What follows belongs to an exercise in optimizing a design on an open flow for small area, a short achievable clock period and few clock cycles; a production flow would make more cautious choices. The RTL was checked by simulation tests, not by an equivalence proof against the original design. Not every run is shown, and edits may drop behaviour that the tests do not exercise. No activity file was given, so power comes from the tool's default toggle rates.

==> design.v <==
`timescale 1ns/100ps
module PC(clk_i, rst_n_i, keep_i, pc_i, pc_o);
  input clk_i;
  input rst_n_i;
  input keep_i;
  input [32 - 1:0] pc_i;
  output reg [32 - 1:0] pc_o;
  always@(posedge clk_i)begin
    if(~rst_n_i)begin
	  pc_o <= 32'b0;
    end
    else if(keep_i)begin
      pc_o <= pc_o;
    end
    else begin
      pc_o <= pc_i;
    end	
  end
endmodule
`timescale 1ns/100ps
module adder(src1_i, src2_i, result_o);
  input [32 - 1:0] src1_i;
  input [32 - 1:0] src2_i;
  output [32 - 1:0] result_o;
  assign result_o = src1_i + src2_i;
endmodule
`timescale 1ns/100ps
module MUX_32(a, b, s, o);
  input [31:0] a;
  input [31:0] b;
  input s;
  output [31:0] o;
  assign o = (s)?b:a;
endmodule
`timescale 1ns/100ps
module MUX_pc(a, b, c, s, o);
  input [31:0] a;
  input [31:0] b;
  input [31:0] c;
  input [5:0] s;
  output [31:0] o;
  assign o = (s==6'b000100)?b:
             (s==6'b000010)?c:
			 a;
endmodule
`timescale 1ns/100ps
module IF_ID_reg(clk_i, rst_n_i, keep_d, next_addr_d, ins_d, flush_d, sign_extention_d,
                 next_addr_q, ins_q, sign_extention_q);
  input clk_i;
  input rst_n_i;
  input keep_d;
  input [32 - 1:0] next_addr_d;
  input [32 - 1:0] ins_d;
  input flush_d;
  input [32 - 1:0] sign_extention_d;
  output reg [32 - 1:0] next_addr_q;
  output reg [32 - 1:0] ins_q;
  output reg [32 - 1:0] sign_extention_q;
  always@(posedge clk_i)begin
    if(~rst_n_i)begin
      next_addr_q <= 32'b0;
	  ins_q <= {6'b000000, 26'b0}; 
	  sign_extention_q <= 32'd0;
    end
	else if(keep_d)begin
	  next_addr_q <= next_addr_q;
	  ins_q <= ins_q;
	  sign_extention_q <= sign_extention_q;
	end
	else if(flush_d)begin
      next_addr_q <= 32'b0;
	  ins_q <= {6'b000000, 26'b0}; 
	  sign_extention_q <= sign_extention_d;
    end
	else begin
	  next_addr_q <= next_addr_d;
	  ins_q <= ins_d;
	  sign_extention_q <= sign_extention_d;
	end
  end
endmodule
`timescale 1ns/100ps
module regfile(clk_i, rst_n_i, write_d, read_addr1_d, read_addr2_d, write_addr_d, write_data_d, read_data1_q, read_data2_q);
  input clk_i;
  input rst_n_i;
  input write_d;
  input [5 - 1:0] read_addr1_d;
  input [5 - 1:0] read_addr2_d;
  input [5 - 1:0] write_addr_d;
  input [32 - 1:0] write_data_d;
  output reg [32 - 1:0] read_data1_q;
  output reg [32 - 1:0] read_data2_q;
  reg [32 - 1:0] REGFILE [0:32 - 1];
  always@(posedge clk_i)begin
    if(~rst_n_i)
	    REGFILE[0] <= 32'b0;
	else if(write_d)
	  REGFILE[write_addr_d] <= write_data_d;
  end
  always@(*)begin
	read_data1_q = (write_d && write_addr_d==read_addr1_d) ? write_data_d : REGFILE[read_addr1_d];
	read_data2_q = (write_d && write_addr_d==read_addr2_d) ? write_data_d : REGFILE[read_addr2_d];
  end
endmodule
`timescale 1ns/100ps
module sign_extend(in_i, out_o);
  input [16 - 1:0] in_i;
  output [32 - 1:0] out_o;
  assign out_o = (in_i[15])?{16'b1111111111111111, in_i}
                           :{16'b0000000000000000, in_i};
endmodule
`timescale 1ns/100ps
module compare(data1_i, data2_i, equal_o);
  input [32 - 1:0] data1_i;
  input [32 - 1:0] data2_i;
  output equal_o;
  assign equal_o = (data1_i==data2_i)?1'b1:1'b0;
endmodule
`timescale 1ns/100ps
module MUX_8(a, b, s, o);
  input [7:0] a;
  input [7:0] b;
  input s;
  output [7:0] o;
  assign o = (s)?b:a;
endmodule
`timescale 1ns/100ps
module controller(opcode_i, equal_i, predic_incorrect, all_ctrl_o);
  input [6 - 1:0] opcode_i;
  input equal_i;
  output predic_incorrect;
  output [8 - 1:0] all_ctrl_o;
  reg RegWrite;
  reg MemtoReg;
  reg MemWrite;
  reg MemRead;
  reg ALUsrc;
  reg [2 - 1:0] ALUOp;
  reg RegDst;
  assign predic_incorrect = (~equal_i) & (opcode_i==6'b000100);
  assign all_ctrl_o = {RegWrite,
                       MemtoReg,
					   MemWrite,
					   MemRead,
					   ALUsrc,
					   ALUOp,
					   RegDst};
  always@(*)begin
	RegWrite = (opcode_i==6'b000000)?1'b1: 
	           (opcode_i==6'b100011)?1'b1: 
			   (opcode_i==6'b001000)?1'b1: 
			   1'b0; 
	MemtoReg = (opcode_i==6'b000000)?1'b1: 
	           (opcode_i==6'b100011)?1'b0: 
			   (opcode_i==6'b001000)?1'b1: 
			   1'b0; 
	MemWrite = (opcode_i==6'b101011)?1'b1: 
			   1'b0; 
	MemRead = (opcode_i==6'b100011)?1'b1: 
	          1'b0; 
	ALUsrc = (opcode_i==6'b000000)?1'b0: 
	         (opcode_i==6'b100011)?1'b1: 
			 (opcode_i==6'b101011)?1'b1: 
			 (opcode_i==6'b001000)?1'b1: 
			 1'b0; 
    ALUOp = (opcode_i==6'b000000)?2'b10: 
	        (opcode_i==6'b100011)?2'b00: 
			(opcode_i==6'b101011)?2'b00: 
			(opcode_i==6'b001000)?2'b00: 
			(opcode_i==6'b000100)?2'b01: 
			2'b11;
	RegDst = (opcode_i==6'b000000)?1'b1: 
	         (opcode_i==6'b100011)?1'b0: 
			 (opcode_i==6'b001000)?1'b0: 
			 1'b0; 
  end
endmodule
`timescale 1ns/100ps
module hazard_detection_unit(ID_rs_i, ID_rt_i, EX_rt_i, EX_mem_read_i,
                             pc_keep_o, IF_ID_keep_o, ID_EX_zero_o);
  input [5 - 1:0] ID_rs_i;
  input [5 - 1:0] ID_rt_i;
  input [5 - 1:0] EX_rt_i;
  input EX_mem_read_i;
  output reg pc_keep_o;
  output reg IF_ID_keep_o;
  output reg ID_EX_zero_o;
  always@(*)begin
    if((EX_mem_read_i && ((EX_rt_i==ID_rs_i) || (EX_rt_i==ID_rt_i))))begin
	  pc_keep_o = 1'b1;
	  IF_ID_keep_o = 1'b1;
	  ID_EX_zero_o = 1'b1;
	end
	else begin
	  pc_keep_o = 1'b0;
	  IF_ID_keep_o = 1'b0;
	  ID_EX_zero_o = 1'b0;
	end
  end
endmodule
`timescale 1ns/100ps
module ID_EX_reg (clk_i, rst_n_i, WB_ctrl_d, MEM_ctrl_d, EX_ctrl_d, data1_d, data2_d, extended_d, rt_d, rd_d,
                  WB_ctrl_q, MEM_ctrl_q, EX_ctrl_q,  data1_q, data2_q, extended_q, rt_q, rd_q);
  input clk_i;
  input rst_n_i;
  input [2-1:0] WB_ctrl_d;
  input [2-1:0] MEM_ctrl_d;
  input [4-1:0] EX_ctrl_d;
  input [32-1:0] data1_d;
  input [32-1:0] data2_d;
  input [32-1:0] extended_d;
  input [5-1:0] rt_d;
  input [5-1:0] rd_d;
  output reg [2-1:0] WB_ctrl_q;
  output reg [2-1:0] MEM_ctrl_q;
  output reg [4-1:0] EX_ctrl_q;
  output reg [32-1:0] data1_q;
  output reg [32-1:0] data2_q;
  output reg [32-1:0] extended_q;
  output reg [5-1:0] rt_q;
  output reg [5-1:0] rd_q;
  always@(posedge clk_i)begin
    if(~rst_n_i)begin
	  WB_ctrl_q <= 2'b0;
      MEM_ctrl_q <= 2'b0;
      EX_ctrl_q <= 4'b0;
      data1_q <= 32'b0;
      data2_q <= 32'b0;
      extended_q <= 32'b0;
      rt_q <= 5'b0;
      rd_q <= 5'b0;
	end
	else begin
	  WB_ctrl_q <= WB_ctrl_d;
      MEM_ctrl_q <= MEM_ctrl_d;
      EX_ctrl_q <= EX_ctrl_d;
      data1_q <= data1_d;
      data2_q <= data2_d;
      extended_q <= extended_d;
      rt_q <= rt_d;
      rd_q <= rd_d;
	end
  end
endmodule
`timescale 1ns/100ps
module MUX4_32(a, b, c, d, s, o);
  input [31:0] a;
  input [31:0] b;
  input [31:0] c;
  input [31:0] d;
  input [2:0] s;
  output [31:0] o;
  reg [31:0] o;
  always@(*)begin
    case(s)
      3'b000:  o = a;
	  3'b001:  o = b;
      3'b010:  o = c;
      3'b011:  o = d;
	  default:o = 32'b0;
    endcase	
  end
endmodule
`timescale 1ns/100ps
module ALU(src1_i, src2_i, ALU_control_i, result_o);
  input signed [32 - 1:0] src1_i;
  input signed [32 - 1:0] src2_i;
  input [4 - 1:0] ALU_control_i;
  output reg [32 - 1:0] result_o;
  always@(*)begin
    case(ALU_control_i)
      4'b0010:
	    result_o = src1_i + src2_i;
	  4'b0110:
	    result_o = src1_i - src2_i;
	  4'b0000:
	    result_o = src1_i & src2_i;
	  4'b0001:
	    result_o = src1_i | src2_i;
	  4'b0111:
        result_o = ((src1_i-src2_i)<0)?32'd1:32'b0;
	  4'b1000:
	    result_o = (src2_i << src1_i);
	  default:
	    result_o = 32'b0;
    endcase
  end
endmodule
`timescale 1ns/100ps
module ALUcontrol(func_i, ALUOp_i, ALU_control_o);
  input [6 - 1:0] func_i;
  input [2 - 1:0] ALUOp_i;
  output reg [4 - 1:0] ALU_control_o;
  always@(*)begin
      case(ALUOp_i)
	    2'b00: 
		  ALU_control_o = 4'b0010;
		2'b01: 
		  ALU_control_o = 4'b0110;
		2'b10:begin
          case(func_i)
		    6'b100000: 
			  ALU_control_o = 4'b0010;
			6'b100010: 
			  ALU_control_o = 4'b0110;
			6'b100100: 
			  ALU_control_o = 4'b0000;
			6'b100101: 
			  ALU_control_o = 4'b0001;
			6'b101010: 
			  ALU_control_o = 4'b0111;
			6'b010100: 
			  ALU_control_o = 4'b1000;
			default:
			  ALU_control_o = 4'b1111;
		  endcase
        end
        default:
          ALU_control_o = 4'b1111;		
	  endcase
  end
endmodule
`timescale 1ns/100ps
module MUX_5(a, b, s, o);
  input [4:0] a;
  input [4:0] b;
  input s;
  output [4:0] o;
  assign o = (s)?b:a;
endmodule
`timescale 1ns/100ps
module forwarding_unit(MEM_rd_i, EX_rd_i, ID_rs_i, ID_rt_i, MEM_reg_write_i, EX_reg_write_i, MEM_mem_read_i, forwardingA_o, forwardingB_o);
  input [5 - 1:0] MEM_rd_i;
  input [5 - 1:0] EX_rd_i;
  input [5 - 1:0] ID_rs_i;
  input [5 - 1:0] ID_rt_i;
  input MEM_reg_write_i;
  input EX_reg_write_i;
  input MEM_mem_read_i;
  output [2:0] forwardingA_o;
  output [2:0] forwardingB_o;
  assign RS_mem_hazard = (MEM_reg_write_i && MEM_rd_i!=5'b0 && (ID_rs_i==MEM_rd_i));
  assign RS_ex_hazard = (EX_reg_write_i && EX_rd_i!=5'b0 && (ID_rs_i==EX_rd_i));
  assign RS_wb_hazard = RS_mem_hazard && MEM_mem_read_i;
  assign RT_mem_hazard = (MEM_reg_write_i && MEM_rd_i!=5'b0 && (ID_rt_i==MEM_rd_i));
  assign RT_ex_hazard = (EX_reg_write_i && EX_rd_i!=5'b0 && (ID_rt_i==EX_rd_i));
  assign RT_wb_hazard = RT_mem_hazard && MEM_mem_read_i;
  assign forwardingA_o = (RS_ex_hazard)?3'b001:
						 (RS_wb_hazard)?3'b011:
                         (RS_mem_hazard)?3'b010:
						 3'b00;
  assign forwardingB_o = (RT_ex_hazard)?3'b001:
						 (RT_wb_hazard)?3'b011:
                         (RT_mem_hazard)?3'b010:
						 3'b00;
endmodule
`timescale 1ns/100ps
module EX_MEM_reg(clk_i, rst_n_i, MEM_ctrl_d, WB_ctrl_d, result_d, src2_d, rd_d,
                  MEM_ctrl_q, WB_ctrl_q, result_q, src2_q, rd_q);
  input clk_i;
  input rst_n_i;
  input [2-1:0]MEM_ctrl_d;
  input [2-1:0]WB_ctrl_d;
  input [32 - 1:0] result_d;
  input [32 - 1:0] src2_d;
  input [5 - 1:0] rd_d;
  output reg [2-1:0]MEM_ctrl_q;
  output reg [2-1:0]WB_ctrl_q;
  output reg [32 - 1:0] result_q;
  output reg [32 - 1:0] src2_q;
  output reg [5 - 1:0] rd_q;
  always@(posedge clk_i)begin
    if(~rst_n_i)begin
	  MEM_ctrl_q <= 2'b0;
	  WB_ctrl_q <= 2'b0;
	  result_q <= 32'b0;
	  src2_q <= 32'b0;
	  rd_q <= 5'b0;
	end
	else begin
	  MEM_ctrl_q <= MEM_ctrl_d;
	  WB_ctrl_q <= WB_ctrl_d;
	  result_q <= result_d;
	  src2_q <= src2_d;
	  rd_q <= rd_d;
	end
  end
endmodule
`timescale 1ns/100ps
module MEM_WB_reg(clk_i, rst_n_i,
                  WB_ctrl_d, read_data_d, result_d, rd_d,
                  WB_ctrl_q, read_data_q, result_q, rd_q);
  input clk_i;
  input rst_n_i;
  input [2 - 1:0] WB_ctrl_d;
  input [32 - 1:0] read_data_d;
  input [32 - 1:0] result_d;
  input [5 - 1:0] rd_d;
  output reg [2 - 1:0] WB_ctrl_q;
  output reg [32 - 1:0] read_data_q;
  output reg [32 - 1:0] result_q;
  output reg [5 - 1:0] rd_q;
  always@(posedge clk_i)begin
    if(~rst_n_i)begin
	  WB_ctrl_q <= 2'b0;
	  read_data_q <= 32'b0;
	  result_q <= 32'b0;
	  rd_q <= 5'b0;
	end
	else begin
	  WB_ctrl_q <= WB_ctrl_d;
	  read_data_q <= read_data_d;
	  result_q <= result_d;
	  rd_q <= rd_d;
	end
  end
endmodule
`timescale 1ns/100ps
module CPU(clk_i, rst_n_i, ins_i, pc_o, data_from_mem_i, MEM_ctrl_o, mem_write_addr_o, mem_write_data_o);
  input clk_i;
  input rst_n_i;
  input [32 - 1:0] ins_i;
  input [32 - 1:0] data_from_mem_i;
  output [32 - 1:0] pc_o; 
  output [2 - 1:0] MEM_ctrl_o; 
  output [32 - 1:0] mem_write_addr_o; 
  output [32 - 1:0] mem_write_data_o; 
  wire pc_keep;
  wire [32 - 1:0] correct_pc;
  wire [32 - 1:0] predict_pc;
  wire [32 - 1:0] new_pc;
  wire [32 - 1:0] next_addr_mem;
  wire [32 - 1:0] branch_addr;
  wire predic_incorrect;
  wire equal;
  wire IF_ID_keep;
  wire [32 - 1:0] IF_ID_addr;
  wire [32 - 1:0] IF_ID_ins;
  wire [2 - 1:0] EX_ctrl_WB;
  wire [2 - 1:0] MEM_ctrl_WB;
  wire [2 - 1:0] WB_ctrl_WB;
  wire [5 - 1:0] reg_write;
  wire [32 - 1:0] write_reg_data;
  wire [32 - 1:0] read_data1;
  wire [32 - 1:0] read_data2;
  wire [32 - 1:0] sign_extention_i;
  wire [32 - 1:0] sign_extention_o;
  wire [8 - 1:0] all_ctrl;
  wire ID_EX_zero_ctrl;
  wire [8 - 1:0] new_all_ctrl;
  wire [5 - 1:0] EX_rt;
  wire [5 - 1:0] EX_rd_new;
  wire [4 - 1:0] EX_ctrl;
  wire [32 - 1:0] EX_data_1;
  wire [32 - 1:0] EX_data_2;
  wire [32 - 1:0] EX_extention;
  wire [5 - 1:0] EX_rd;
  wire [3 - 1:0] forwardA;
  wire [3 - 1:0] forwardB;
  wire [32 - 1:0] after_forwardA;
  wire [32 - 1:0] after_forwardB;
  wire [32 - 1:0] ALU_src2_new;
  wire [4 - 1:0] alu_control;
  wire [32 - 1:0] ALU_result;
  wire [5 - 1:0] MEM_rd;
  wire [2 - 1:0] MEM_ctrl;
  wire [32 - 1:0] WB_data;
  wire [32 - 1:0] WB_result;
  PC PC(.clk_i  (clk_i),
        .rst_n_i(rst_n_i),
		.keep_i (pc_keep),
		.pc_i   (new_pc),
		.pc_o   (pc_o));
  adder adder0(.src1_i  (pc_o),
               .src2_i  (32'd1),
			   .result_o(next_addr_mem));
  MUX_32 MUX0(.a(next_addr_mem), 
              .b(IF_ID_addr), 
			  .s(predic_incorrect),
			  .o(correct_pc));
  sign_extend sign_extend(.in_i (ins_i[15:0]),
                          .out_o(sign_extention_i));
  adder adder1(.src1_i  (next_addr_mem),
               .src2_i  (sign_extention_i),
		       .result_o(predict_pc));
  MUX_pc MUX7(.a(correct_pc),
              .b(predict_pc), 
			  .c({next_addr_mem[31:28], 2'b00, ins_i[25:0]}), 
			  .s(predic_incorrect ? 6'b0 : ins_i[31:26]), 
			  .o(new_pc));
  IF_ID_reg IF_ID_reg(.clk_i           (clk_i),
                      .rst_n_i         (rst_n_i),
					  .keep_d          (IF_ID_keep),
					  .next_addr_d     (next_addr_mem),
					  .ins_d           (ins_i),
					  .flush_d         (predic_incorrect),
					  .sign_extention_d(sign_extention_i),
                      .next_addr_q     (IF_ID_addr),
					  .ins_q           (IF_ID_ins),
					  .sign_extention_q(sign_extention_o));
  regfile regfile(.clk_i       (clk_i),
                  .rst_n_i     (rst_n_i),
				  .write_d     (WB_ctrl_WB[1]),
				  .read_addr1_d(IF_ID_ins[25:21]),
				  .read_addr2_d(IF_ID_ins[20:16]),
				  .write_addr_d(reg_write),
				  .write_data_d(write_reg_data),
				  .read_data1_q(read_data1),
				  .read_data2_q(read_data2));
  MUX4_32 MUX2(.a(read_data1),
               .b(ALU_result),
			   .c(mem_write_addr_o),
			   .d(data_from_mem_i),
			   .s(forwardA),
			   .o(after_forwardA));
  MUX4_32 MUX3(.a(read_data2),
               .b(ALU_result),
			   .c(mem_write_addr_o),
			   .d(data_from_mem_i),
			   .s(forwardB),
			   .o(after_forwardB));
  compare compare(.data1_i(after_forwardA),
                  .data2_i(after_forwardB),
				  .equal_o(equal));
  MUX_8 MUX1(.a(all_ctrl),
             .b(8'b0),
			 .s(ID_EX_zero_ctrl),
			 .o(new_all_ctrl));
  controller controller(.opcode_i        (IF_ID_ins[31:26]),
						.equal_i         (equal),
						.predic_incorrect(predic_incorrect),
						.all_ctrl_o      (all_ctrl));
  hazard_detection_unit hazard_detection_unit(.ID_rs_i      (IF_ID_ins[25:21]),
                                              .ID_rt_i      (IF_ID_ins[20:16]),
											  .EX_rt_i      (EX_rt),
											  .EX_mem_read_i(MEM_ctrl[0]),
                                              .pc_keep_o    (pc_keep),
											  .IF_ID_keep_o (IF_ID_keep),
											  .ID_EX_zero_o (ID_EX_zero_ctrl));
  ID_EX_reg ID_EX_reg(.clk_i     (clk_i),
                      .rst_n_i   (rst_n_i),
					  .WB_ctrl_d (new_all_ctrl[7:6]),
					  .MEM_ctrl_d(new_all_ctrl[5:4]),
					  .EX_ctrl_d (new_all_ctrl[3:0]),
					  .data1_d   (after_forwardA),
					  .data2_d   (after_forwardB),
					  .extended_d(sign_extention_o),
					  .rt_d      (IF_ID_ins[20:16]),
					  .rd_d      (IF_ID_ins[15:11]),
                      .WB_ctrl_q (EX_ctrl_WB),
					  .MEM_ctrl_q(MEM_ctrl),
					  .EX_ctrl_q (EX_ctrl),
					  .data1_q   (EX_data_1),
					  .data2_q   (EX_data_2),
					  .extended_q(EX_extention),
					  .rt_q      (EX_rt),
					  .rd_q      (EX_rd));
  MUX_32 MUX4(.a(EX_data_2),
              .b(EX_extention),
			  .s(EX_ctrl[3]),
			  .o(ALU_src2_new));
  ALU ALU(.src1_i       (EX_data_1),
          .src2_i       (ALU_src2_new),
		  .ALU_control_i(alu_control),
		  .result_o     (ALU_result));
  ALUcontrol ALUcontrol(.func_i       (EX_extention[5:0]),
                        .ALUOp_i      (EX_ctrl[2:1]),
						.ALU_control_o(alu_control));
  MUX_5 MUX5(.a(EX_rt),
             .b(EX_rd),
			 .s(EX_ctrl[0]),
			 .o(EX_rd_new));
  forwarding_unit forwarding_unit(.MEM_rd_i       (MEM_rd),
                                  .EX_rd_i        (EX_rd_new),
								  .ID_rs_i        (IF_ID_ins[25:21]),
								  .ID_rt_i        (IF_ID_ins[20:16]),
								  .MEM_reg_write_i(MEM_ctrl_WB[1]),
								  .EX_reg_write_i (EX_ctrl_WB[1]),
								  .MEM_mem_read_i (MEM_ctrl_o[0]),
								  .forwardingA_o  (forwardA),
								  .forwardingB_o  (forwardB));
  EX_MEM_reg EX_MEM_reg(.clk_i     (clk_i),
                        .rst_n_i   (rst_n_i),
						.MEM_ctrl_d(MEM_ctrl),
						.WB_ctrl_d (EX_ctrl_WB),
						.result_d  (ALU_result),
						.src2_d    (EX_data_2),
						.rd_d      (EX_rd_new),
                        .MEM_ctrl_q(MEM_ctrl_o),
						.WB_ctrl_q (MEM_ctrl_WB),
						.result_q  (mem_write_addr_o),
						.src2_q    (mem_write_data_o),
						.rd_q      (MEM_rd));
  MEM_WB_reg MEM_WB_reg(.clk_i      (clk_i),
                        .rst_n_i    (rst_n_i),
                        .WB_ctrl_d  (MEM_ctrl_WB),
						.read_data_d(data_from_mem_i),
						.result_d   (mem_write_addr_o),
						.rd_d       (MEM_rd),
                        .WB_ctrl_q  (WB_ctrl_WB),
						.read_data_q(WB_data),
						.result_q   (WB_result),
						.rd_q       (reg_write));
  MUX_32 MUX6(.a(WB_data),
              .b(WB_result),
			  .s(WB_ctrl_WB[0]),
			  .o(write_reg_data));
endmodule
==> run.sh <==
#!/bin/bash
# synth_recipe.tcl (not shown) runs the flow's synth.tcl, then flattens the netlist and writes it again
# the make line also repeats each setting of config.mk as NAME=value (left out here)
make -C /OpenROAD-flow-scripts/flow DESIGN_CONFIG=/design/flow/config.mk WORK_HOME=/design/flow/orfs CLKGATE_MAP_FILE= SYNTH_SCRIPT=/design/flow/synth_recipe.tcl finish
==> config.mk <==
export PLATFORM = sky130hd
export DESIGN_NAME = CPU
export DESIGN_NICKNAME = CPU
export VERILOG_FILES = /design/flow/design.v
export SDC_FILE = /design/flow/constraint.sdc
export NUM_CORES = 4
export LEC_CHECK = 0
export CAP_MARGIN = 20
export CORE_MARGIN = 2
export CORE_UTILIZATION = 40
export SLEW_MARGIN = 20
==> constraint.sdc <==
create_clock -name core_clock -period 8.5 [get_ports {clk_i}]
set_input_delay 1.7000 -clock core_clock [delete_from_list [all_inputs] [get_ports {clk_i}]]
set_output_delay 1.7000 -clock core_clock [all_outputs]
set_load 0.01 [all_outputs]
Figure 1. Close-up of the layout (run 1).
Region (313, 313) to (333, 333) µm. Cells in gray, sequential cells in the stronger gray; small squares are vias.
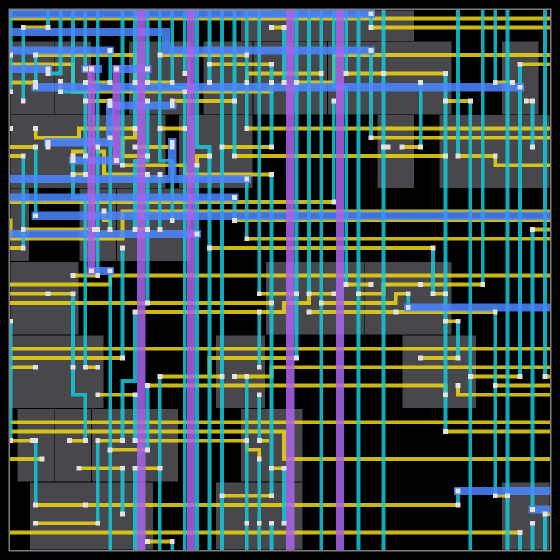
layer	color
M2	cyan
M1	yellow
M4	purple
M3	blue
most frequent	inv_1 (5), ha_1 (5), nor3b_1 (2)
cells with their middle in the window	27
sequential cells in the window	0

Figure 2. Flops by top-level scope (run 1).
Drawn at 1 px/µm. Other sequential cells in the stronger gray, the rest of the logic in the fainter gray.
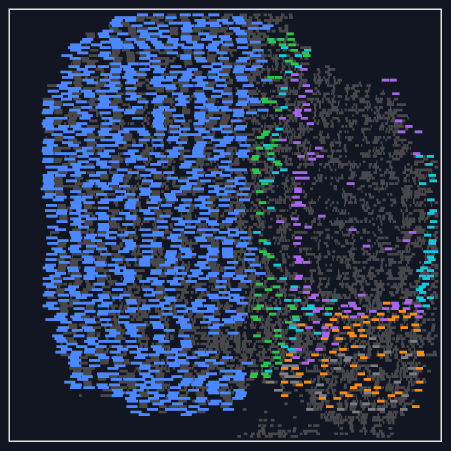
scope	color	sequential cells
MEM_WB_reg	green	71
IF_ID_reg	orange	69
EX_MEM_reg	cyan	73
ID_EX_reg	purple	98
regfile	blue	1024
Finished Core Util: 45.62%
Die ar.: 185400 µm²

Figure 3. The worst timing path (run 1).
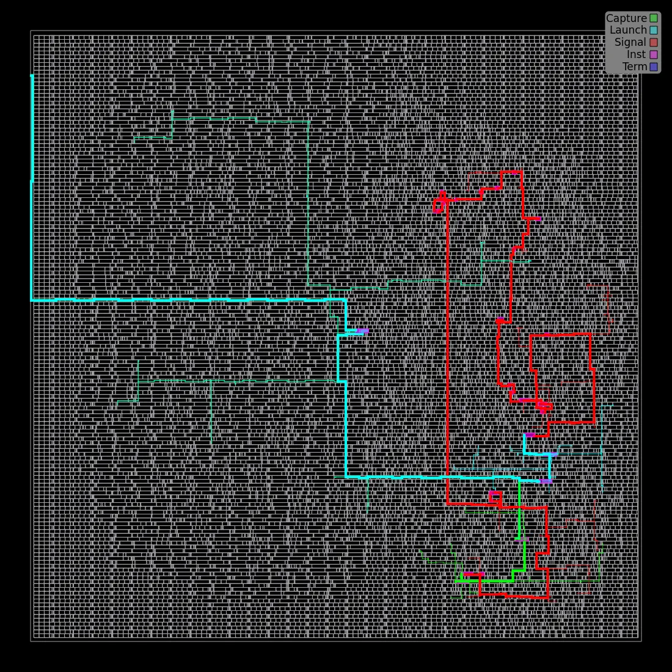
final worst-path setup slack: 1.102 ns
final non-filler cell total: 8202
fin crit period: 7.398 ns
Setup TNS: 0 ns

==> summary.md, run 1 <==
| Metric | Value |
|---|---|
| Worst hold path class | flip-flop to flip-flop |
| Clock Sinks | roughly 1400 |
| Synth Flop Type | edfxtp_1 |
| Commonest non-fill, non-tap cell in the layout | edfxtp_1 |
| Compound-Gate Fraction of Synth Area | 10.50% |
| Status | no timing/DRC/antenna violations |
| Commonest cells in the netlist | 1024 x edfxtp_1, 495 x mux4_2, 396 x nor2_1 |
| Total congestion overflow | 0 |
| Inverters | 163 |
| Seq. cell area | roughly 38000 µm² |
| Reg2Reg Depth | 22 |
| Final GP Congestion | 0.9818 |
| Final non-clock buffer share | 3.751% |
| Power Density | between 200 and 250 nW/µm² |
| Simple-gate area share of the yosys netlist | 9.333% |
| Worst setup SP type | flip-flop |
| ANT nets after route | 0 |
| Final Max Tran Viols | 0 |
| Vias per cell | between 6 and 7 |
| Mapped Cells | roughly 5600 |
| Max FFs per register | around 1000 |
| Layout cell share with drive strength beyond 1 | a little under a fifth |
| Total global-route track usage | 29.03% |
| Global routing's busiest layer | met2 |
| Max IR drop VDD | about 0.00021 V |
| Final setup skew | 0.04782 ns |
| WP data arrival | 8.11 ns |
| RSZ-0062 raised after global routing | false |
| Met1 GRT Util | approximately 38% |
| Ys async rst share | 0% |
| Final setup fails | 0 |
| Max_cap viols | 0 |
| Most common cell in the netlist | edfxtp_1 |
| DRT iter0 DRCs | between 6000 and 7000 |
| Crit-path max cell delay | 0.70 ns |
| Largest delay share family, worst path | compound AO/OA/AOI/OAI gates |
| Tcrit/Tclk final | between 80 and 90% |
| Multi-input combinational cell area | 32900 µm² |
| Antenna fix cells | 4 |
| Largest class | registers |
| Seq area share | a little under half |
| Yosys synthesis warning count | 17 |
| CTS Root Cell | clkbuf_16 |
| Post-route cell area | between 80000 and 90000 µm² |
| Initial Util | 40.27% |
| Top pwr grp | sequential cells |
| Total wire length | between 200 and 300 mm |
| First-pass GRT wire length | 387.0 mm |
| CP cell instances | buf_4, mux2i_1, inv_1, ha_1, fa_1, a211oi_1, o21ai_0, a2111o_1, a31oi_1, o32a_1, o311ai_1, a21boi_0, xnor2_1, a21oi_1, xnor2_1, a21oi_1, or3_1, nor3_1, nand3_4, a21oi_4, nand2_2, o31ai_1 |
| Setup slack after placement | approximately 1.3 ns |
| Comb. pwr | approximately 2.7 mW |
| Setup repair bufs after CTS | 0 |
| Vias post-DR | around 53000 |
| FILL cells | 16107 |
| Largest reg by FF count | regfile.REGFILE |
| Share of the synthesized area in the top cell type | 42.25% |
| #MultiIn Comb | around 3700 |
| Switching Fraction | between 20% and 30% |
Figure 4. Sequential cells colored by netlist name (run 1).
Drawn at 1 px/µm. Other sequential cells in the stronger gray, the rest of the logic in the fainter gray.
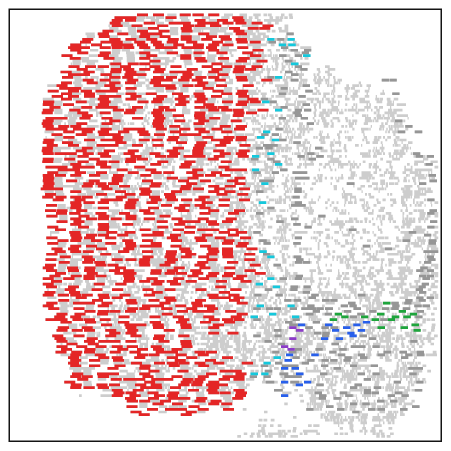

==> run 2: a larger rewrite; changed files in full <==
==> design.v <==
`timescale 1ns/100ps
module CPU(clk_i, rst_n_i, ins_i, pc_o, data_from_mem_i, MEM_ctrl_o, mem_write_addr_o, mem_write_data_o);
  input clk_i;
  input rst_n_i;
  input [32 - 1:0] ins_i;
  input [32 - 1:0] data_from_mem_i;
  output [32 - 1:0] pc_o;
  output [2 - 1:0] MEM_ctrl_o;
  output [32 - 1:0] mem_write_addr_o;
  output [32 - 1:0] mem_write_data_o;
  integer i;
  reg  [31:0] pc;
  wire [31:0] pc1 = pc + 32'd1;
  wire [31:0] if_target = pc1 + {{16{ins_i[15]}}, ins_i[15:0]};
  wire if_beq = (ins_i[31:26] == 6'b000100);
  wire if_j   = (ins_i[31:26] == 6'b000010);
  wire        mispredict;
  wire [31:0] ex_fall;
  always @(posedge clk_i) begin
    if (~rst_n_i)        pc <= 32'd0;
    else if (mispredict) pc <= ex_fall;
    else if (if_beq)     pc <= if_target;
    else if (if_j)       pc <= {pc1[31:28], 2'b00, ins_i[25:0]};
    else                 pc <= pc1;
  end
  assign pc_o = pc;
  reg        id_valid;
  reg [31:0] id_ins;
  reg [31:0] id_pc1;
  reg [31:1] id_rs_oh;
  reg [31:1] id_rt_oh;
  always @(posedge clk_i) begin
    id_valid <= rst_n_i & ~mispredict;
    id_ins   <= ins_i;
    id_pc1   <= pc1;
    for (i = 1; i < 32; i = i + 1) begin
      id_rs_oh[i] <= (ins_i[25:21] == i);
      id_rt_oh[i] <= (ins_i[20:16] == i);
    end
  end
  wire [5:0] id_op   = id_ins[31:26];
  wire [4:0] id_rs   = id_ins[25:21];
  wire [4:0] id_rt   = id_ins[20:16];
  wire [4:0] id_rd   = id_ins[15:11];
  wire [5:0] id_fn   = id_ins[5:0];
  wire       is_r    = (id_op == 6'b000000);
  wire       is_addi = (id_op == 6'b001000);
  wire       is_lw   = (id_op == 6'b100011);
  wire       is_sw   = (id_op == 6'b101011);
  wire       is_beq  = (id_op == 6'b000100);
  wire       is_imm  = is_addi | is_lw | is_sw;
  wire       r_shl = ~id_fn[5];
  wire       r_slt = id_fn[5] & id_fn[3];
  wire       r_log = id_fn[5] & ~id_fn[3] & id_fn[2];
  wire       r_and = r_log & ~id_fn[0];
  wire       r_or  = r_log & id_fn[0];
  wire       r_sub = id_fn[5] & ~id_fn[3] & ~id_fn[2] & id_fn[1];
  wire       r_add = id_fn[5] & ~id_fn[3] & ~id_fn[2] & ~id_fn[1];
  wire [4:0] id_dest = is_r ? id_rd : id_rt;
  wire       id_rw   = (is_r | is_addi | is_lw) & (id_dest != 5'd0);
  wire       id_sub  = is_beq | (is_r & (r_sub | r_slt));
  reg [31:0] rf [1:31];
  reg [31:0] rf_a, rf_b;
  always @(*) begin
    rf_a = 32'd0;
    rf_b = 32'd0;
    for (i = 1; i < 32; i = i + 1) begin
      rf_a = rf_a | ({32{id_rs_oh[i]}} & rf[i]);
      rf_b = rf_b | ({32{id_rt_oh[i]}} & rf[i]);
    end
  end
  reg        ex_rw, ex_lw, ex_sw, ex_beq;
  reg        ex_add, ex_and, ex_or, ex_slt, ex_shl, ex_cin;
  reg  [4:0] ex_dest;
  reg [31:0] ex_a, ex_x, ex_b;
  wire [31:0] ex_res;
  wire fwd_a = ex_rw & (ex_dest == id_rs);
  wire fwd_b = ex_rw & (ex_dest == id_rt);
  wire [31:0] opa = fwd_a ? ex_res : rf_a;
  wire [31:0] opb = fwd_b ? ex_res : rf_b;
  wire id_go = id_valid & rst_n_i & ~mispredict;
  always @(posedge clk_i) begin
    ex_rw  <= id_go & id_rw;
    ex_lw  <= id_go & is_lw;
    ex_sw  <= id_go & is_sw;
    ex_beq <= id_go & is_beq;
    ex_add <= is_imm | (is_r & (r_add | r_sub));
    ex_and <= is_r & r_and;
    ex_or  <= is_r & r_or;
    ex_slt <= is_r & r_slt;
    ex_shl <= is_r & r_shl;
    ex_cin <= id_sub;
    ex_dest <= id_dest;
    ex_a <= opa;
    ex_x <= is_imm ? {{16{id_ins[15]}}, id_ins[15:0]} : (opb ^ {32{id_sub}});
    ex_b <= is_beq ? id_pc1 : opb;
  end
  wire [31:0] sum = ex_a + ex_x + {31'd0, ex_cin};
  wire [31:0] shl = (|ex_a[31:5]) ? 32'd0 : (ex_x << ex_a[4:0]);
  wire [31:0] alu = ({32{ex_add}} & sum)
                  | ({32{ex_and}} & (ex_a & ex_x))
                  | ({32{ex_or}}  & (ex_a | ex_x))
                  | ({32{ex_slt}} & {31'd0, sum[31]})
                  | ({32{ex_shl}} & shl);
  assign ex_res = ex_lw ? data_from_mem_i : alu;
  assign mispredict = ex_beq & (sum != 32'd0);
  assign ex_fall    = ex_b;
  always @(posedge clk_i) begin
    for (i = 1; i < 32; i = i + 1)
      if (ex_rw && ex_dest == i) rf[i] <= ex_res;
  end
  assign MEM_ctrl_o       = {ex_sw, ex_lw};
  assign mem_write_addr_o = sum;
  assign mem_write_data_o = ex_b;
endmodule
Figure 5. Sequential cells colored by netlist name (run 2).
Drawn at 1 px/µm. Other sequential cells in the stronger gray, the rest of the logic in the fainter gray.
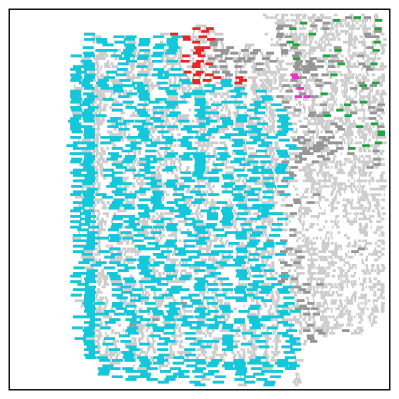
signal	color	sequential cells
rf	cyan	992
id_rs_oh	red	31
pc	green	32
ex_dest	magenta	5
Finished Core Util: 46.55%
P_seq: 6.94 mW

==> summary.md, run 2 <==
| Metric | Value |
|---|---|
| Status | no timing/DRC/antenna violations |
| Final worst-path setup slack | 1.848 ns (+0.7460 ns) |
| Most common cell in the netlist | edfxtp_1 |
| DRT iter0 DRCs | 11456 (+70%) |
| Worst hold path class | flip-flop to flip-flop |
| Top pwr grp | sequential cells |
| Reg2Reg Depth | 14 (-36%) |
| Final non-filler cell total | 6474 (-21%) |
| Global routing's busiest layer | met2 |
| Fin crit period | 6.652 ns (-0.7460 ns) |
| Die ar. | 143600 µm² (-23%) |
| Yosys synthesis warning count | 2 (-15) |
| #MultiIn Comb | 2670 (-27%) |
| Worst setup SP type | flip-flop |
| RSZ-0062 raised after global routing | false |
| Switching Fraction | 27.20% (-1.3 points) |
| Commonest non-fill, non-tap cell in the layout | edfxtp_1 |
| Comb. pwr | 2.09 mW (-23%) |
| Clock Sinks | 1262 (-8.4%) |
| Final setup skew | 0.03861 ns (-0.009209 ns) |
| Crit-path max cell delay | 0.92 ns (+0.22 ns) |
| Total global-route track usage | 36.58% (+7.6 points) |
| CP cell instances | inv_1, fa_1, nand2b_1, a2111oi_0, o21a_1, o2111ai_1, a41o_1, a211oi_1, clkdlybuf4s50_1 |
| Largest class | registers |
| Share of the synthesized area in the top cell type | 52.96% (+11 points) |
| Layout cell share with drive strength beyond 1 | 11.95% (-6.3 points) |
| WP data arrival | 4.95 ns (-3.16 ns) |
| Setup TNS | 0 ns (unchanged) |
| Total congestion overflow | 0 (unchanged) |
| Setup repair bufs after CTS | 0 (unchanged) |
| Tcrit/Tclk final | 78.25% (-8.8 points) |
| Ys async rst share | 0% (unchanged) |
| Multi-input combinational cell area | 19910 µm² (-39%) |
| Seq area share | 54.34% (+8.4 points) |
| ANT nets after route | 0 (unchanged) |
| FILL cells | 12474 (-23%) |
| CTS Root Cell | clkbuf_16 |
| Max_cap viols | 0 (unchanged) |
Testbench counts for the RTL of run 2, summed over its fixed seeds: cycles 112,812.
Figure 6. Close-up of the layout (run 2).
Region (274, 274) to (294, 294) µm. Cells in gray, sequential cells in the stronger gray; small squares are vias.
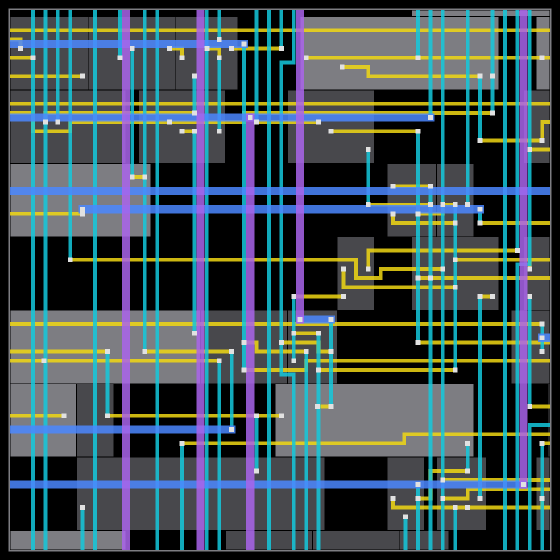
layer	color
M3	blue
M4	purple
M2	cyan
M1	yellow
netlist names of flops here include	id_ins (3), ex_dest (1)
sequential cells in the window	4
most frequent	xor2_1 (5), nor2_1 (4), dfxtp_1 (4)
cells with their middle in the window	21

Figure 7. Cells colored by class (run 2).
Drawn at 1 px/µm. Fill, decap, tap and diode cells in gray.
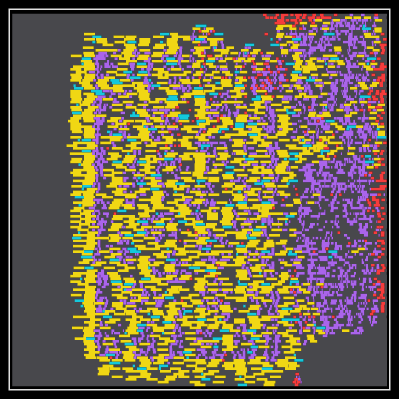

## Run 3: files that changed since run 2, shown whole
==> design.v <==
`timescale 1ns/100ps
module adder(a_i, b_i, c_i, s_o);
  input  [31:0] a_i;
  input  [31:0] b_i;
  input         c_i;
  output [31:0] s_o;
  reg [31:0] p, g, gn, pn;
  integer l, k, j;
  always @(*) begin
    p = a_i ^ b_i;
    g = a_i & b_i;
    g[0] = g[0] | (p[0] & c_i);    
    pn = p;
    for (l = 0; l < 5; l = l + 1) begin
      gn = g;
      for (k = 0; k < 32; k = k + 1)
        if ((k >> l) & 1) begin
          j = ((k >> l) << l) - 1;
          gn[k] = g[k] | (pn[k] & g[j]);
        end
      for (k = 31; k >= 0; k = k - 1)
        if ((k >> l) & 1) begin
          j = ((k >> l) << l) - 1;
          pn[k] = pn[k] & pn[j];
        end
      g = gn;
    end
  end
  assign s_o = p ^ {g[30:0], c_i};
endmodule
`timescale 1ns/100ps
module CPU(clk_i, rst_n_i, ins_i, pc_o, data_from_mem_i, MEM_ctrl_o, mem_write_addr_o, mem_write_data_o);
  input clk_i;
  input rst_n_i;
  input [32 - 1:0] ins_i;
  input [32 - 1:0] data_from_mem_i;
  output [32 - 1:0] pc_o;
  output [2 - 1:0] MEM_ctrl_o;
  output [32 - 1:0] mem_write_addr_o;
  output [32 - 1:0] mem_write_data_o;
  integer i;
  reg  [31:0] pc;
  wire [31:0] pc1 = pc + 32'd1;
  wire [31:0] if_target;
  adder target_adder(.a_i(pc1), .b_i({{16{ins_i[15]}}, ins_i[15:0]}), .c_i(1'b0), .s_o(if_target));
  wire if_beq = (ins_i[31:26] == 6'b000100);
  wire if_j   = (ins_i[31:26] == 6'b000010);
  wire        mispredict;
  reg  [31:0] id_pc1;
  always @(posedge clk_i) begin
    if (~rst_n_i)        pc <= 32'd0;
    else if (mispredict) pc <= id_pc1;
    else if (if_beq)     pc <= if_target;
    else if (if_j)       pc <= {pc1[31:28], 2'b00, ins_i[25:0]};
    else                 pc <= pc1;
  end
  assign pc_o = pc;
  reg        id_valid;
  wire [4:0] id_dest;
  wire       id_rw_go;
  reg [31:0] id_ins;
  reg [31:1] id_rs_oh;
  reg [31:1] id_rt_oh;
  reg  id_fwd_a, id_fwd_b;
  wire nx_fwd_a = id_rw_go & (id_dest == ins_i[25:21]);
  wire nx_fwd_b = id_rw_go & (id_dest == ins_i[20:16]);
  always @(posedge clk_i) begin
    id_valid <= rst_n_i & ~mispredict;
    id_ins   <= ins_i;
    id_pc1   <= pc1;
    id_fwd_a <= nx_fwd_a;
    id_fwd_b <= nx_fwd_b;
    for (i = 1; i < 32; i = i + 1) begin
      id_rs_oh[i] <= (ins_i[25:21] == i) & ~nx_fwd_a;
      id_rt_oh[i] <= (ins_i[20:16] == i) & ~nx_fwd_b;
    end
  end
  wire [5:0] id_op   = id_ins[31:26];
  wire [4:0] id_rs   = id_ins[25:21];
  wire [4:0] id_rt   = id_ins[20:16];
  wire [4:0] id_rd   = id_ins[15:11];
  wire [5:0] id_fn   = id_ins[5:0];
  wire       is_r    = (id_op == 6'b000000);
  wire       is_addi = (id_op == 6'b001000);
  wire       is_lw   = (id_op == 6'b100011);
  wire       is_sw   = (id_op == 6'b101011);
  wire       is_beq  = (id_op == 6'b000100);
  wire       is_imm  = is_addi | is_lw | is_sw;
  wire       id_go   = id_valid & rst_n_i;
  wire       r_shl = ~id_fn[5];
  wire       r_slt = id_fn[5] & id_fn[3];
  wire       r_log = id_fn[5] & ~id_fn[3] & id_fn[2];
  wire       r_and = r_log & ~id_fn[0];
  wire       r_or  = r_log & id_fn[0];
  wire       r_sub = id_fn[5] & ~id_fn[3] & ~id_fn[2] & id_fn[1];
  wire       r_add = id_fn[5] & ~id_fn[3] & ~id_fn[2] & ~id_fn[1];
  assign     id_dest = is_r ? id_rd : id_rt;
  wire       id_rw   = (is_r | is_addi | is_lw) & (id_dest != 5'd0);
  assign     id_rw_go = id_go & id_rw;
  wire       id_sub  = is_r & (r_sub | r_slt);
  wire       sel_add = is_imm | (is_r & (r_add | r_sub));
  wire       sel_and = is_r & r_and;
  wire       sel_or  = is_r & r_or;
  wire       sel_slt = is_r & r_slt;
  wire       sel_shl = is_r & r_shl;
  reg [31:0] rf [1:31];
  reg [31:0] rf_a, rf_b;
  always @(*) begin
    rf_a = 32'd0;
    rf_b = 32'd0;
    for (i = 1; i < 32; i = i + 1) begin
      rf_a = rf_a | ({32{id_rs_oh[i]}} & rf[i]);
      rf_b = rf_b | ({32{id_rt_oh[i]}} & rf[i]);
    end
  end
  reg        wb_rw, wb_lw, wb_sw;
  reg  [4:0] wb_dest;
  reg [31:0] wb_alu, wb_sd;
  wire [31:0] wb_res = wb_lw ? data_from_mem_i : wb_alu;
  wire [31:0] opa = rf_a | ({32{id_fwd_a}} & wb_res);
  wire [31:0] opb = rf_b | ({32{id_fwd_b}} & wb_res);
  wire [31:0] srcb = is_imm ? {{16{id_ins[15]}}, id_ins[15:0]} : opb;
  wire [31:0] sum;
  adder alu_adder(.a_i(opa), .b_i(srcb ^ {32{id_sub}}), .c_i(id_sub), .s_o(sum));
  wire [31:0] shl  = (|opa[31:5]) ? 32'd0 : (opb << opa[4:0]);
  wire [31:0] alu  = ({32{sel_add}} & sum)
                   | ({32{sel_and}} & (opa & opb))
                   | ({32{sel_or}}  & (opa | opb))
                   | ({32{sel_slt}} & {31'd0, sum[31]})
                   | ({32{sel_shl}} & shl);
  assign mispredict = id_valid & is_beq & (opa != opb);
  always @(posedge clk_i) begin
    wb_rw   <= id_rw_go;
    wb_lw   <= id_go & is_lw;
    wb_sw   <= id_go & is_sw;
    wb_dest <= id_dest;
    wb_alu  <= alu;
    wb_sd   <= opb;
  end
  always @(posedge clk_i) begin
    for (i = 1; i < 32; i = i + 1)
      if (wb_rw && wb_dest == i) rf[i] <= wb_res;
  end
  assign MEM_ctrl_o       = {wb_sw, wb_lw};
  assign mem_write_addr_o = wb_alu;
  assign mem_write_data_o = wb_sd;
endmodule
==> config.mk <==
export PLATFORM = sky130hd
export DESIGN_NAME = CPU
export DESIGN_NICKNAME = CPU
export VERILOG_FILES = /design/flow/design.v
export SDC_FILE = /design/flow/constraint.sdc
export NUM_CORES = 4
export LEC_CHECK = 0
export CAP_MARGIN = 20
export CORE_MARGIN = 2
export CORE_UTILIZATION = 40
export SETUP_SLACK_MARGIN = 5
export SLEW_MARGIN = 20
Figure 8. Cells colored by class (run 3).
Drawn at 1 px/µm. Fill, decap, tap and diode cells in gray.
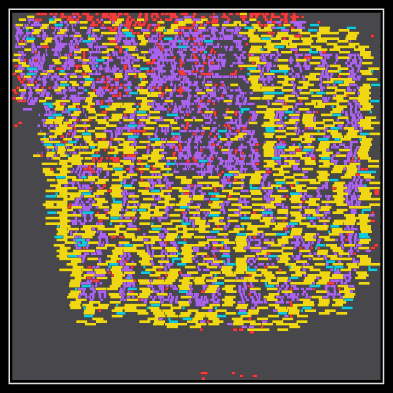
class	color	cells	share of their area
remaining buffers and delay cells	red	495	7.2%
clock drivers and dummy loads	cyan	224	6.1%
registers	yellow	1220	54%
remaining logic cells	purple	2597	33%
Seq area share: 52.04%
post-route cell area: 66460 µm²
Finished Core Util: 49.18%
total core area: 135100 µm²

==> summary.md, run 3 <==
| Metric | Value |
|---|---|
| Ys async rst share | 0% (unchanged) |
| Die ar. | 138900 µm² (-3.3%) |
| FILL cells | 11672 (-6.4%) |
| Share of the synthesized area in the top cell type | 54.78% (+1.8 points) |
| RSZ-0062 raised after global routing | true |
| Largest class | registers |
| Top pwr grp | sequential cells |
| Multi-input combinational cell area | 20590 µm² (+3.4%) |
| Max_cap viols | 0 (unchanged) |
| Clock Sinks | 1220 (-3.3%) |
| Worst setup SP type | flip-flop |
| Drc violations | 0 |
| Tcrit/Tclk final | 58.87% (-19 points) |
| Switching Fraction | 26.86% (-0.34 points) |
| Commonest non-fill, non-tap cell in the layout | edfxtp_1 |
| Yosys synthesis warning count | 3 (+1) |
| Vias per cell | ~7.6 |
| Final setup skew | 0.04335 ns (+0.004741 ns) |
| Post-synthesis register bit count | approximately 1200 |
| Total global-route track usage | 38.59% (+2.0 points) |
| Global routing's busiest layer | met2 |
| Setup repair bufs after CTS | 84 (+84) |
| Crit-path max cell delay | 0.83 ns (-0.09 ns) |
| Well tap count | between 1500 and 2000 |
| #MultiIn Comb | 2475 (-7.3%) |
| CTS Root Cell | clkbuf_16 |
| DRT iter0 DRCs | 12237 (+6.8%) |
| Commonest cells in the netlist | 992 x edfxtp_1, 658 x a22oi_1, 228 x dfxtp_1 |
| Final worst-path setup slack | 3.496 ns (+1.648 ns) |
| Vias post-DR | slightly below 50000 |
| Status | no timing/DRC/antenna violations |
| # hold bufs at CTS | 0 |
| ANT nets after route | 0 (unchanged) |
| HP Start | id_pc1[12] |
| Most common cell in the netlist | edfxtp_1 |
| Worst hold path class | flip-flop to flip-flop |
| Total congestion overflow | 0 (unchanged) |
| Layout cell share with drive strength beyond 1 | 21.23% (+9.3 points) |
| CP cell instances | buf_6, a22oi_1, nand4_1, a2111oi_4, nand2_2, clkinv_4, nor2_1, a21oi_2, fa_2, nand2b_4, a21oi_4, o41ai_4, buf_4, a311o_1, a211oi_2, buf_4, o31ai_4, buf_6, a21oi_2, xor2_1, nand2_1, o2111ai_2 |
| Number of synthesized flops with an enable pin | about 990 |
| Worst skew pair latency | around 0.8 ns |
| Fin crit period | 5.004 ns (-1.648 ns) |
| Max FFs per register | 992 |
| WP data arrival | 5.71 ns (+0.76 ns) |
| Final non-filler cell total | 6324 (-2.3%) |
| Reg2Reg Depth | 22 (+8) |
| Comb. pwr | 2.02 mW (-3%) |
Testbench counts for the RTL of run 3, summed over its fixed seeds: cycles 107,105.
Figure 9. Sequential cells colored by netlist name (run 3).
Drawn at 1 px/µm. Other sequential cells in the stronger gray, the rest of the logic in the fainter gray.
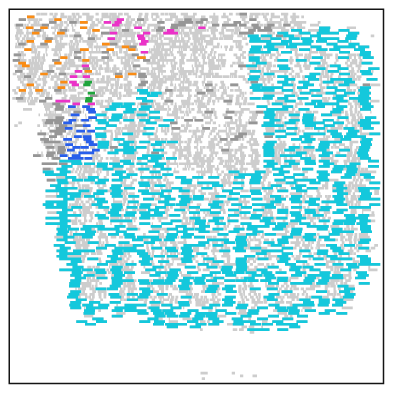
signal	color	sequential cells
pc	orange	32
id_ins	magenta	27
id_rs_oh	blue	31
wb_dest	green	5
rf	cyan	992
not colored	133
P_seq: 6.58 mW
Seq. cell area: 34580 µm²

Figure 10. Close-up of the layout (run 3).
Region (270, 270) to (290, 290) µm. Cells in gray, sequential cells in the stronger gray; small squares are vias.
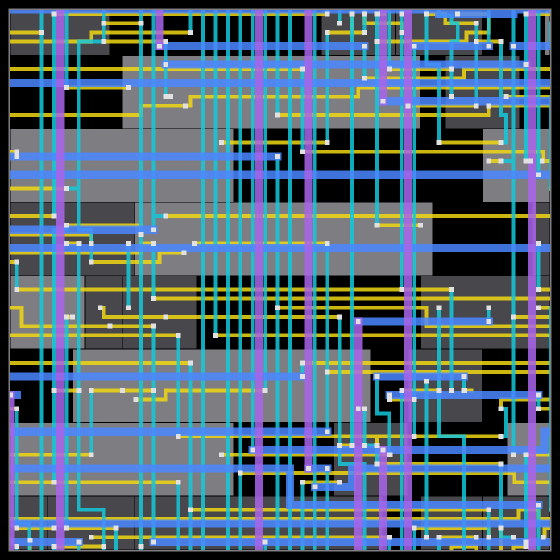

## Run 4: files that changed since run 3, shown whole
==> design.v <==
`timescale 1ns/100ps
module adder(a_i, b_i, c_i, s_o, c_o);
  parameter W = 32;
  input  [W-1:0] a_i;
  input  [W-1:0] b_i;
  input          c_i;
  output [W-1:0] s_o;
  output         c_o;
  reg [W-1:0] p, g, gn, pn;
  integer l, k, j;
  always @(*) begin
    p = a_i ^ b_i;
    g = a_i & b_i;
    g[0] = g[0] | (p[0] & c_i);    
    pn = p;
    for (l = 0; (1 << l) < W; l = l + 1) begin
      gn = g;
      for (k = 0; k < W; k = k + 1)
        if ((k >> l) & 1) begin
          j = ((k >> l) << l) - 1;
          gn[k] = g[k] | (pn[k] & g[j]);
        end
      for (k = W - 1; k >= 0; k = k - 1)
        if ((k >> l) & 1) begin
          j = ((k >> l) << l) - 1;
          pn[k] = pn[k] & pn[j];
        end
      g = gn;
    end
  end
  assign s_o = p ^ {g[W-2:0], c_i};
  assign c_o = g[W-1];
endmodule
`timescale 1ns/100ps
module CPU(clk_i, rst_n_i, ins_i, pc_o, data_from_mem_i, MEM_ctrl_o, mem_write_addr_o, mem_write_data_o);
  input clk_i;
  input rst_n_i;
  input [32 - 1:0] ins_i;
  input [32 - 1:0] data_from_mem_i;
  output [32 - 1:0] pc_o;
  output [2 - 1:0] MEM_ctrl_o;
  output [32 - 1:0] mem_write_addr_o;
  output [32 - 1:0] mem_write_data_o;
  integer i;
  reg        wb_rw, wb_lw, wb_sw;
  reg  [4:0] wb_dest;
  reg [31:0] wb_alu, wb_sd;
  wire [31:0] wb_res = wb_lw ? data_from_mem_i : wb_alu;
  reg [31:0] rf [1:31];
  reg  [31:0] pc;
  wire [31:0] pc1 = pc + 32'd1;
  wire [15:0] tgt_lo;
  wire        tgt_c;
  adder #(.W(16)) target_adder(.a_i(pc1[15:0]), .b_i(ins_i[15:0]), .c_i(1'b0), .s_o(tgt_lo), .c_o(tgt_c));
  wire [15:0] pc1_hi   = pc1[31:16];
  wire [15:0] pc1_hi_p = pc1_hi + 16'd1;
  wire [15:0] pc1_hi_m = ~((~pc1_hi) + 16'd1);
  wire [15:0] tgt_hi   = (tgt_c == ins_i[15]) ? pc1_hi : (tgt_c ? pc1_hi_p : pc1_hi_m);
  wire [31:0] if_target = {tgt_hi, tgt_lo};
  wire if_beq = (ins_i[31:26] == 6'b000100);
  wire if_j   = (ins_i[31:26] == 6'b000010);
  wire [4:0] if_rs = ins_i[25:21];
  wire [4:0] if_rt = ins_i[20:16];
  wire        mispredict;
  wire        stall;
  reg  [31:0] id_pc1;
  always @(posedge clk_i) begin
    if (~rst_n_i)        pc <= 32'd0;
    else if (mispredict) pc <= id_pc1;
    else if (stall)      pc <= pc;
    else if (if_beq)     pc <= if_target;
    else if (if_j)       pc <= {pc1[31:28], 2'b00, ins_i[25:0]};
    else                 pc <= pc1;
  end
  assign pc_o = pc;
  reg [31:0] rf_a, rf_b;
  always @(*) begin
    rf_a = 32'd0;
    rf_b = 32'd0;
    for (i = 1; i < 32; i = i + 1) begin
      rf_a = rf_a | ({32{if_rs == i}} & rf[i]);
      rf_b = rf_b | ({32{if_rt == i}} & rf[i]);
    end
  end
  wire byp_a = wb_rw & (wb_dest == if_rs);
  wire byp_b = wb_rw & (wb_dest == if_rt);
  wire [4:0] id_dest;
  wire       id_rw_go;
  wire nx_fwd_a = id_rw_go & (id_dest == if_rs);
  wire nx_fwd_b = id_rw_go & (id_dest == if_rt);
  wire id_lw_go;
  wire if_use_rt = (ins_i[31:26] == 6'b000000) | (ins_i[31:26] == 6'b101011) | if_beq;
  wire nx_lu = id_lw_go & ((nx_fwd_a & ~if_j) | (nx_fwd_b & if_use_rt));
  wire [5:0] if_op   = ins_i[31:26];
  wire [5:0] if_fn   = ins_i[5:0];
  wire       if_r    = (if_op == 6'b000000);
  wire       if_imm  = (if_op == 6'b001000) | (if_op == 6'b100011) | (if_op == 6'b101011);
  wire       f_slt   = if_fn[5] & if_fn[3];
  wire       f_log   = if_fn[5] & ~if_fn[3] & if_fn[2];
  wire       f_as    = if_fn[5] & ~if_fn[3] & ~if_fn[2];
  wire [6:0] if_ctl  = {if_imm,                           
                        if_r & (f_slt | (f_as & if_fn[1])),  
                        if_imm | (if_r & f_as),           
                        if_r & f_log & ~if_fn[0],         
                        if_r & f_log & if_fn[0],          
                        if_r & f_slt,                     
                        if_r & ~if_fn[5]};                
  reg        id_valid;
  reg  [6:0] id_ctl;
  reg [31:0] id_ins;
  reg [31:0] id_a, id_b;
  reg        id_fwd_a, id_fwd_b, id_lu;
  always @(posedge clk_i) begin
    id_valid <= rst_n_i & (stall | ~mispredict);
    if (stall) begin
      id_fwd_a <= 1'b0;
      id_fwd_b <= 1'b0;
      id_lu    <= 1'b0;
      id_a     <= id_fwd_a ? wb_res : id_a;
      id_b     <= id_fwd_b ? wb_res : id_b;
    end else begin
      id_ins   <= ins_i;
      id_ctl   <= if_ctl;
      id_pc1   <= pc1;
      id_fwd_a <= nx_fwd_a;
      id_fwd_b <= nx_fwd_b;
      id_lu    <= nx_lu;
      id_a     <= byp_a ? wb_res : rf_a;
      id_b     <= byp_b ? wb_res : rf_b;
    end
  end
  wire [5:0] id_op   = id_ins[31:26];
  wire [4:0] id_rt   = id_ins[20:16];
  wire [4:0] id_rd   = id_ins[15:11];
  wire [5:0] id_fn   = id_ins[5:0];
  wire       is_r    = (id_op == 6'b000000);
  wire       is_addi = (id_op == 6'b001000);
  wire       is_lw   = (id_op == 6'b100011);
  wire       is_sw   = (id_op == 6'b101011);
  wire       is_beq  = (id_op == 6'b000100);
  wire       is_imm  = is_addi | is_lw | is_sw;
  wire       id_go   = id_valid & rst_n_i;
  assign     id_dest  = is_r ? id_rd : id_rt;
  wire       id_rw    = (is_r | is_addi | is_lw) & (id_dest != 5'd0);
  assign     id_rw_go = id_go & id_rw;
  assign     id_lw_go = id_go & is_lw;
  assign     stall    = id_valid & id_lu;
  wire       b_imm    = id_ctl[6];
  wire       id_sub   = id_ctl[5];
  wire       sel_add  = id_ctl[4];
  wire       sel_and  = id_ctl[3];
  wire       sel_or   = id_ctl[2];
  wire       sel_slt  = id_ctl[1];
  wire       sel_shl  = id_ctl[0];
  wire [31:0] opa = id_fwd_a ? wb_alu : id_a;
  wire [31:0] opb = id_fwd_b ? wb_alu : id_b;
  wire [31:0] srcb = b_imm ? {{16{id_ins[15]}}, id_ins[15:0]} : opb;
  wire [31:0] sum;
  adder alu_adder(.a_i(opa), .b_i(srcb ^ {32{id_sub}}), .c_i(id_sub), .s_o(sum), .c_o());
  wire [31:0] shl  = (|opa[31:5]) ? 32'd0 : (opb << opa[4:0]);
  wire [31:0] alu  = ({32{sel_add}} & sum)
                   | ({32{sel_and}} & (opa & opb))
                   | ({32{sel_or}}  & (opa | opb))
                   | ({32{sel_slt}} & {31'd0, sum[31]})
                   | ({32{sel_shl}} & shl);
  assign mispredict = id_valid & ~id_lu & is_beq & (opa != opb);
  always @(posedge clk_i) begin
    wb_rw   <= id_rw_go & ~stall;
    wb_lw   <= id_lw_go & ~stall;
    wb_sw   <= id_go & is_sw & ~stall;
    wb_dest <= id_dest;
    wb_alu  <= alu;
    wb_sd   <= opb;
  end
  always @(posedge clk_i) begin
    for (i = 1; i < 32; i = i + 1)
      if (wb_rw && wb_dest == i) rf[i] <= wb_res;
  end
  assign MEM_ctrl_o       = {wb_sw, wb_lw};
  assign mem_write_addr_o = wb_alu;
  assign mem_write_data_o = wb_sd;
endmodule
Figure 11. Close-up of the layout (run 4).
Region (277, 277) to (297, 297) µm. Cells in gray, sequential cells in the stronger gray; small squares are vias.
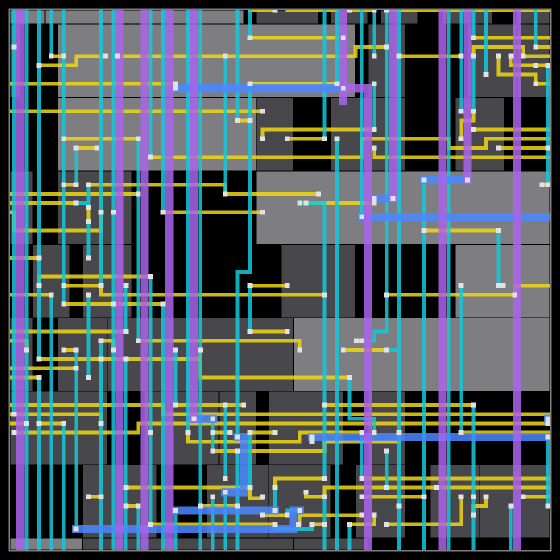

==> summary.md, run 4 <==
| Metric | Value |
|---|---|
| Status | no timing/DRC/antenna violations |
| Number of synthesized flops with an enable pin | 1122 (+13%) |
| ANT nets after route | 0 (unchanged) |
| Seq area share | 50.41% (-1.6 points) |
| Global routing's busiest layer | met2 |
| Reg2Reg Depth | 14 (-36%) |
| Most common cell in the netlist | edfxtp_1 |
| Top pwr grp | sequential cells |
| Well tap count | 1903 (+6.9%) |
| Fin crit period | 3.856 ns (-1.148 ns) |
| CTS Root Cell | clkbuf_16 |
| Post-synthesis register bit count | 1230 (+0.82%) |
| Max FFs per register | 992 (unchanged) |
| #MultiIn Comb | 2750 (+11%) |
| Share of the synthesized area in the top cell type | 58.67% (+3.9 points) |
| # hold bufs at CTS | 0 (unchanged) |
| Worst hold path class | flip-flop to flip-flop |
| Tcrit/Tclk final | 45.36% (-14 points) |
| Largest class | registers |
| Max_cap viols | 0 (unchanged) |
| Clock Sinks | 1230 (+0.82%) |
| Multi-input combinational cell area | 22390 µm² (+8.7%) |
| HP Start | id_lu |
| Worst setup SP type | flip-flop |
| Yosys synthesis warning count | 4 (+1) |
| Seq. cell area | 36040 µm² (+4.2%) |
| Post-route cell area | 71510 µm² (+7.6%) |
| WP data arrival | 4.52 ns (-1.19 ns) |
| Final setup skew | 0.03799 ns (-0.005358 ns) |
| Finished Core Util | 49.96% (+0.78 points) |
| Final non-filler cell total | 6844 (+8.2%) |
| Final worst-path setup slack | 4.644 ns (+1.148 ns) |
| Switching Fraction | 26.42% (-0.43 points) |
| Setup repair bufs after CTS | 194 (+130%) |
Testbench counts for the RTL of run 4, summed over its fixed seeds: cycles 112,057.
Figure 12. Metal layers overlaid (run 4).
Drawn at 1.5 px/µm. Only two layers are drawn.
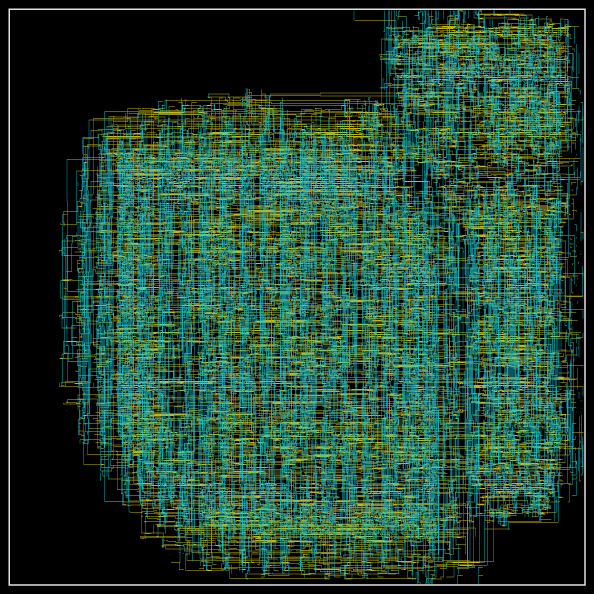
layer	color	wire length
M2	cyan	114 mm
M1	yellow	93.5 mm
drt wl/cell: 42.03 µm
total wire length: 287.6 mm
vias post-DR: 51197
total global-route track usage: 37.82%

Figure 13. The worst timing path (run 4).
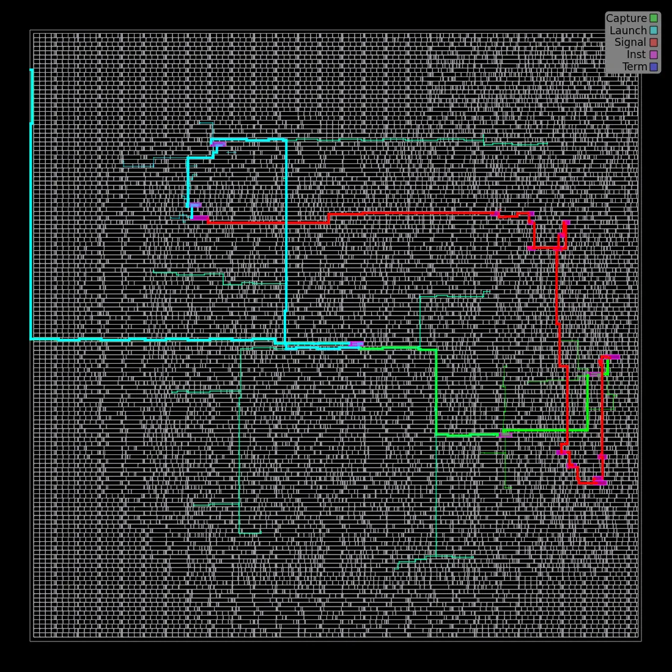

==> inputs of run 5 (changes only) <==
--- a/config.mk
+++ b/config.mk
@@ -9,4 +9,5 @@
 export CORE_MARGIN = 2
-export CORE_UTILIZATION = 40
+export CORE_UTILIZATION = 30
 export SETUP_SLACK_MARGIN = 5
 export SLEW_MARGIN = 20
+export TNS_END_PERCENT = 5
Figure 14. The worst timing path (run 5).
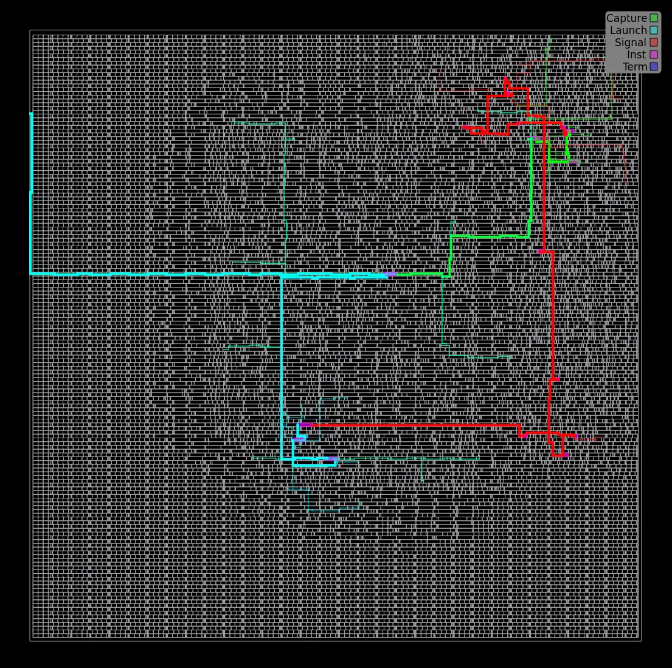
Finished Core Util: 36.75%
fin crit period: 3.982 ns
final non-filler cell total: 7332

Figure 15. Metal layers overlaid (run 5).
Drawn at 1 px/µm. Only two layers are drawn.
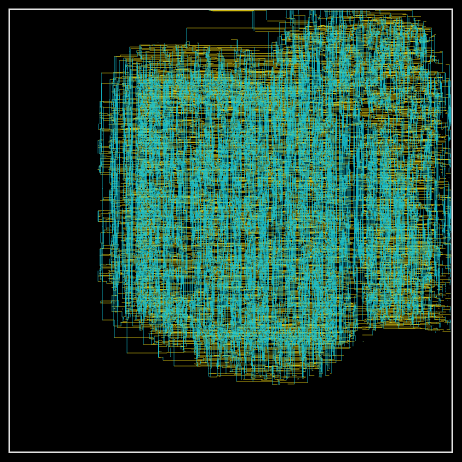
layer	color	wire length
M2	cyan	114 mm
M1	yellow	94.5 mm
vias post-DR: 49822
total global-route track usage: 27.78%
total wire length: 281.8 mm
drt wl/cell: 38.44 µm

==> summary.md, run 5 <==
| Metric | Value |
|---|---|
| Well tap count | 2511 (+32%) |
| Setup repair bufs after CTS | 105 (-46%) |
| Clk pwr | just over 6 mW |
| Max FFs per register | 992 (unchanged) |
| Post-route cell area | 69900 µm² (-2.3%) |
| Share of the synthesized area in the top cell type | 58.67% (unchanged) |
| Largest class | registers |
| Switching Fraction | 25.68% (-0.74 points) |
| # hold bufs at CTS | 0 (unchanged) |
| Multi-input combinational cell area | 21570 µm² (-3.7%) |
| Clock Sinks | 1230 (unchanged) |
| Most common cell in the netlist | edfxtp_1 |
| #MultiIn Comb | 2750 (unchanged) |
| Top pwr grp | sequential cells |
| CTS Root Cell | clkbuf_16 |
| Yosys synthesis warning count | 4 (unchanged) |
| Commonest non-fill, non-tap cells in the layout | 1122 x edfxtp_1, 409 x a22oi_1, 278 x buf_4, 248 x a221oi_1, 246 x a22o_1 |
| Seq. cell area | 35900 µm² (-0.40%) |
| Worst hold path class | flip-flop to flip-flop |
| Final non-clock buffer share | 6.243% |
| HP Start | pc[9] |
| Tcrit/Tclk final | 46.85% (+1.5 points) |
| Worst setup SP type | flip-flop |
| Status | no timing/DRC/antenna violations |
| Final setup skew | 0.04436 ns (+0.006365 ns) |
| Post-synthesis register bit count | 1230 (unchanged) |
| WP data arrival | 4.62 ns (+0.10 ns) |
| Final worst-path setup slack | 4.518 ns (-0.1266 ns) |
| Max_cap viols | 0 (unchanged) |
Figure 16. Sequential cells colored by netlist name (run 5).
Drawn at 1 px/µm. Other sequential cells in the stronger gray, the rest of the logic in the fainter gray.
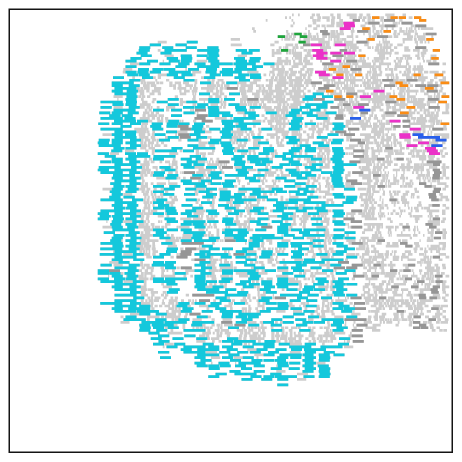

==> inputs of run 6 (changes only) <==
--- a/config.mk
+++ b/config.mk
@@ -10,2 +10,4 @@
 export CORE_UTILIZATION = 30
+export CTS_CLUSTER_DIAMETER = 100
+export CTS_CLUSTER_SIZE = 24
 export SETUP_SLACK_MARGIN = 5
Figure 17. Sequential cells colored by netlist name (run 6).
Drawn at 1 px/µm. Other sequential cells in the stronger gray, the rest of the logic in the fainter gray.
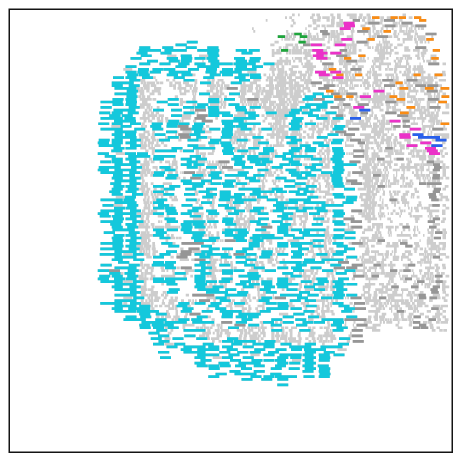
signal	color	sequential cells
pc	orange	32
id_ctl	blue	7
rf	cyan	992
wb_dest	green	5
id_ins	magenta	27
Seq area share: 53.54%
Seq. cell area: 35900 µm²
Finished Core Util: 35.26%
P_seq: 6.83 mW

==> summary.md, run 6 <==
| Metric | Value |
|---|---|
| Max_cap viols | 0 (unchanged) |
| Post-layout nets | ~4800 |
| PortBufs | around 160 |
| R2r setup slk | 4.58 ns |
| Clk pwr | 3.29 mW (-46%) |
| Worst setup SP type | flip-flop |
| #MultiIn Comb | 2750 (unchanged) |
| CTS H-Tree Depth | 2 |
| Setup repair bufs after CTS | 110 (+4.8%) |
| Worst-path maximum fanout | 16 |
| CP endpoint | pc[18] |
| Top pwr grp | sequential cells |
| WL met3 | approximately 47 mm |
| Final Max Tran Viols | 0 |
| Well tap count | 2511 (unchanged) |
| Drt wl/cell | 38.96 µm (+1.4%) |
| F_max | roughly 250 MHz |
| Net Switching | approximately 3.2 mW |
| Total wire length | 279.9 mm (-0.68%) |
| Max FFs per register | 992 (unchanged) |
| Switching Fraction | 27.15% (+1.5 points) |
| Final setup skew | 0.02364 ns (-0.02072 ns) |
| Share of the synthesized area in the top cell type | 58.67% (unchanged) |
| Multi-input combinational cell area | 21510 µm² (-0.30%) |
| Most common cell in the netlist | edfxtp_1 |
| WP data arrival | 4.53 ns (-0.09 ns) |
| Fin crit period | 3.924 ns (-0.05823 ns) |
| Final non-clock buffer share | 6.518% (+0.27 points) |
| HP Start | pc[5] |
| Largest class | registers |
| Post-route cell area | 67050 µm² (-4.1%) |
| Yosys synthesis warning count | 4 (unchanged) |
| Status | no timing/DRC/antenna violations |
| Largest reg by FF count | rf |
| CTS Root Cell | clkbuf_16 |
| DPL Wire Length | between 150 and 200 mm |
| DRT iter0 DRCs | 12343 |
| Vias post-DR | 49609 (-0.43%) |
| Top cells by area, synth | edfxtp_1 59%, a22oi_1 5.3%, a221oi_1 3.8% |
| Total global-route track usage | 27.51% (-0.27 points) |
| Commonest non-fill, non-tap cells in the layout | 1122 x edfxtp_1, 409 x a22oi_1, 282 x buf_4, 248 x a221oi_1, 246 x a22o_1 |
| Worst hold path class | flip-flop to flip-flop |
| Clock Sinks | 1230 (unchanged) |
| Post-synthesis register bit count | 1230 (unchanged) |
| CP Buf/Inv Count | 2 |
| FILL cells | approximately 18000 |
| # hold bufs at CTS | 0 (unchanged) |
Figure 18. The worst timing path (run 6).
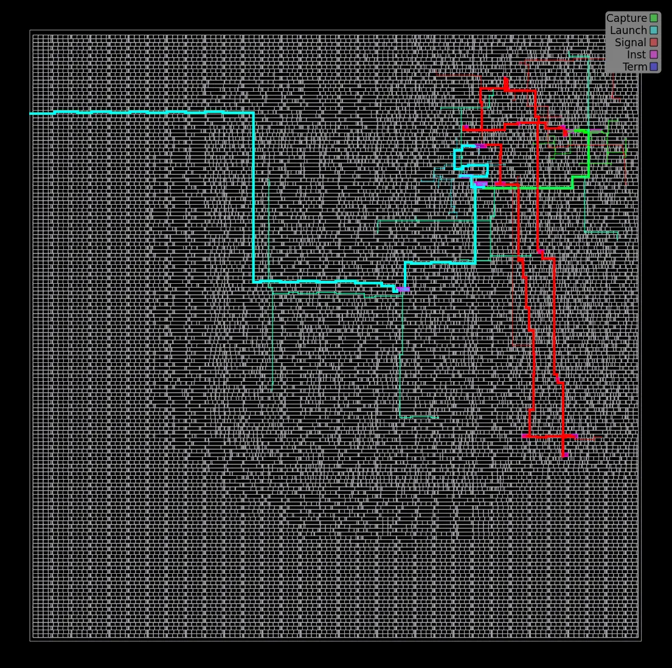
final non-filler cell total: 7184
final worst-path setup slack: 4.576 ns

Figure 19. Close-up of the layout (run 6).
Region (321, 321) to (341, 341) µm. Cells in gray, sequential cells in the stronger gray; small squares are vias.
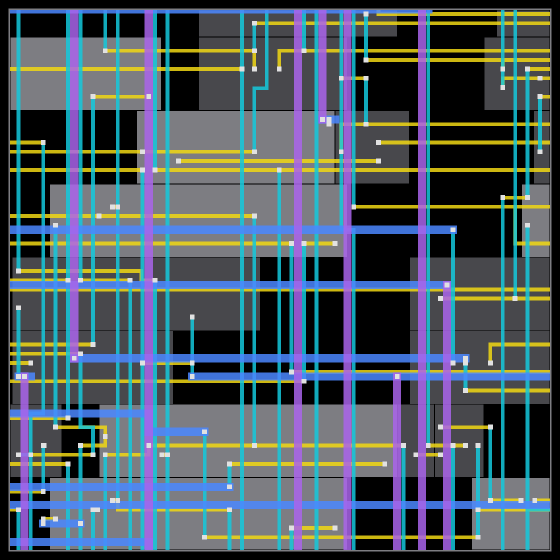

==> inputs of run 7 (changes only) <==
--- a/config.mk
+++ b/config.mk
@@ -9,3 +9,3 @@
 export CORE_MARGIN = 2
-export CORE_UTILIZATION = 30
+export CORE_UTILIZATION = 40
 export CTS_CLUSTER_DIAMETER = 100
@@ -14,2 +14 @@
 export SLEW_MARGIN = 20
-export TNS_END_PERCENT = 5
Figure 20. Close-up of the layout (run 7).
Region (277, 277) to (297, 297) µm. Cells in gray, sequential cells in the stronger gray; small squares are vias.
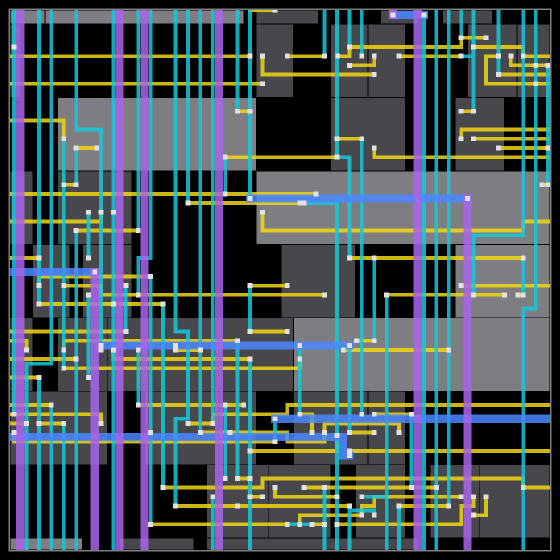
layer	color
M1	yellow
M4	purple
M3	blue
M2	cyan
most frequent	nor2_1 (6), buf_4 (4), nor3_1 (3)
netlist names of flops here include	id_ins (2), id_lu (1)
cells with their middle in the window	27
sequential cells in the window	3

==> summary.md, run 7 <==
| Metric | Value |
|---|---|
| Final setup skew | 0.05633 ns (+0.03270 ns) |
| Vias post-DR | 50362 (+1.5%) |
| I/O pins | around 160 |
| # hold bufs at CTS | 0 (unchanged) |
| Net Switching | 3.375 mW (+4.5%) |
| Final Max Tran Viols | 0 (unchanged) |
| Setup repair bufs after CTS | 188 (+71%) |
| Worst hold path class | flip-flop to flip-flop |
| Final non-filler cell total | 6659 (-7.3%) |
| Commonest non-fill, non-tap cells in the layout | 1122 x edfxtp_1, 409 x a22oi_1, 294 x buf_4, 246 x a22o_1, 245 x a221oi_1 |
| WL met3 | 49.00 mm (+3.9%) |
| WP data arrival | 4.54 ns (about the same) |
| Final non-clock buffer share | 7.886% (+1.4 points) |
| Cell depth of the worst setup path | 14 |
| Clk pwr | 3.43 mW (+4%) |
| Drt wl/cell | 42.71 µm (+9.6%) |
| Share of the synthesized area in the top cell type | 58.67% (unchanged) |
| PortBufs | 163 (unchanged) |
| Multi-input combinational cell area | 22170 µm² (+3.1%) |
| DRT iter0 DRCs | 12546 (+1.6%) |
| Post-synthesis register bit count | 1230 (unchanged) |
| CTS Root Cell | clkbuf_16 |
| Top pwr grp | sequential cells |
| Max FFs per register | 992 (unchanged) |
| R2r setup slk | 4.65 ns (+0.07 ns) |
| F_max | 259.6 MHz (+1.9%) |
| Switching Fraction | 27.75% (+0.60 points) |
| First-pass GRT wire length | 380.9 mm |
| Met2 WL | around 110 mm |
| Fin crit period | 3.853 ns (-0.07139 ns) |
| #MultiIn Comb | 2751 (+0.036%) |
| CP endpoint | wb_alu[0] |
| HP Start | id_lu |
| Post-layout nets | 4903 (+1.4%) |
| FILL cells | 12342 (-32%) |
| Largest reg by FF count | rf |
| Yosys synthesis warning count | 4 (unchanged) |
| Largest class | registers |
| Setup Crit Path Kind | flip-flop to flip-flop |
| Post-route cell area | 68240 µm² (+1.8%) |
| CTS H-Tree Depth | 2 (unchanged) |
| Final hold vios | 0 |
| Clock Sinks | 1230 (unchanged) |
| Total wire length | 284.4 mm (+1.6%) |
| Cells after DPL | 6300 |
| Total global-route track usage | 37.37% (+9.9 points) |
| CP Buf/Inv Count | 2 (unchanged) |
| Final worst-path setup slack | 4.647 ns (+0.07139 ns) |
| Well tap count | 1903 (-24%) |
| Status | no timing/DRC/antenna violations |
| Worst-path maximum fanout | 4 (-12) |
| Max_cap viols | 0 (unchanged) |
| DPL Wire Length | 153.5 mm (-1.8%) |
| Top cells by area, synth | edfxtp_1 59%, a22oi_1 5.3%, a221oi_1 3.8% |
Figure 21. Sequential cells colored by netlist name (run 7).
Drawn at 1 px/µm. Other sequential cells in the stronger gray, the rest of the logic in the fainter gray.
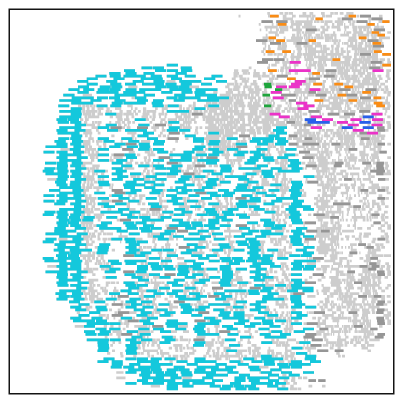
signal	color	sequential cells
rf	cyan	992
id_ctl	blue	7
id_ins	magenta	27
wb_dest	green	5
pc	orange	32
Finished Core Util: 47.68%
Seq area share: 52.79%
Seq. cell area: 36020 µm²
P_seq: 6.84 mW

Figure 22. The worst timing path (run 7).
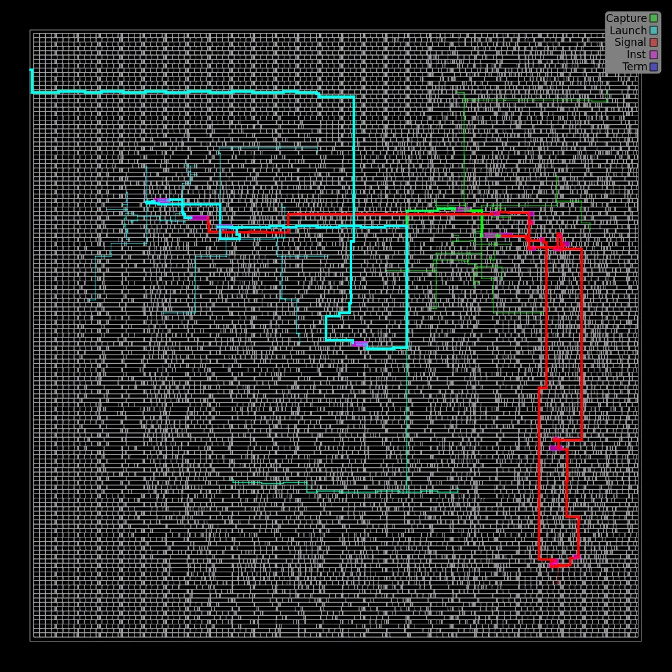

==> inputs of run 8 (changes only) <==
--- a/config.mk
+++ b/config.mk
@@ -9,6 +9,7 @@
 export CORE_MARGIN = 2
-export CORE_UTILIZATION = 40
+export CORE_UTILIZATION = 30
 export CTS_CLUSTER_DIAMETER = 100
-export CTS_CLUSTER_SIZE = 24
+export CTS_CLUSTER_SIZE = 18
 export SETUP_SLACK_MARGIN = 5
 export SLEW_MARGIN = 20
+export TNS_END_PERCENT = 5
Figure 23. The worst timing path (run 8).
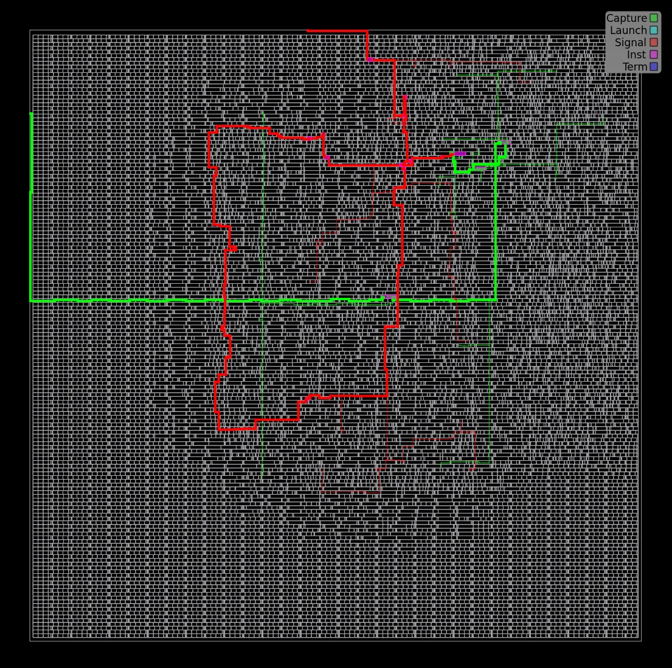
final worst-path setup slack: 4.485 ns
Finished Core Util: 35.52%
fin crit period: 4.015 ns
final non-filler cell total: 7192

Figure 24. Close-up of the layout (run 8).
Region (321, 321) to (341, 341) µm. Cells in gray, sequential cells in the stronger gray; small squares are vias.
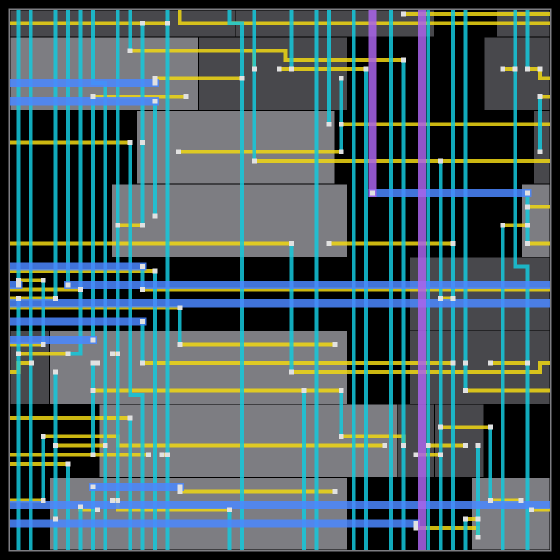
layer	color
M2	cyan
M4	purple
M3	blue
M1	yellow
sequential cells in the window	6
netlist names of flops here include	rf (4)
most frequent	edfxtp_1 (4), mux2_4 (2)
cells with their middle in the window	13

==> summary.md, run 8 <==
| Metric | Value |
|---|---|
| Multi-input combinational cell area | 21610 µm² (-2.5%) |
| Seq. cell area | 35900 µm² (-0.33%) |
| WL met3 | 46.67 mm (-4.8%) |
| I/O pins | 164 (unchanged) |
| Vias post-DR | 49584 (-1.5%) |
| WP data arrival | 4.44 ns (-0.10 ns) |
| Final Max Tran Viols | 0 (unchanged) |
| Max_cap viols | 0 (unchanged) |
| Cell depth of the worst setup path | 11 (-3) |
| Clock Sinks | 1230 (unchanged) |
| Post-route cell area | 67550 µm² (-1.0%) |
| PortBufs | 163 (unchanged) |
| P_seq | 6.83 mW (about the same) |
| Setup Crit Path Kind | input pin to flip-flop |
| CTS H-Tree Depth | 3 (+1) |
| Max FFs per register | 992 (unchanged) |
| Net Switching | 3.365 mW (-0.31%) |
| Seq area share | 53.15% (+0.37 points) |
| Worst hold path class | flip-flop to flip-flop |
| Top cells by area, synth | edfxtp_1 59%, a22oi_1 5.3%, a221oi_1 3.8% |
| CP Buf/Inv Count | 5 (+3) |
| Cells after DPL | 6918 (+9.8%) |
| Status | no timing/DRC/antenna violations |
| Share of the synthesized area in the top cell type | 58.67% (unchanged) |
| #MultiIn Comb | 2750 (-0.036%) |
| Well tap count | 2511 (+32%) |
| Worst-path maximum fanout | 21 (+17) |
| HP Start | pc[6] |
| DRT iter0 DRCs | 12702 (+1.2%) |
| Drt wl/cell | 39.04 µm (-8.6%) |
| Clk pwr | 3.91 mW (+14%) |
| Largest reg by FF count | rf |
| Largest class | registers |
Figure 25. Metal layers overlaid (run 8).
Drawn at 1 px/µm. Only two layers are drawn.
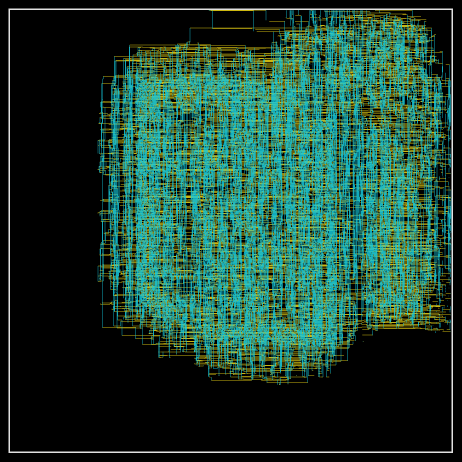

==> inputs of run 9 (changes only) <==
==> flow/run.sh (new file) <==
#!/bin/bash
# The standard layout, with the ports buffered by a plain buffer cell
# instead of the delay cell buffer_ports picks by default.
set -euo pipefail
export BUFFER_PORTS_ARGS="-buffer_cell sky130_fd_sc_hd__buf_2"
bash standard.sh > standard_flow.log 2>&1
==> standard.sh (new file) <==
#!/bin/bash
# synth_recipe.tcl (not shown) runs the flow's synth.tcl, then flattens the netlist and writes it again
# the make line also repeats each setting of config.mk as NAME=value (left out here)
make -C /OpenROAD-flow-scripts/flow DESIGN_CONFIG=/design/flow/config.mk WORK_HOME=/design/flow/orfs CLKGATE_MAP_FILE= SYNTH_SCRIPT=/design/flow/synth_recipe.tcl "${@:-finish}"
--- a/config.mk
+++ b/config.mk
@@ -10,4 +10,2 @@
 export CORE_UTILIZATION = 30
-export CTS_CLUSTER_DIAMETER = 100
-export CTS_CLUSTER_SIZE = 18
 export SETUP_SLACK_MARGIN = 5
removed: run.sh
Figure 26. Metal layers overlaid (run 9).
Drawn at 1 px/µm. Only two layers are drawn.
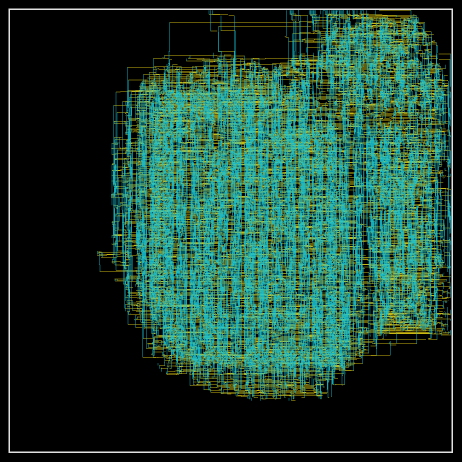
layer	color	wire length
M1	yellow	92.8 mm
M2	cyan	114 mm
drt wl/cell: 38.23 µm
total global-route track usage: 27.41%
total wire length: 279.9 mm
vias post-DR: 49655

==> summary.md, run 9 <==
| Metric | Value |
|---|---|
| Status | no timing/DRC/antenna violations |
| CTS H-Tree Depth | 4 (+1) |
| Seq. cell area | 35900 µm² (about the same) |
| Multi-input combinational cell area | 21510 µm² (-0.45%) |
| Non-clock buffers | 472 |
| PortBufs | 163 (unchanged) |
| Final Max Tran Viols | 0 (unchanged) |
| Clock power frac | 40.7% |
| Clock-cell share | under 10% |
| Switching Fraction | 27.04% |
| Largest reg by FF count | rf |
| Largest class | registers |
| DRT iter0 DRCs | 12509 (-1.5%) |
| Cells after DPL | 6910 (-0.12%) |
| CP Buf/Inv Count | 3 (-2) |
| Pin count of the biggest net entering global routing | 65 |
| Post-route cell area | 68860 µm² (+1.9%) |
| Max FFs per register | 992 (unchanged) |
| Clock Sinks | 1230 (unchanged) |
| Post-place instance area | about 62000 µm² |
| Final setup skew | 0.04450 ns |
| WP data arrival | 4.77 ns (+0.33 ns) |
| Worst hold path class | flip-flop to flip-flop |
| Total CTS buffers | approximately 130 |
| Register area share after synthesis | between 60% and 70% |
| Setup slack after placement | 3.136 ns |
| Max_cap viols | 0 (unchanged) |
| Seq area share | 52.14% (-1.0 points) |
| Top cells by area, synth | edfxtp_1 59%, a22oi_1 5.3%, a221oi_1 3.8% |
| Comb pwr share | a little under an eighth |
| Net Switching | 3.896 mW (+16%) |
| Setup Crit Path Kind | input pin to flip-flop |
| Clk pwr | 5.86 mW (+50%) |
| #MultiIn Comb | 2751 (+0.036%) |
| Most common cell in the netlist | edfxtp_1 |
| First-pass GRT wire length | about 370 mm |
| Mux cell area share after synthesis | under 10% |
| Cell depth of the worst setup path | 10 (-1) |
| Well tap count | 2511 (unchanged) |
| WL met3 | 47.22 mm (+1.2%) |
| I/O pins | 164 (unchanged) |
| Share of the synthesized area in the top cell type | 58.67% (unchanged) |
Figure 27. The worst timing path (run 9).
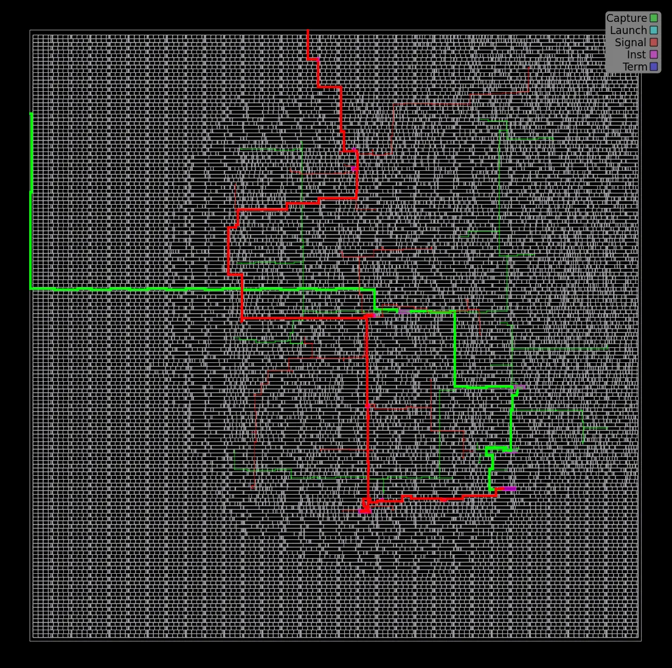
Finished Core Util: 36.21%
fin crit period: 4.147 ns
final non-filler cell total: 7323
final worst-path setup slack: 4.353 ns

Figure 28. Sequential cells colored by netlist name (run 9).
Drawn at 1 px/µm. Other sequential cells in the stronger gray, the rest of the logic in the fainter gray.
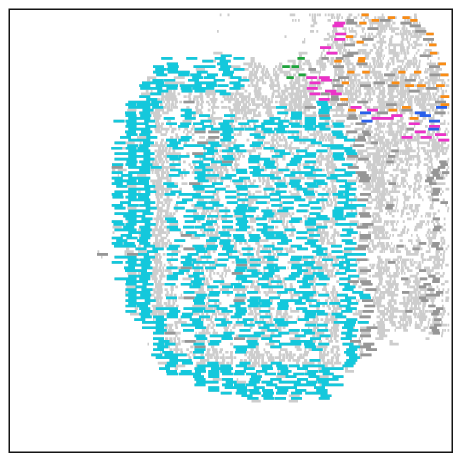

==> inputs of run 10 (changes only) <==
--- a/config.mk
+++ b/config.mk
@@ -10,2 +10,4 @@
 export CORE_UTILIZATION = 30
+export CTS_CLUSTER_DIAMETER = 100
+export CTS_CLUSTER_SIZE = 24
 export SETUP_SLACK_MARGIN = 5
Figure 29. Sequential cells colored by netlist name (run 10).
Drawn at 1 px/µm. Other sequential cells in the stronger gray, the rest of the logic in the fainter gray.
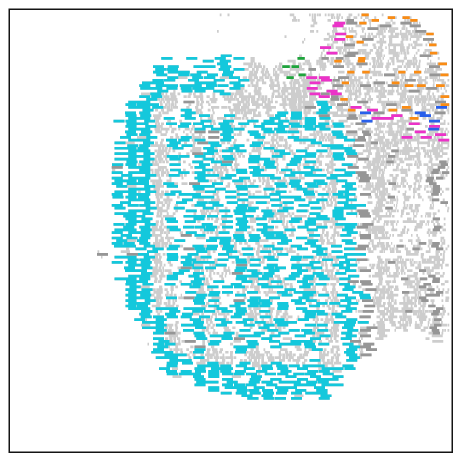
signal	color	sequential cells
rf	cyan	992
id_ins	magenta	27
pc	orange	32
id_ctl	blue	7
wb_dest	green	5
not colored	167
Seq. cell area: 35900 µm²
Seq area share: 54.33%
Finished Core Util: 34.75%
P_seq: 6.81 mW

==> summary.md, run 10 <==
| Metric | Value |
|---|---|
| Status | no timing/DRC/antenna violations |
| #MultiIn Comb | 2753 (+0.073%) |
| Clock-cell share | 2.626% (-3.7 points) |
| Setup Crit Path Kind | input pin to flip-flop |
| Net Switching | 3.292 mW (-16%) |
| Setup slack after placement | 3.136 ns (unchanged) |
| Clock power frac | 28.3% (-12 points) |
| Sequential share of power | 57.1% |
| Final setup skew | 0.04362 ns (-0.0008850 ns) |
| Most common cell in the netlist | edfxtp_1 |
| Non-clock buffers | 460 (-2.5%) |
| Final Max Tran Viols | 0 (unchanged) |
| PortBufs | 163 (unchanged) |
| Largest class | registers |
| CP Buf/Inv Count | 3 (unchanged) |
| Share of the synthesized area in the top cell type | 58.67% (unchanged) |
| I/O pins | 164 (unchanged) |
| Total global-route track usage | 27.14% (-0.27 points) |
| Compound-Gate Fraction of Synth Area | between 10% and 20% |
| Worst hold path class | flip-flop to flip-flop |
| Max Used Layer | met5 |
| Antenna violations before repair | 12 |
| Total wire length | 277.5 mm (-0.85%) |
| Comb pwr share | 14.6% (+2.6 points) |
| Post-place instance area | 62080 µm² (unchanged) |
| Multi-input combinational cell area | 21330 µm² (-0.84%) |
| Well tap count | 2511 (unchanged) |
| Fin crit period | 4.240 ns (+0.09286 ns) |
| Multi-input combinational area share | between 30% and 40% |
| Pin count of the biggest net entering global routing | 65 (unchanged) |
| Final non-filler cell total | 7160 (-2.2%) |
| CTS H-Tree Depth | 2 (-2) |
| M1 WL | around 92 mm |
| Cell depth of the worst setup path | 9 (-1) |
| Switching Fraction | 27.61% (+0.56 points) |
| Max_cap viols | 0 (unchanged) |
| Max FFs per register | 992 (unchanged) |
| Register area share after synthesis | 62.43% (unchanged) |
| WL met3 | 46.40 mm (-1.7%) |
| Largest reg by FF count | rf |
| Clk pwr | 3.37 mW (-42%) |
| Top cells by area, synth | edfxtp_1 59%, a22oi_1 5.3%, a221oi_1 3.8% |
Figure 30. Metal layers overlaid (run 10).
Drawn at 1 px/µm. Only two layers are drawn.
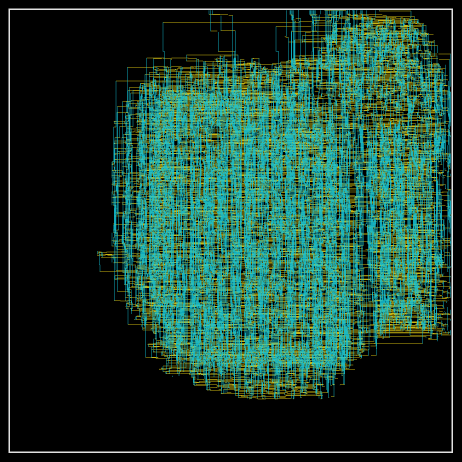
layer	color	wire length
M2	cyan	113 mm
M1	yellow	92.3 mm
vias post-DR: 48999
drt wl/cell: 38.76 µm

Figure 31. Cells colored by class (run 10).
Drawn at 1 px/µm. Fill, decap, tap and diode cells in gray.
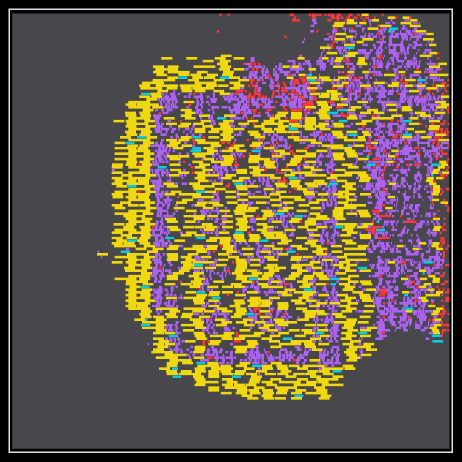

--- run 11 (changed files replaced; the others as in run 10) ---
removed: flow/run.sh
removed: standard.sh
==> design.v <==
`timescale 1ns/100ps
module adder(a_i, b_i, c_i, s_o, c_o);
  parameter W = 32;
  input  [W-1:0] a_i;
  input  [W-1:0] b_i;
  input          c_i;
  output [W-1:0] s_o;
  output         c_o;
  reg [W-1:0] p, g, gn, pn;
  integer l, k, j;
  always @(*) begin
    p = a_i ^ b_i;
    g = a_i & b_i;
    g[0] = g[0] | (p[0] & c_i);    
    pn = p;
    for (l = 0; (1 << l) < W; l = l + 1) begin
      gn = g;
      for (k = 0; k < W; k = k + 1)
        if ((k >> l) & 1) begin
          j = ((k >> l) << l) - 1;
          gn[k] = g[k] | (pn[k] & g[j]);
        end
      for (k = W - 1; k >= 0; k = k - 1)
        if ((k >> l) & 1) begin
          j = ((k >> l) << l) - 1;
          pn[k] = pn[k] & pn[j];
        end
      g = gn;
    end
  end
  assign s_o = p ^ {g[W-2:0], c_i};
  assign c_o = g[W-1];
endmodule
`timescale 1ns/100ps
module CPU(clk_i, rst_n_i, ins_i, pc_o, data_from_mem_i, MEM_ctrl_o, mem_write_addr_o, mem_write_data_o);
  input clk_i;
  input rst_n_i;
  input [32 - 1:0] ins_i;
  input [32 - 1:0] data_from_mem_i;
  output [32 - 1:0] pc_o;
  output [2 - 1:0] MEM_ctrl_o;
  output [32 - 1:0] mem_write_addr_o;
  output [32 - 1:0] mem_write_data_o;
  integer i;
  reg        wb_rw, wb_lw, wb_sw;
  reg  [4:0] wb_dest;
  reg [31:0] wb_alu, wb_sd;
  wire [31:0] wb_res = wb_lw ? data_from_mem_i : wb_alu;
  reg [31:0] rf [1:31];
  wire        mispredict;
  wire        stall;
  reg  [31:0] pc;
  wire [31:0] pc1 = pc + 32'd1;
  wire [15:0] tgt_lo;
  wire        tgt_c;
  adder #(.W(16)) target_adder(.a_i(pc1[15:0]), .b_i(ins_i[15:0]), .c_i(1'b0), .s_o(tgt_lo), .c_o(tgt_c));
  wire [15:0] pc1_hi   = pc1[31:16];
  wire [15:0] pc1_hi_p = pc1_hi + 16'd1;
  wire [15:0] pc1_hi_m = ~((~pc1_hi) + 16'd1);
  wire [15:0] tgt_hi   = (tgt_c == ins_i[15]) ? pc1_hi : (tgt_c ? pc1_hi_p : pc1_hi_m);
  wire [31:0] if_target = {tgt_hi, tgt_lo};
  wire if_beq = (ins_i[31:26] == 6'b000100);
  wire if_j   = (ins_i[31:26] == 6'b000010);
  reg  [31:0] id_c;    
  always @(posedge clk_i) begin
    if (~rst_n_i)        pc <= 32'd0;
    else if (mispredict) pc <= id_c;
    else if (stall)      pc <= pc;
    else if (if_beq)     pc <= if_target;
    else if (if_j)       pc <= {pc1[31:28], 2'b00, ins_i[25:0]};
    else                 pc <= pc1;
  end
  assign pc_o = pc;
  reg        id_valid;
  reg [31:0] id_ins;
  wire [31:0] s_ins = stall ? id_ins : ins_i;
  wire [5:0]  s_op  = s_ins[31:26];
  wire [5:0]  s_fn  = s_ins[5:0];
  wire [4:0]  s_rs  = s_ins[25:21];
  wire [4:0]  s_rt  = s_ins[20:16];
  wire        s_r   = (s_op == 6'b000000);
  wire        s_beq = (s_op == 6'b000100);
  wire        s_imm = (s_op == 6'b001000) | (s_op == 6'b100011) | (s_op == 6'b101011);
  wire        f_slt = s_fn[5] & s_fn[3];
  wire        f_log = s_fn[5] & ~s_fn[3] & s_fn[2];
  wire        f_as  = s_fn[5] & ~s_fn[3] & ~s_fn[2];
  wire        s_sub = s_r & (f_slt | (f_as & s_fn[1]));
  wire [5:0]  s_ctl = {s_sub,                     
                       s_imm | (s_r & f_as),      
                       s_r & f_log & ~s_fn[0],    
                       s_r & f_log & s_fn[0],     
                       s_r & f_slt,               
                       s_r & ~s_fn[5]};           
  reg [31:0] rf_a, rf_b;
  always @(*) begin
    rf_a = 32'd0;
    rf_b = 32'd0;
    for (i = 1; i < 32; i = i + 1) begin
      rf_a = rf_a | ({32{s_rs == i}} & rf[i]);
      rf_b = rf_b | ({32{s_rt == i}} & rf[i]);
    end
  end
  wire byp_a = wb_rw & (wb_dest == s_rs);
  wire byp_b = wb_rw & (wb_dest == s_rt);
  wire [31:0] val_a = byp_a ? wb_res : rf_a;
  wire [31:0] val_b = byp_b ? wb_res : rf_b;
  wire [4:0] id_dest;
  wire       id_rw_go, id_lw_go;
  wire nx_fwd_a  = id_rw_go & (id_dest == ins_i[25:21]);
  wire nx_fwd_b  = id_rw_go & (id_dest == ins_i[20:16]);
  wire if_use_rt = (ins_i[31:26] == 6'b000000) | (ins_i[31:26] == 6'b101011) | if_beq;
  wire nx_lu     = id_lw_go & ((nx_fwd_a & ~if_j) | (nx_fwd_b & if_use_rt));
  reg  [5:0] id_ctl;
  reg [31:0] id_a, id_bx;
  reg        id_fwd_a, id_fwd_b, id_fwd_bx, id_lu;
  always @(posedge clk_i) begin
    id_valid  <= rst_n_i & (stall | ~mispredict);
    id_ins    <= s_ins;
    id_ctl    <= s_ctl;
    id_lu     <= ~stall & nx_lu;
    id_fwd_a  <= ~stall & nx_fwd_a;
    id_fwd_b  <= ~stall & nx_fwd_b;
    id_fwd_bx <= ~stall & nx_fwd_b & ~s_imm;
    id_a      <= val_a;
    id_bx     <= (s_imm ? {{16{s_ins[15]}}, s_ins[15:0]} : val_b) ^ {32{s_sub}};
    if (s_beq) begin
      if (~stall) id_c <= pc1;
    end else
      id_c <= val_b;
  end
  wire [5:0] id_op   = id_ins[31:26];
  wire [4:0] id_rt   = id_ins[20:16];
  wire [4:0] id_rd   = id_ins[15:11];
  wire       is_r    = (id_op == 6'b000000);
  wire       is_addi = (id_op == 6'b001000);
  wire       is_lw   = (id_op == 6'b100011);
  wire       is_sw   = (id_op == 6'b101011);
  wire       is_beq  = (id_op == 6'b000100);
  wire       id_go   = id_valid & rst_n_i;
  assign     id_dest  = is_r ? id_rd : id_rt;
  wire       id_rw    = (is_r | is_addi | is_lw) & (id_dest != 5'd0);
  assign     id_rw_go = id_go & id_rw;
  assign     id_lw_go = id_go & is_lw;
  assign     stall    = id_valid & id_lu;
  wire       id_sub   = id_ctl[5];
  wire       sel_add  = id_ctl[4];
  wire       sel_and  = id_ctl[3];
  wire       sel_or   = id_ctl[2];
  wire       sel_slt  = id_ctl[1];
  wire       sel_shl  = id_ctl[0];
  wire [31:0] opa  = id_fwd_a ? wb_alu : id_a;
  wire [31:0] srcb = id_fwd_bx ? (wb_alu ^ {32{id_sub}}) : id_bx;
  wire [31:0] sum;
  adder alu_adder(.a_i(opa), .b_i(srcb), .c_i(id_sub), .s_o(sum), .c_o());
  wire [31:0] shl  = (|opa[31:5]) ? 32'd0 : (srcb << opa[4:0]);
  wire [31:0] alu  = ({32{sel_add}} & sum)
                   | ({32{sel_and}} & (opa & srcb))
                   | ({32{sel_or}}  & (opa | srcb))
                   | ({32{sel_slt}} & {31'd0, sum[31]})
                   | ({32{sel_shl}} & shl);
  assign mispredict = id_valid & ~id_lu & is_beq & (opa != srcb);
  always @(posedge clk_i) begin
    wb_rw   <= id_rw_go & ~stall;
    wb_lw   <= id_lw_go & ~stall;
    wb_sw   <= id_go & is_sw & ~stall;
    wb_dest <= id_dest;
    wb_alu  <= alu;
    wb_sd   <= id_fwd_b ? wb_alu : id_c;
  end
  always @(posedge clk_i) begin
    for (i = 1; i < 32; i = i + 1)
      if (wb_rw && wb_dest == i) rf[i] <= wb_res;
  end
  assign MEM_ctrl_o       = {wb_sw, wb_lw};
  assign mem_write_addr_o = wb_alu;
  assign mem_write_data_o = wb_sd;
endmodule
==> run.sh <==
#!/bin/bash
# synth_recipe.tcl (not shown) runs the flow's synth.tcl, then flattens the netlist and writes it again
# the make line also repeats each setting of config.mk as NAME=value (left out here)
make -C /OpenROAD-flow-scripts/flow DESIGN_CONFIG=/design/flow/config.mk WORK_HOME=/design/flow/orfs CLKGATE_MAP_FILE= SYNTH_SCRIPT=/design/flow/synth_recipe.tcl finish
==> config.mk <==
export PLATFORM = sky130hd
export DESIGN_NAME = CPU
export DESIGN_NICKNAME = CPU
export VERILOG_FILES = /design/flow/design.v
export SDC_FILE = /design/flow/constraint.sdc
export NUM_CORES = 4
export LEC_CHECK = 0
export CAP_MARGIN = 20
export CORE_MARGIN = 2
export CORE_UTILIZATION = 30
export CTS_BUF_LIST = sky130_fd_sc_hd__clkbuf_8
export CTS_CLUSTER_SIZE = 24
export SETUP_SLACK_MARGIN = 5
export SLEW_MARGIN = 20
export TNS_END_PERCENT = 5
Figure 32. Cells colored by class (run 11).
Drawn at 1 px/µm. Fill, decap, tap and diode cells in gray.
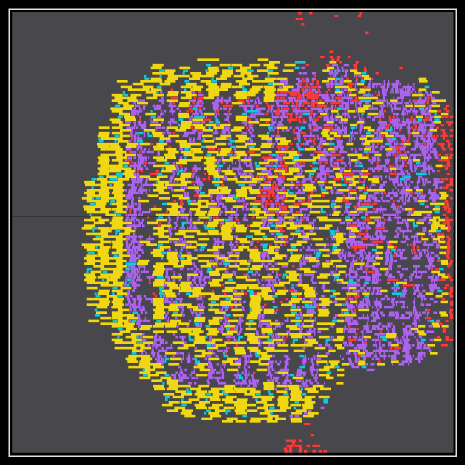
class	color	cells	share of their area
clock drivers and dummy loads	cyan	366	5.7%
remaining logic cells	purple	3203	35%
registers	yellow	1235	51%
remaining buffers and delay cells	red	588	8.3%
total core area: 194400 µm²
Seq area share: 48.49%
Finished Core Util: 37.18%
post-route cell area: 72280 µm²
FP Rows: 162

Figure 33. The worst timing path (run 11).
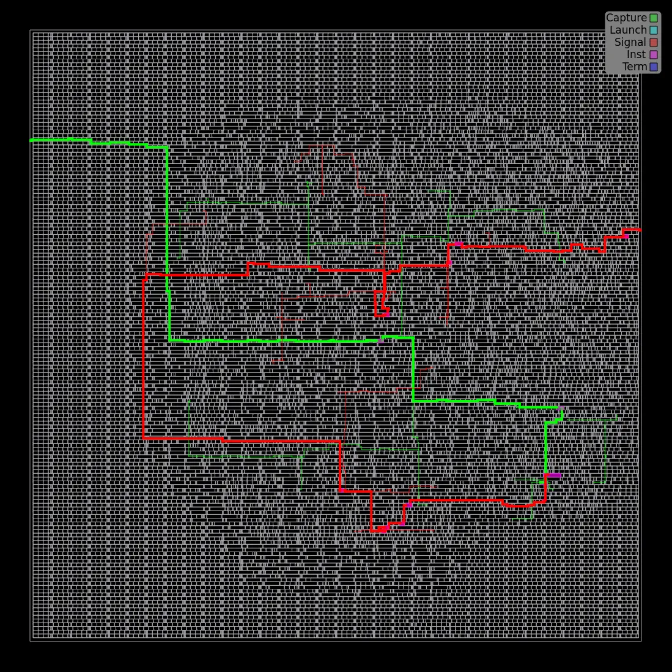
final worst-path setup slack: 4.432 ns
fin crit period: 4.068 ns
final non-filler cell total: 7962

==> summary.md, run 11 <==
| Metric | Value |
|---|---|
| Status | no timing/DRC/antenna violations |
| Setup Crit Path Kind | input pin to flip-flop |
| Max Used Layer | met5 |
| Switching Fraction | 28.83% (+1.2 points) |
| Compound-Gate Fraction of Synth Area | 18.62% (-0.58 points) |
| #MultiIn Comb | 3082 (+12%) |
| Largest class | registers |
| Setup slack after placement | 2.188 ns (-0.9479 ns) |
| Clock power frac | 37.2% (+8.9 points) |
| WL met3 | 53.20 mm (+15%) |
| Seq. cell area | 35050 µm² (-2.4%) |
| Antenna violations before repair | 31 (+19) |
| Comb pwr share | 14.1% (-0.5 points) |
| I/O pins | 164 (unchanged) |
| Vias post-DR | 54058 (+10%) |
| Total wire length | 314.8 mm (+13%) |
| Final Max Tran Viols | 0 (unchanged) |
| Worst hold path class | flip-flop to flip-flop |
| Drt wl/cell | 39.54 µm (+2.0%) |
| Clk pwr | 5.22 mW (+55%) |
| Multi-input combinational area share | 32.96% (+0.68 points) |
| Multi-input combinational cell area | 23820 µm² (+12%) |
| Cell depth of the worst setup path | 11 (+2) |
| Post-place instance area | 63800 µm² (+2.8%) |
| Top cells by area, synth | edfxtp_1 53%, a22oi_1 9.5%, dfxtp_1 7.2% |
| Largest reg by FF count | rf |
| Pin count of the biggest net entering global routing | 58 (-11%) |
| Clock transition at path regs | approximately 0.06 ns |
| CTS H-Tree Depth | 4 (+2) |
| Non-clock buffers | 588 (+28%) |
| CP Buf/Inv Count | 3 (unchanged) |
| Max_cap viols | 0 (unchanged) |
| Final setup skew | 0.08409 ns (+0.04047 ns) |
| Max FFs per register | 992 (unchanged) |
| M1 WL | 102.5 mm (+11%) |
Testbench counts for the RTL of run 11, summed over its fixed seeds: cycles 112,057.

==> notes/layouts.md <==
Pictures saved along the way, in no particular order.

Cells colored by class.
Drawn at 1 px/µm. Fill, decap, tap and diode cells in gray.
(a)
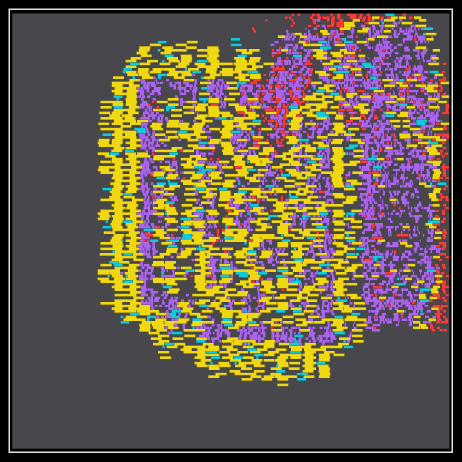
(b)
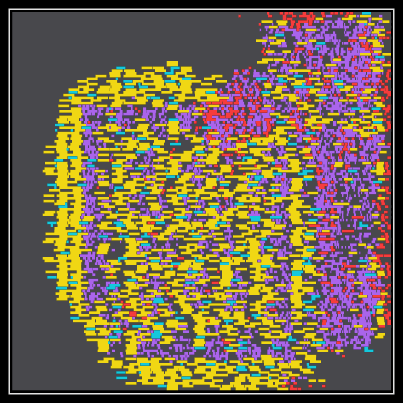
(c)
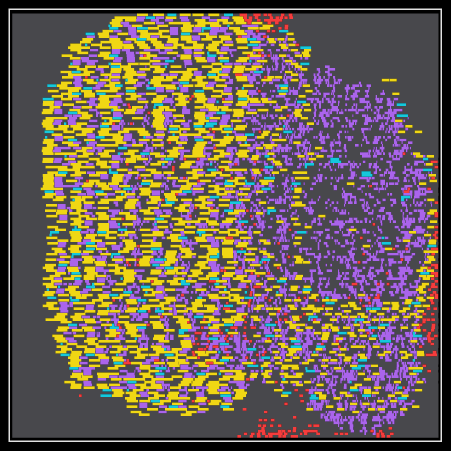
- lowest utilization: (a)
- smallest die: (b)
run 1: (c)
run 5: (a)
run 4: (b)

Key to (a):
class	color	cells	share of their area
remaining logic cells	purple	2869	33%
remaining buffers and delay cells	red	483	6.5%
registers	yellow	1230	54%
clock drivers and dummy loads	cyan	234	6.7%


==> screenshots <==
Cells colored by class.
Drawn at 1 px/µm. Fill, decap, tap and diode cells in gray.
Plate I
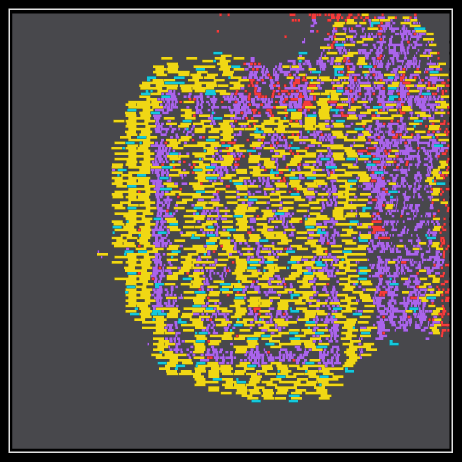
Plate II
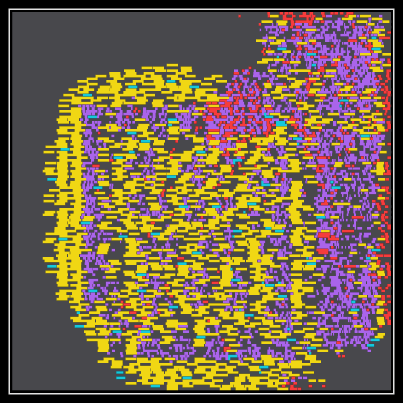
Of these, highest utilization: Plate II
Of these, largest die: Plate I
run 7 -> Plate II
run 9 -> Plate I

==> port drivers added, routing unchanged <==
How much do the figures lean on ideal ports? The routed layouts below were timed once more, with nothing changed but the port constraints. Step 1: set_driving_cell puts a clkbuf_16 on clk_i and a buf_2 on each other input, an assumption about the parent block. Step 2 times the ports against the registers' clock, not the clock port: input delays grow and output delays shrink by t, the midpoint of the rising clock arrivals with the driver on. Three values: ideal ports, drivers, drivers and shift; two values: the first two.
| run | t, ns | slack for setup (ns) | worst hold slack (ns) | latest minus earliest clock arrival (ns) | pins driven straight from the clock port |
|---|---|---|---|---|---|
| run 1 | 0.882 | 1.102 / 1.102 / 1.102 | 0.435 / 0.435 / 0.435 | 0.049 / 0.050 | 1 |
| run 2 | 0.845 | 1.848 / 1.766 / 2.611 | 0.419 / 0.419 / 0.419 | 0.045 / 0.044 | 1 |
| run 3 | 0.861 | 3.496 / 3.496 / 2.668 | 0.465 / 0.465 / 0.465 | 0.044 / 0.043 | 1 |
| run 4 | 0.874 | 4.644 / 4.644 / 3.897 | 0.497 / 0.497 / 0.497 | 0.039 / 0.040 | 1 |
| run 5 | 0.854 | 4.518 / 4.518 / 3.827 | 0.502 / 0.502 / 0.502 | 0.044 / 0.044 | 1 |
| run 6 | 0.829 | 4.576 / 4.564 / 3.851 | 0.503 / 0.503 / 0.503 | 0.027 / 0.027 | 1 |
| run 7 | 0.849 | 4.647 / 4.647 / 3.947 | 0.503 / 0.503 / 0.503 | 0.060 / 0.060 | 1 |
| run 8 | 0.799 | 4.485 / 4.500 / 3.701 | 0.502 / 0.502 / 0.502 | 0.050 / 0.050 | 1 |
| run 9 | 0.879 | 4.353 / 4.408 / 3.530 | 0.502 / 0.502 / 0.502 | 0.055 / 0.055 | 1 |
| run 10 | 0.849 | 4.260 / 4.310 / 3.461 | 0.509 / 0.509 / 0.509 | 0.055 / 0.056 | 1 |
| run 11 | 1.060 | 4.432 / 4.462 / 3.434 | 0.438 / 0.438 / 0.438 | 0.090 / 0.090 | 1 |
After both steps setup and hold are still met in every run listed. The setup slack of run 11, which loses most, moves by +0.030 ns with the drivers and by -0.998 ns with both steps.
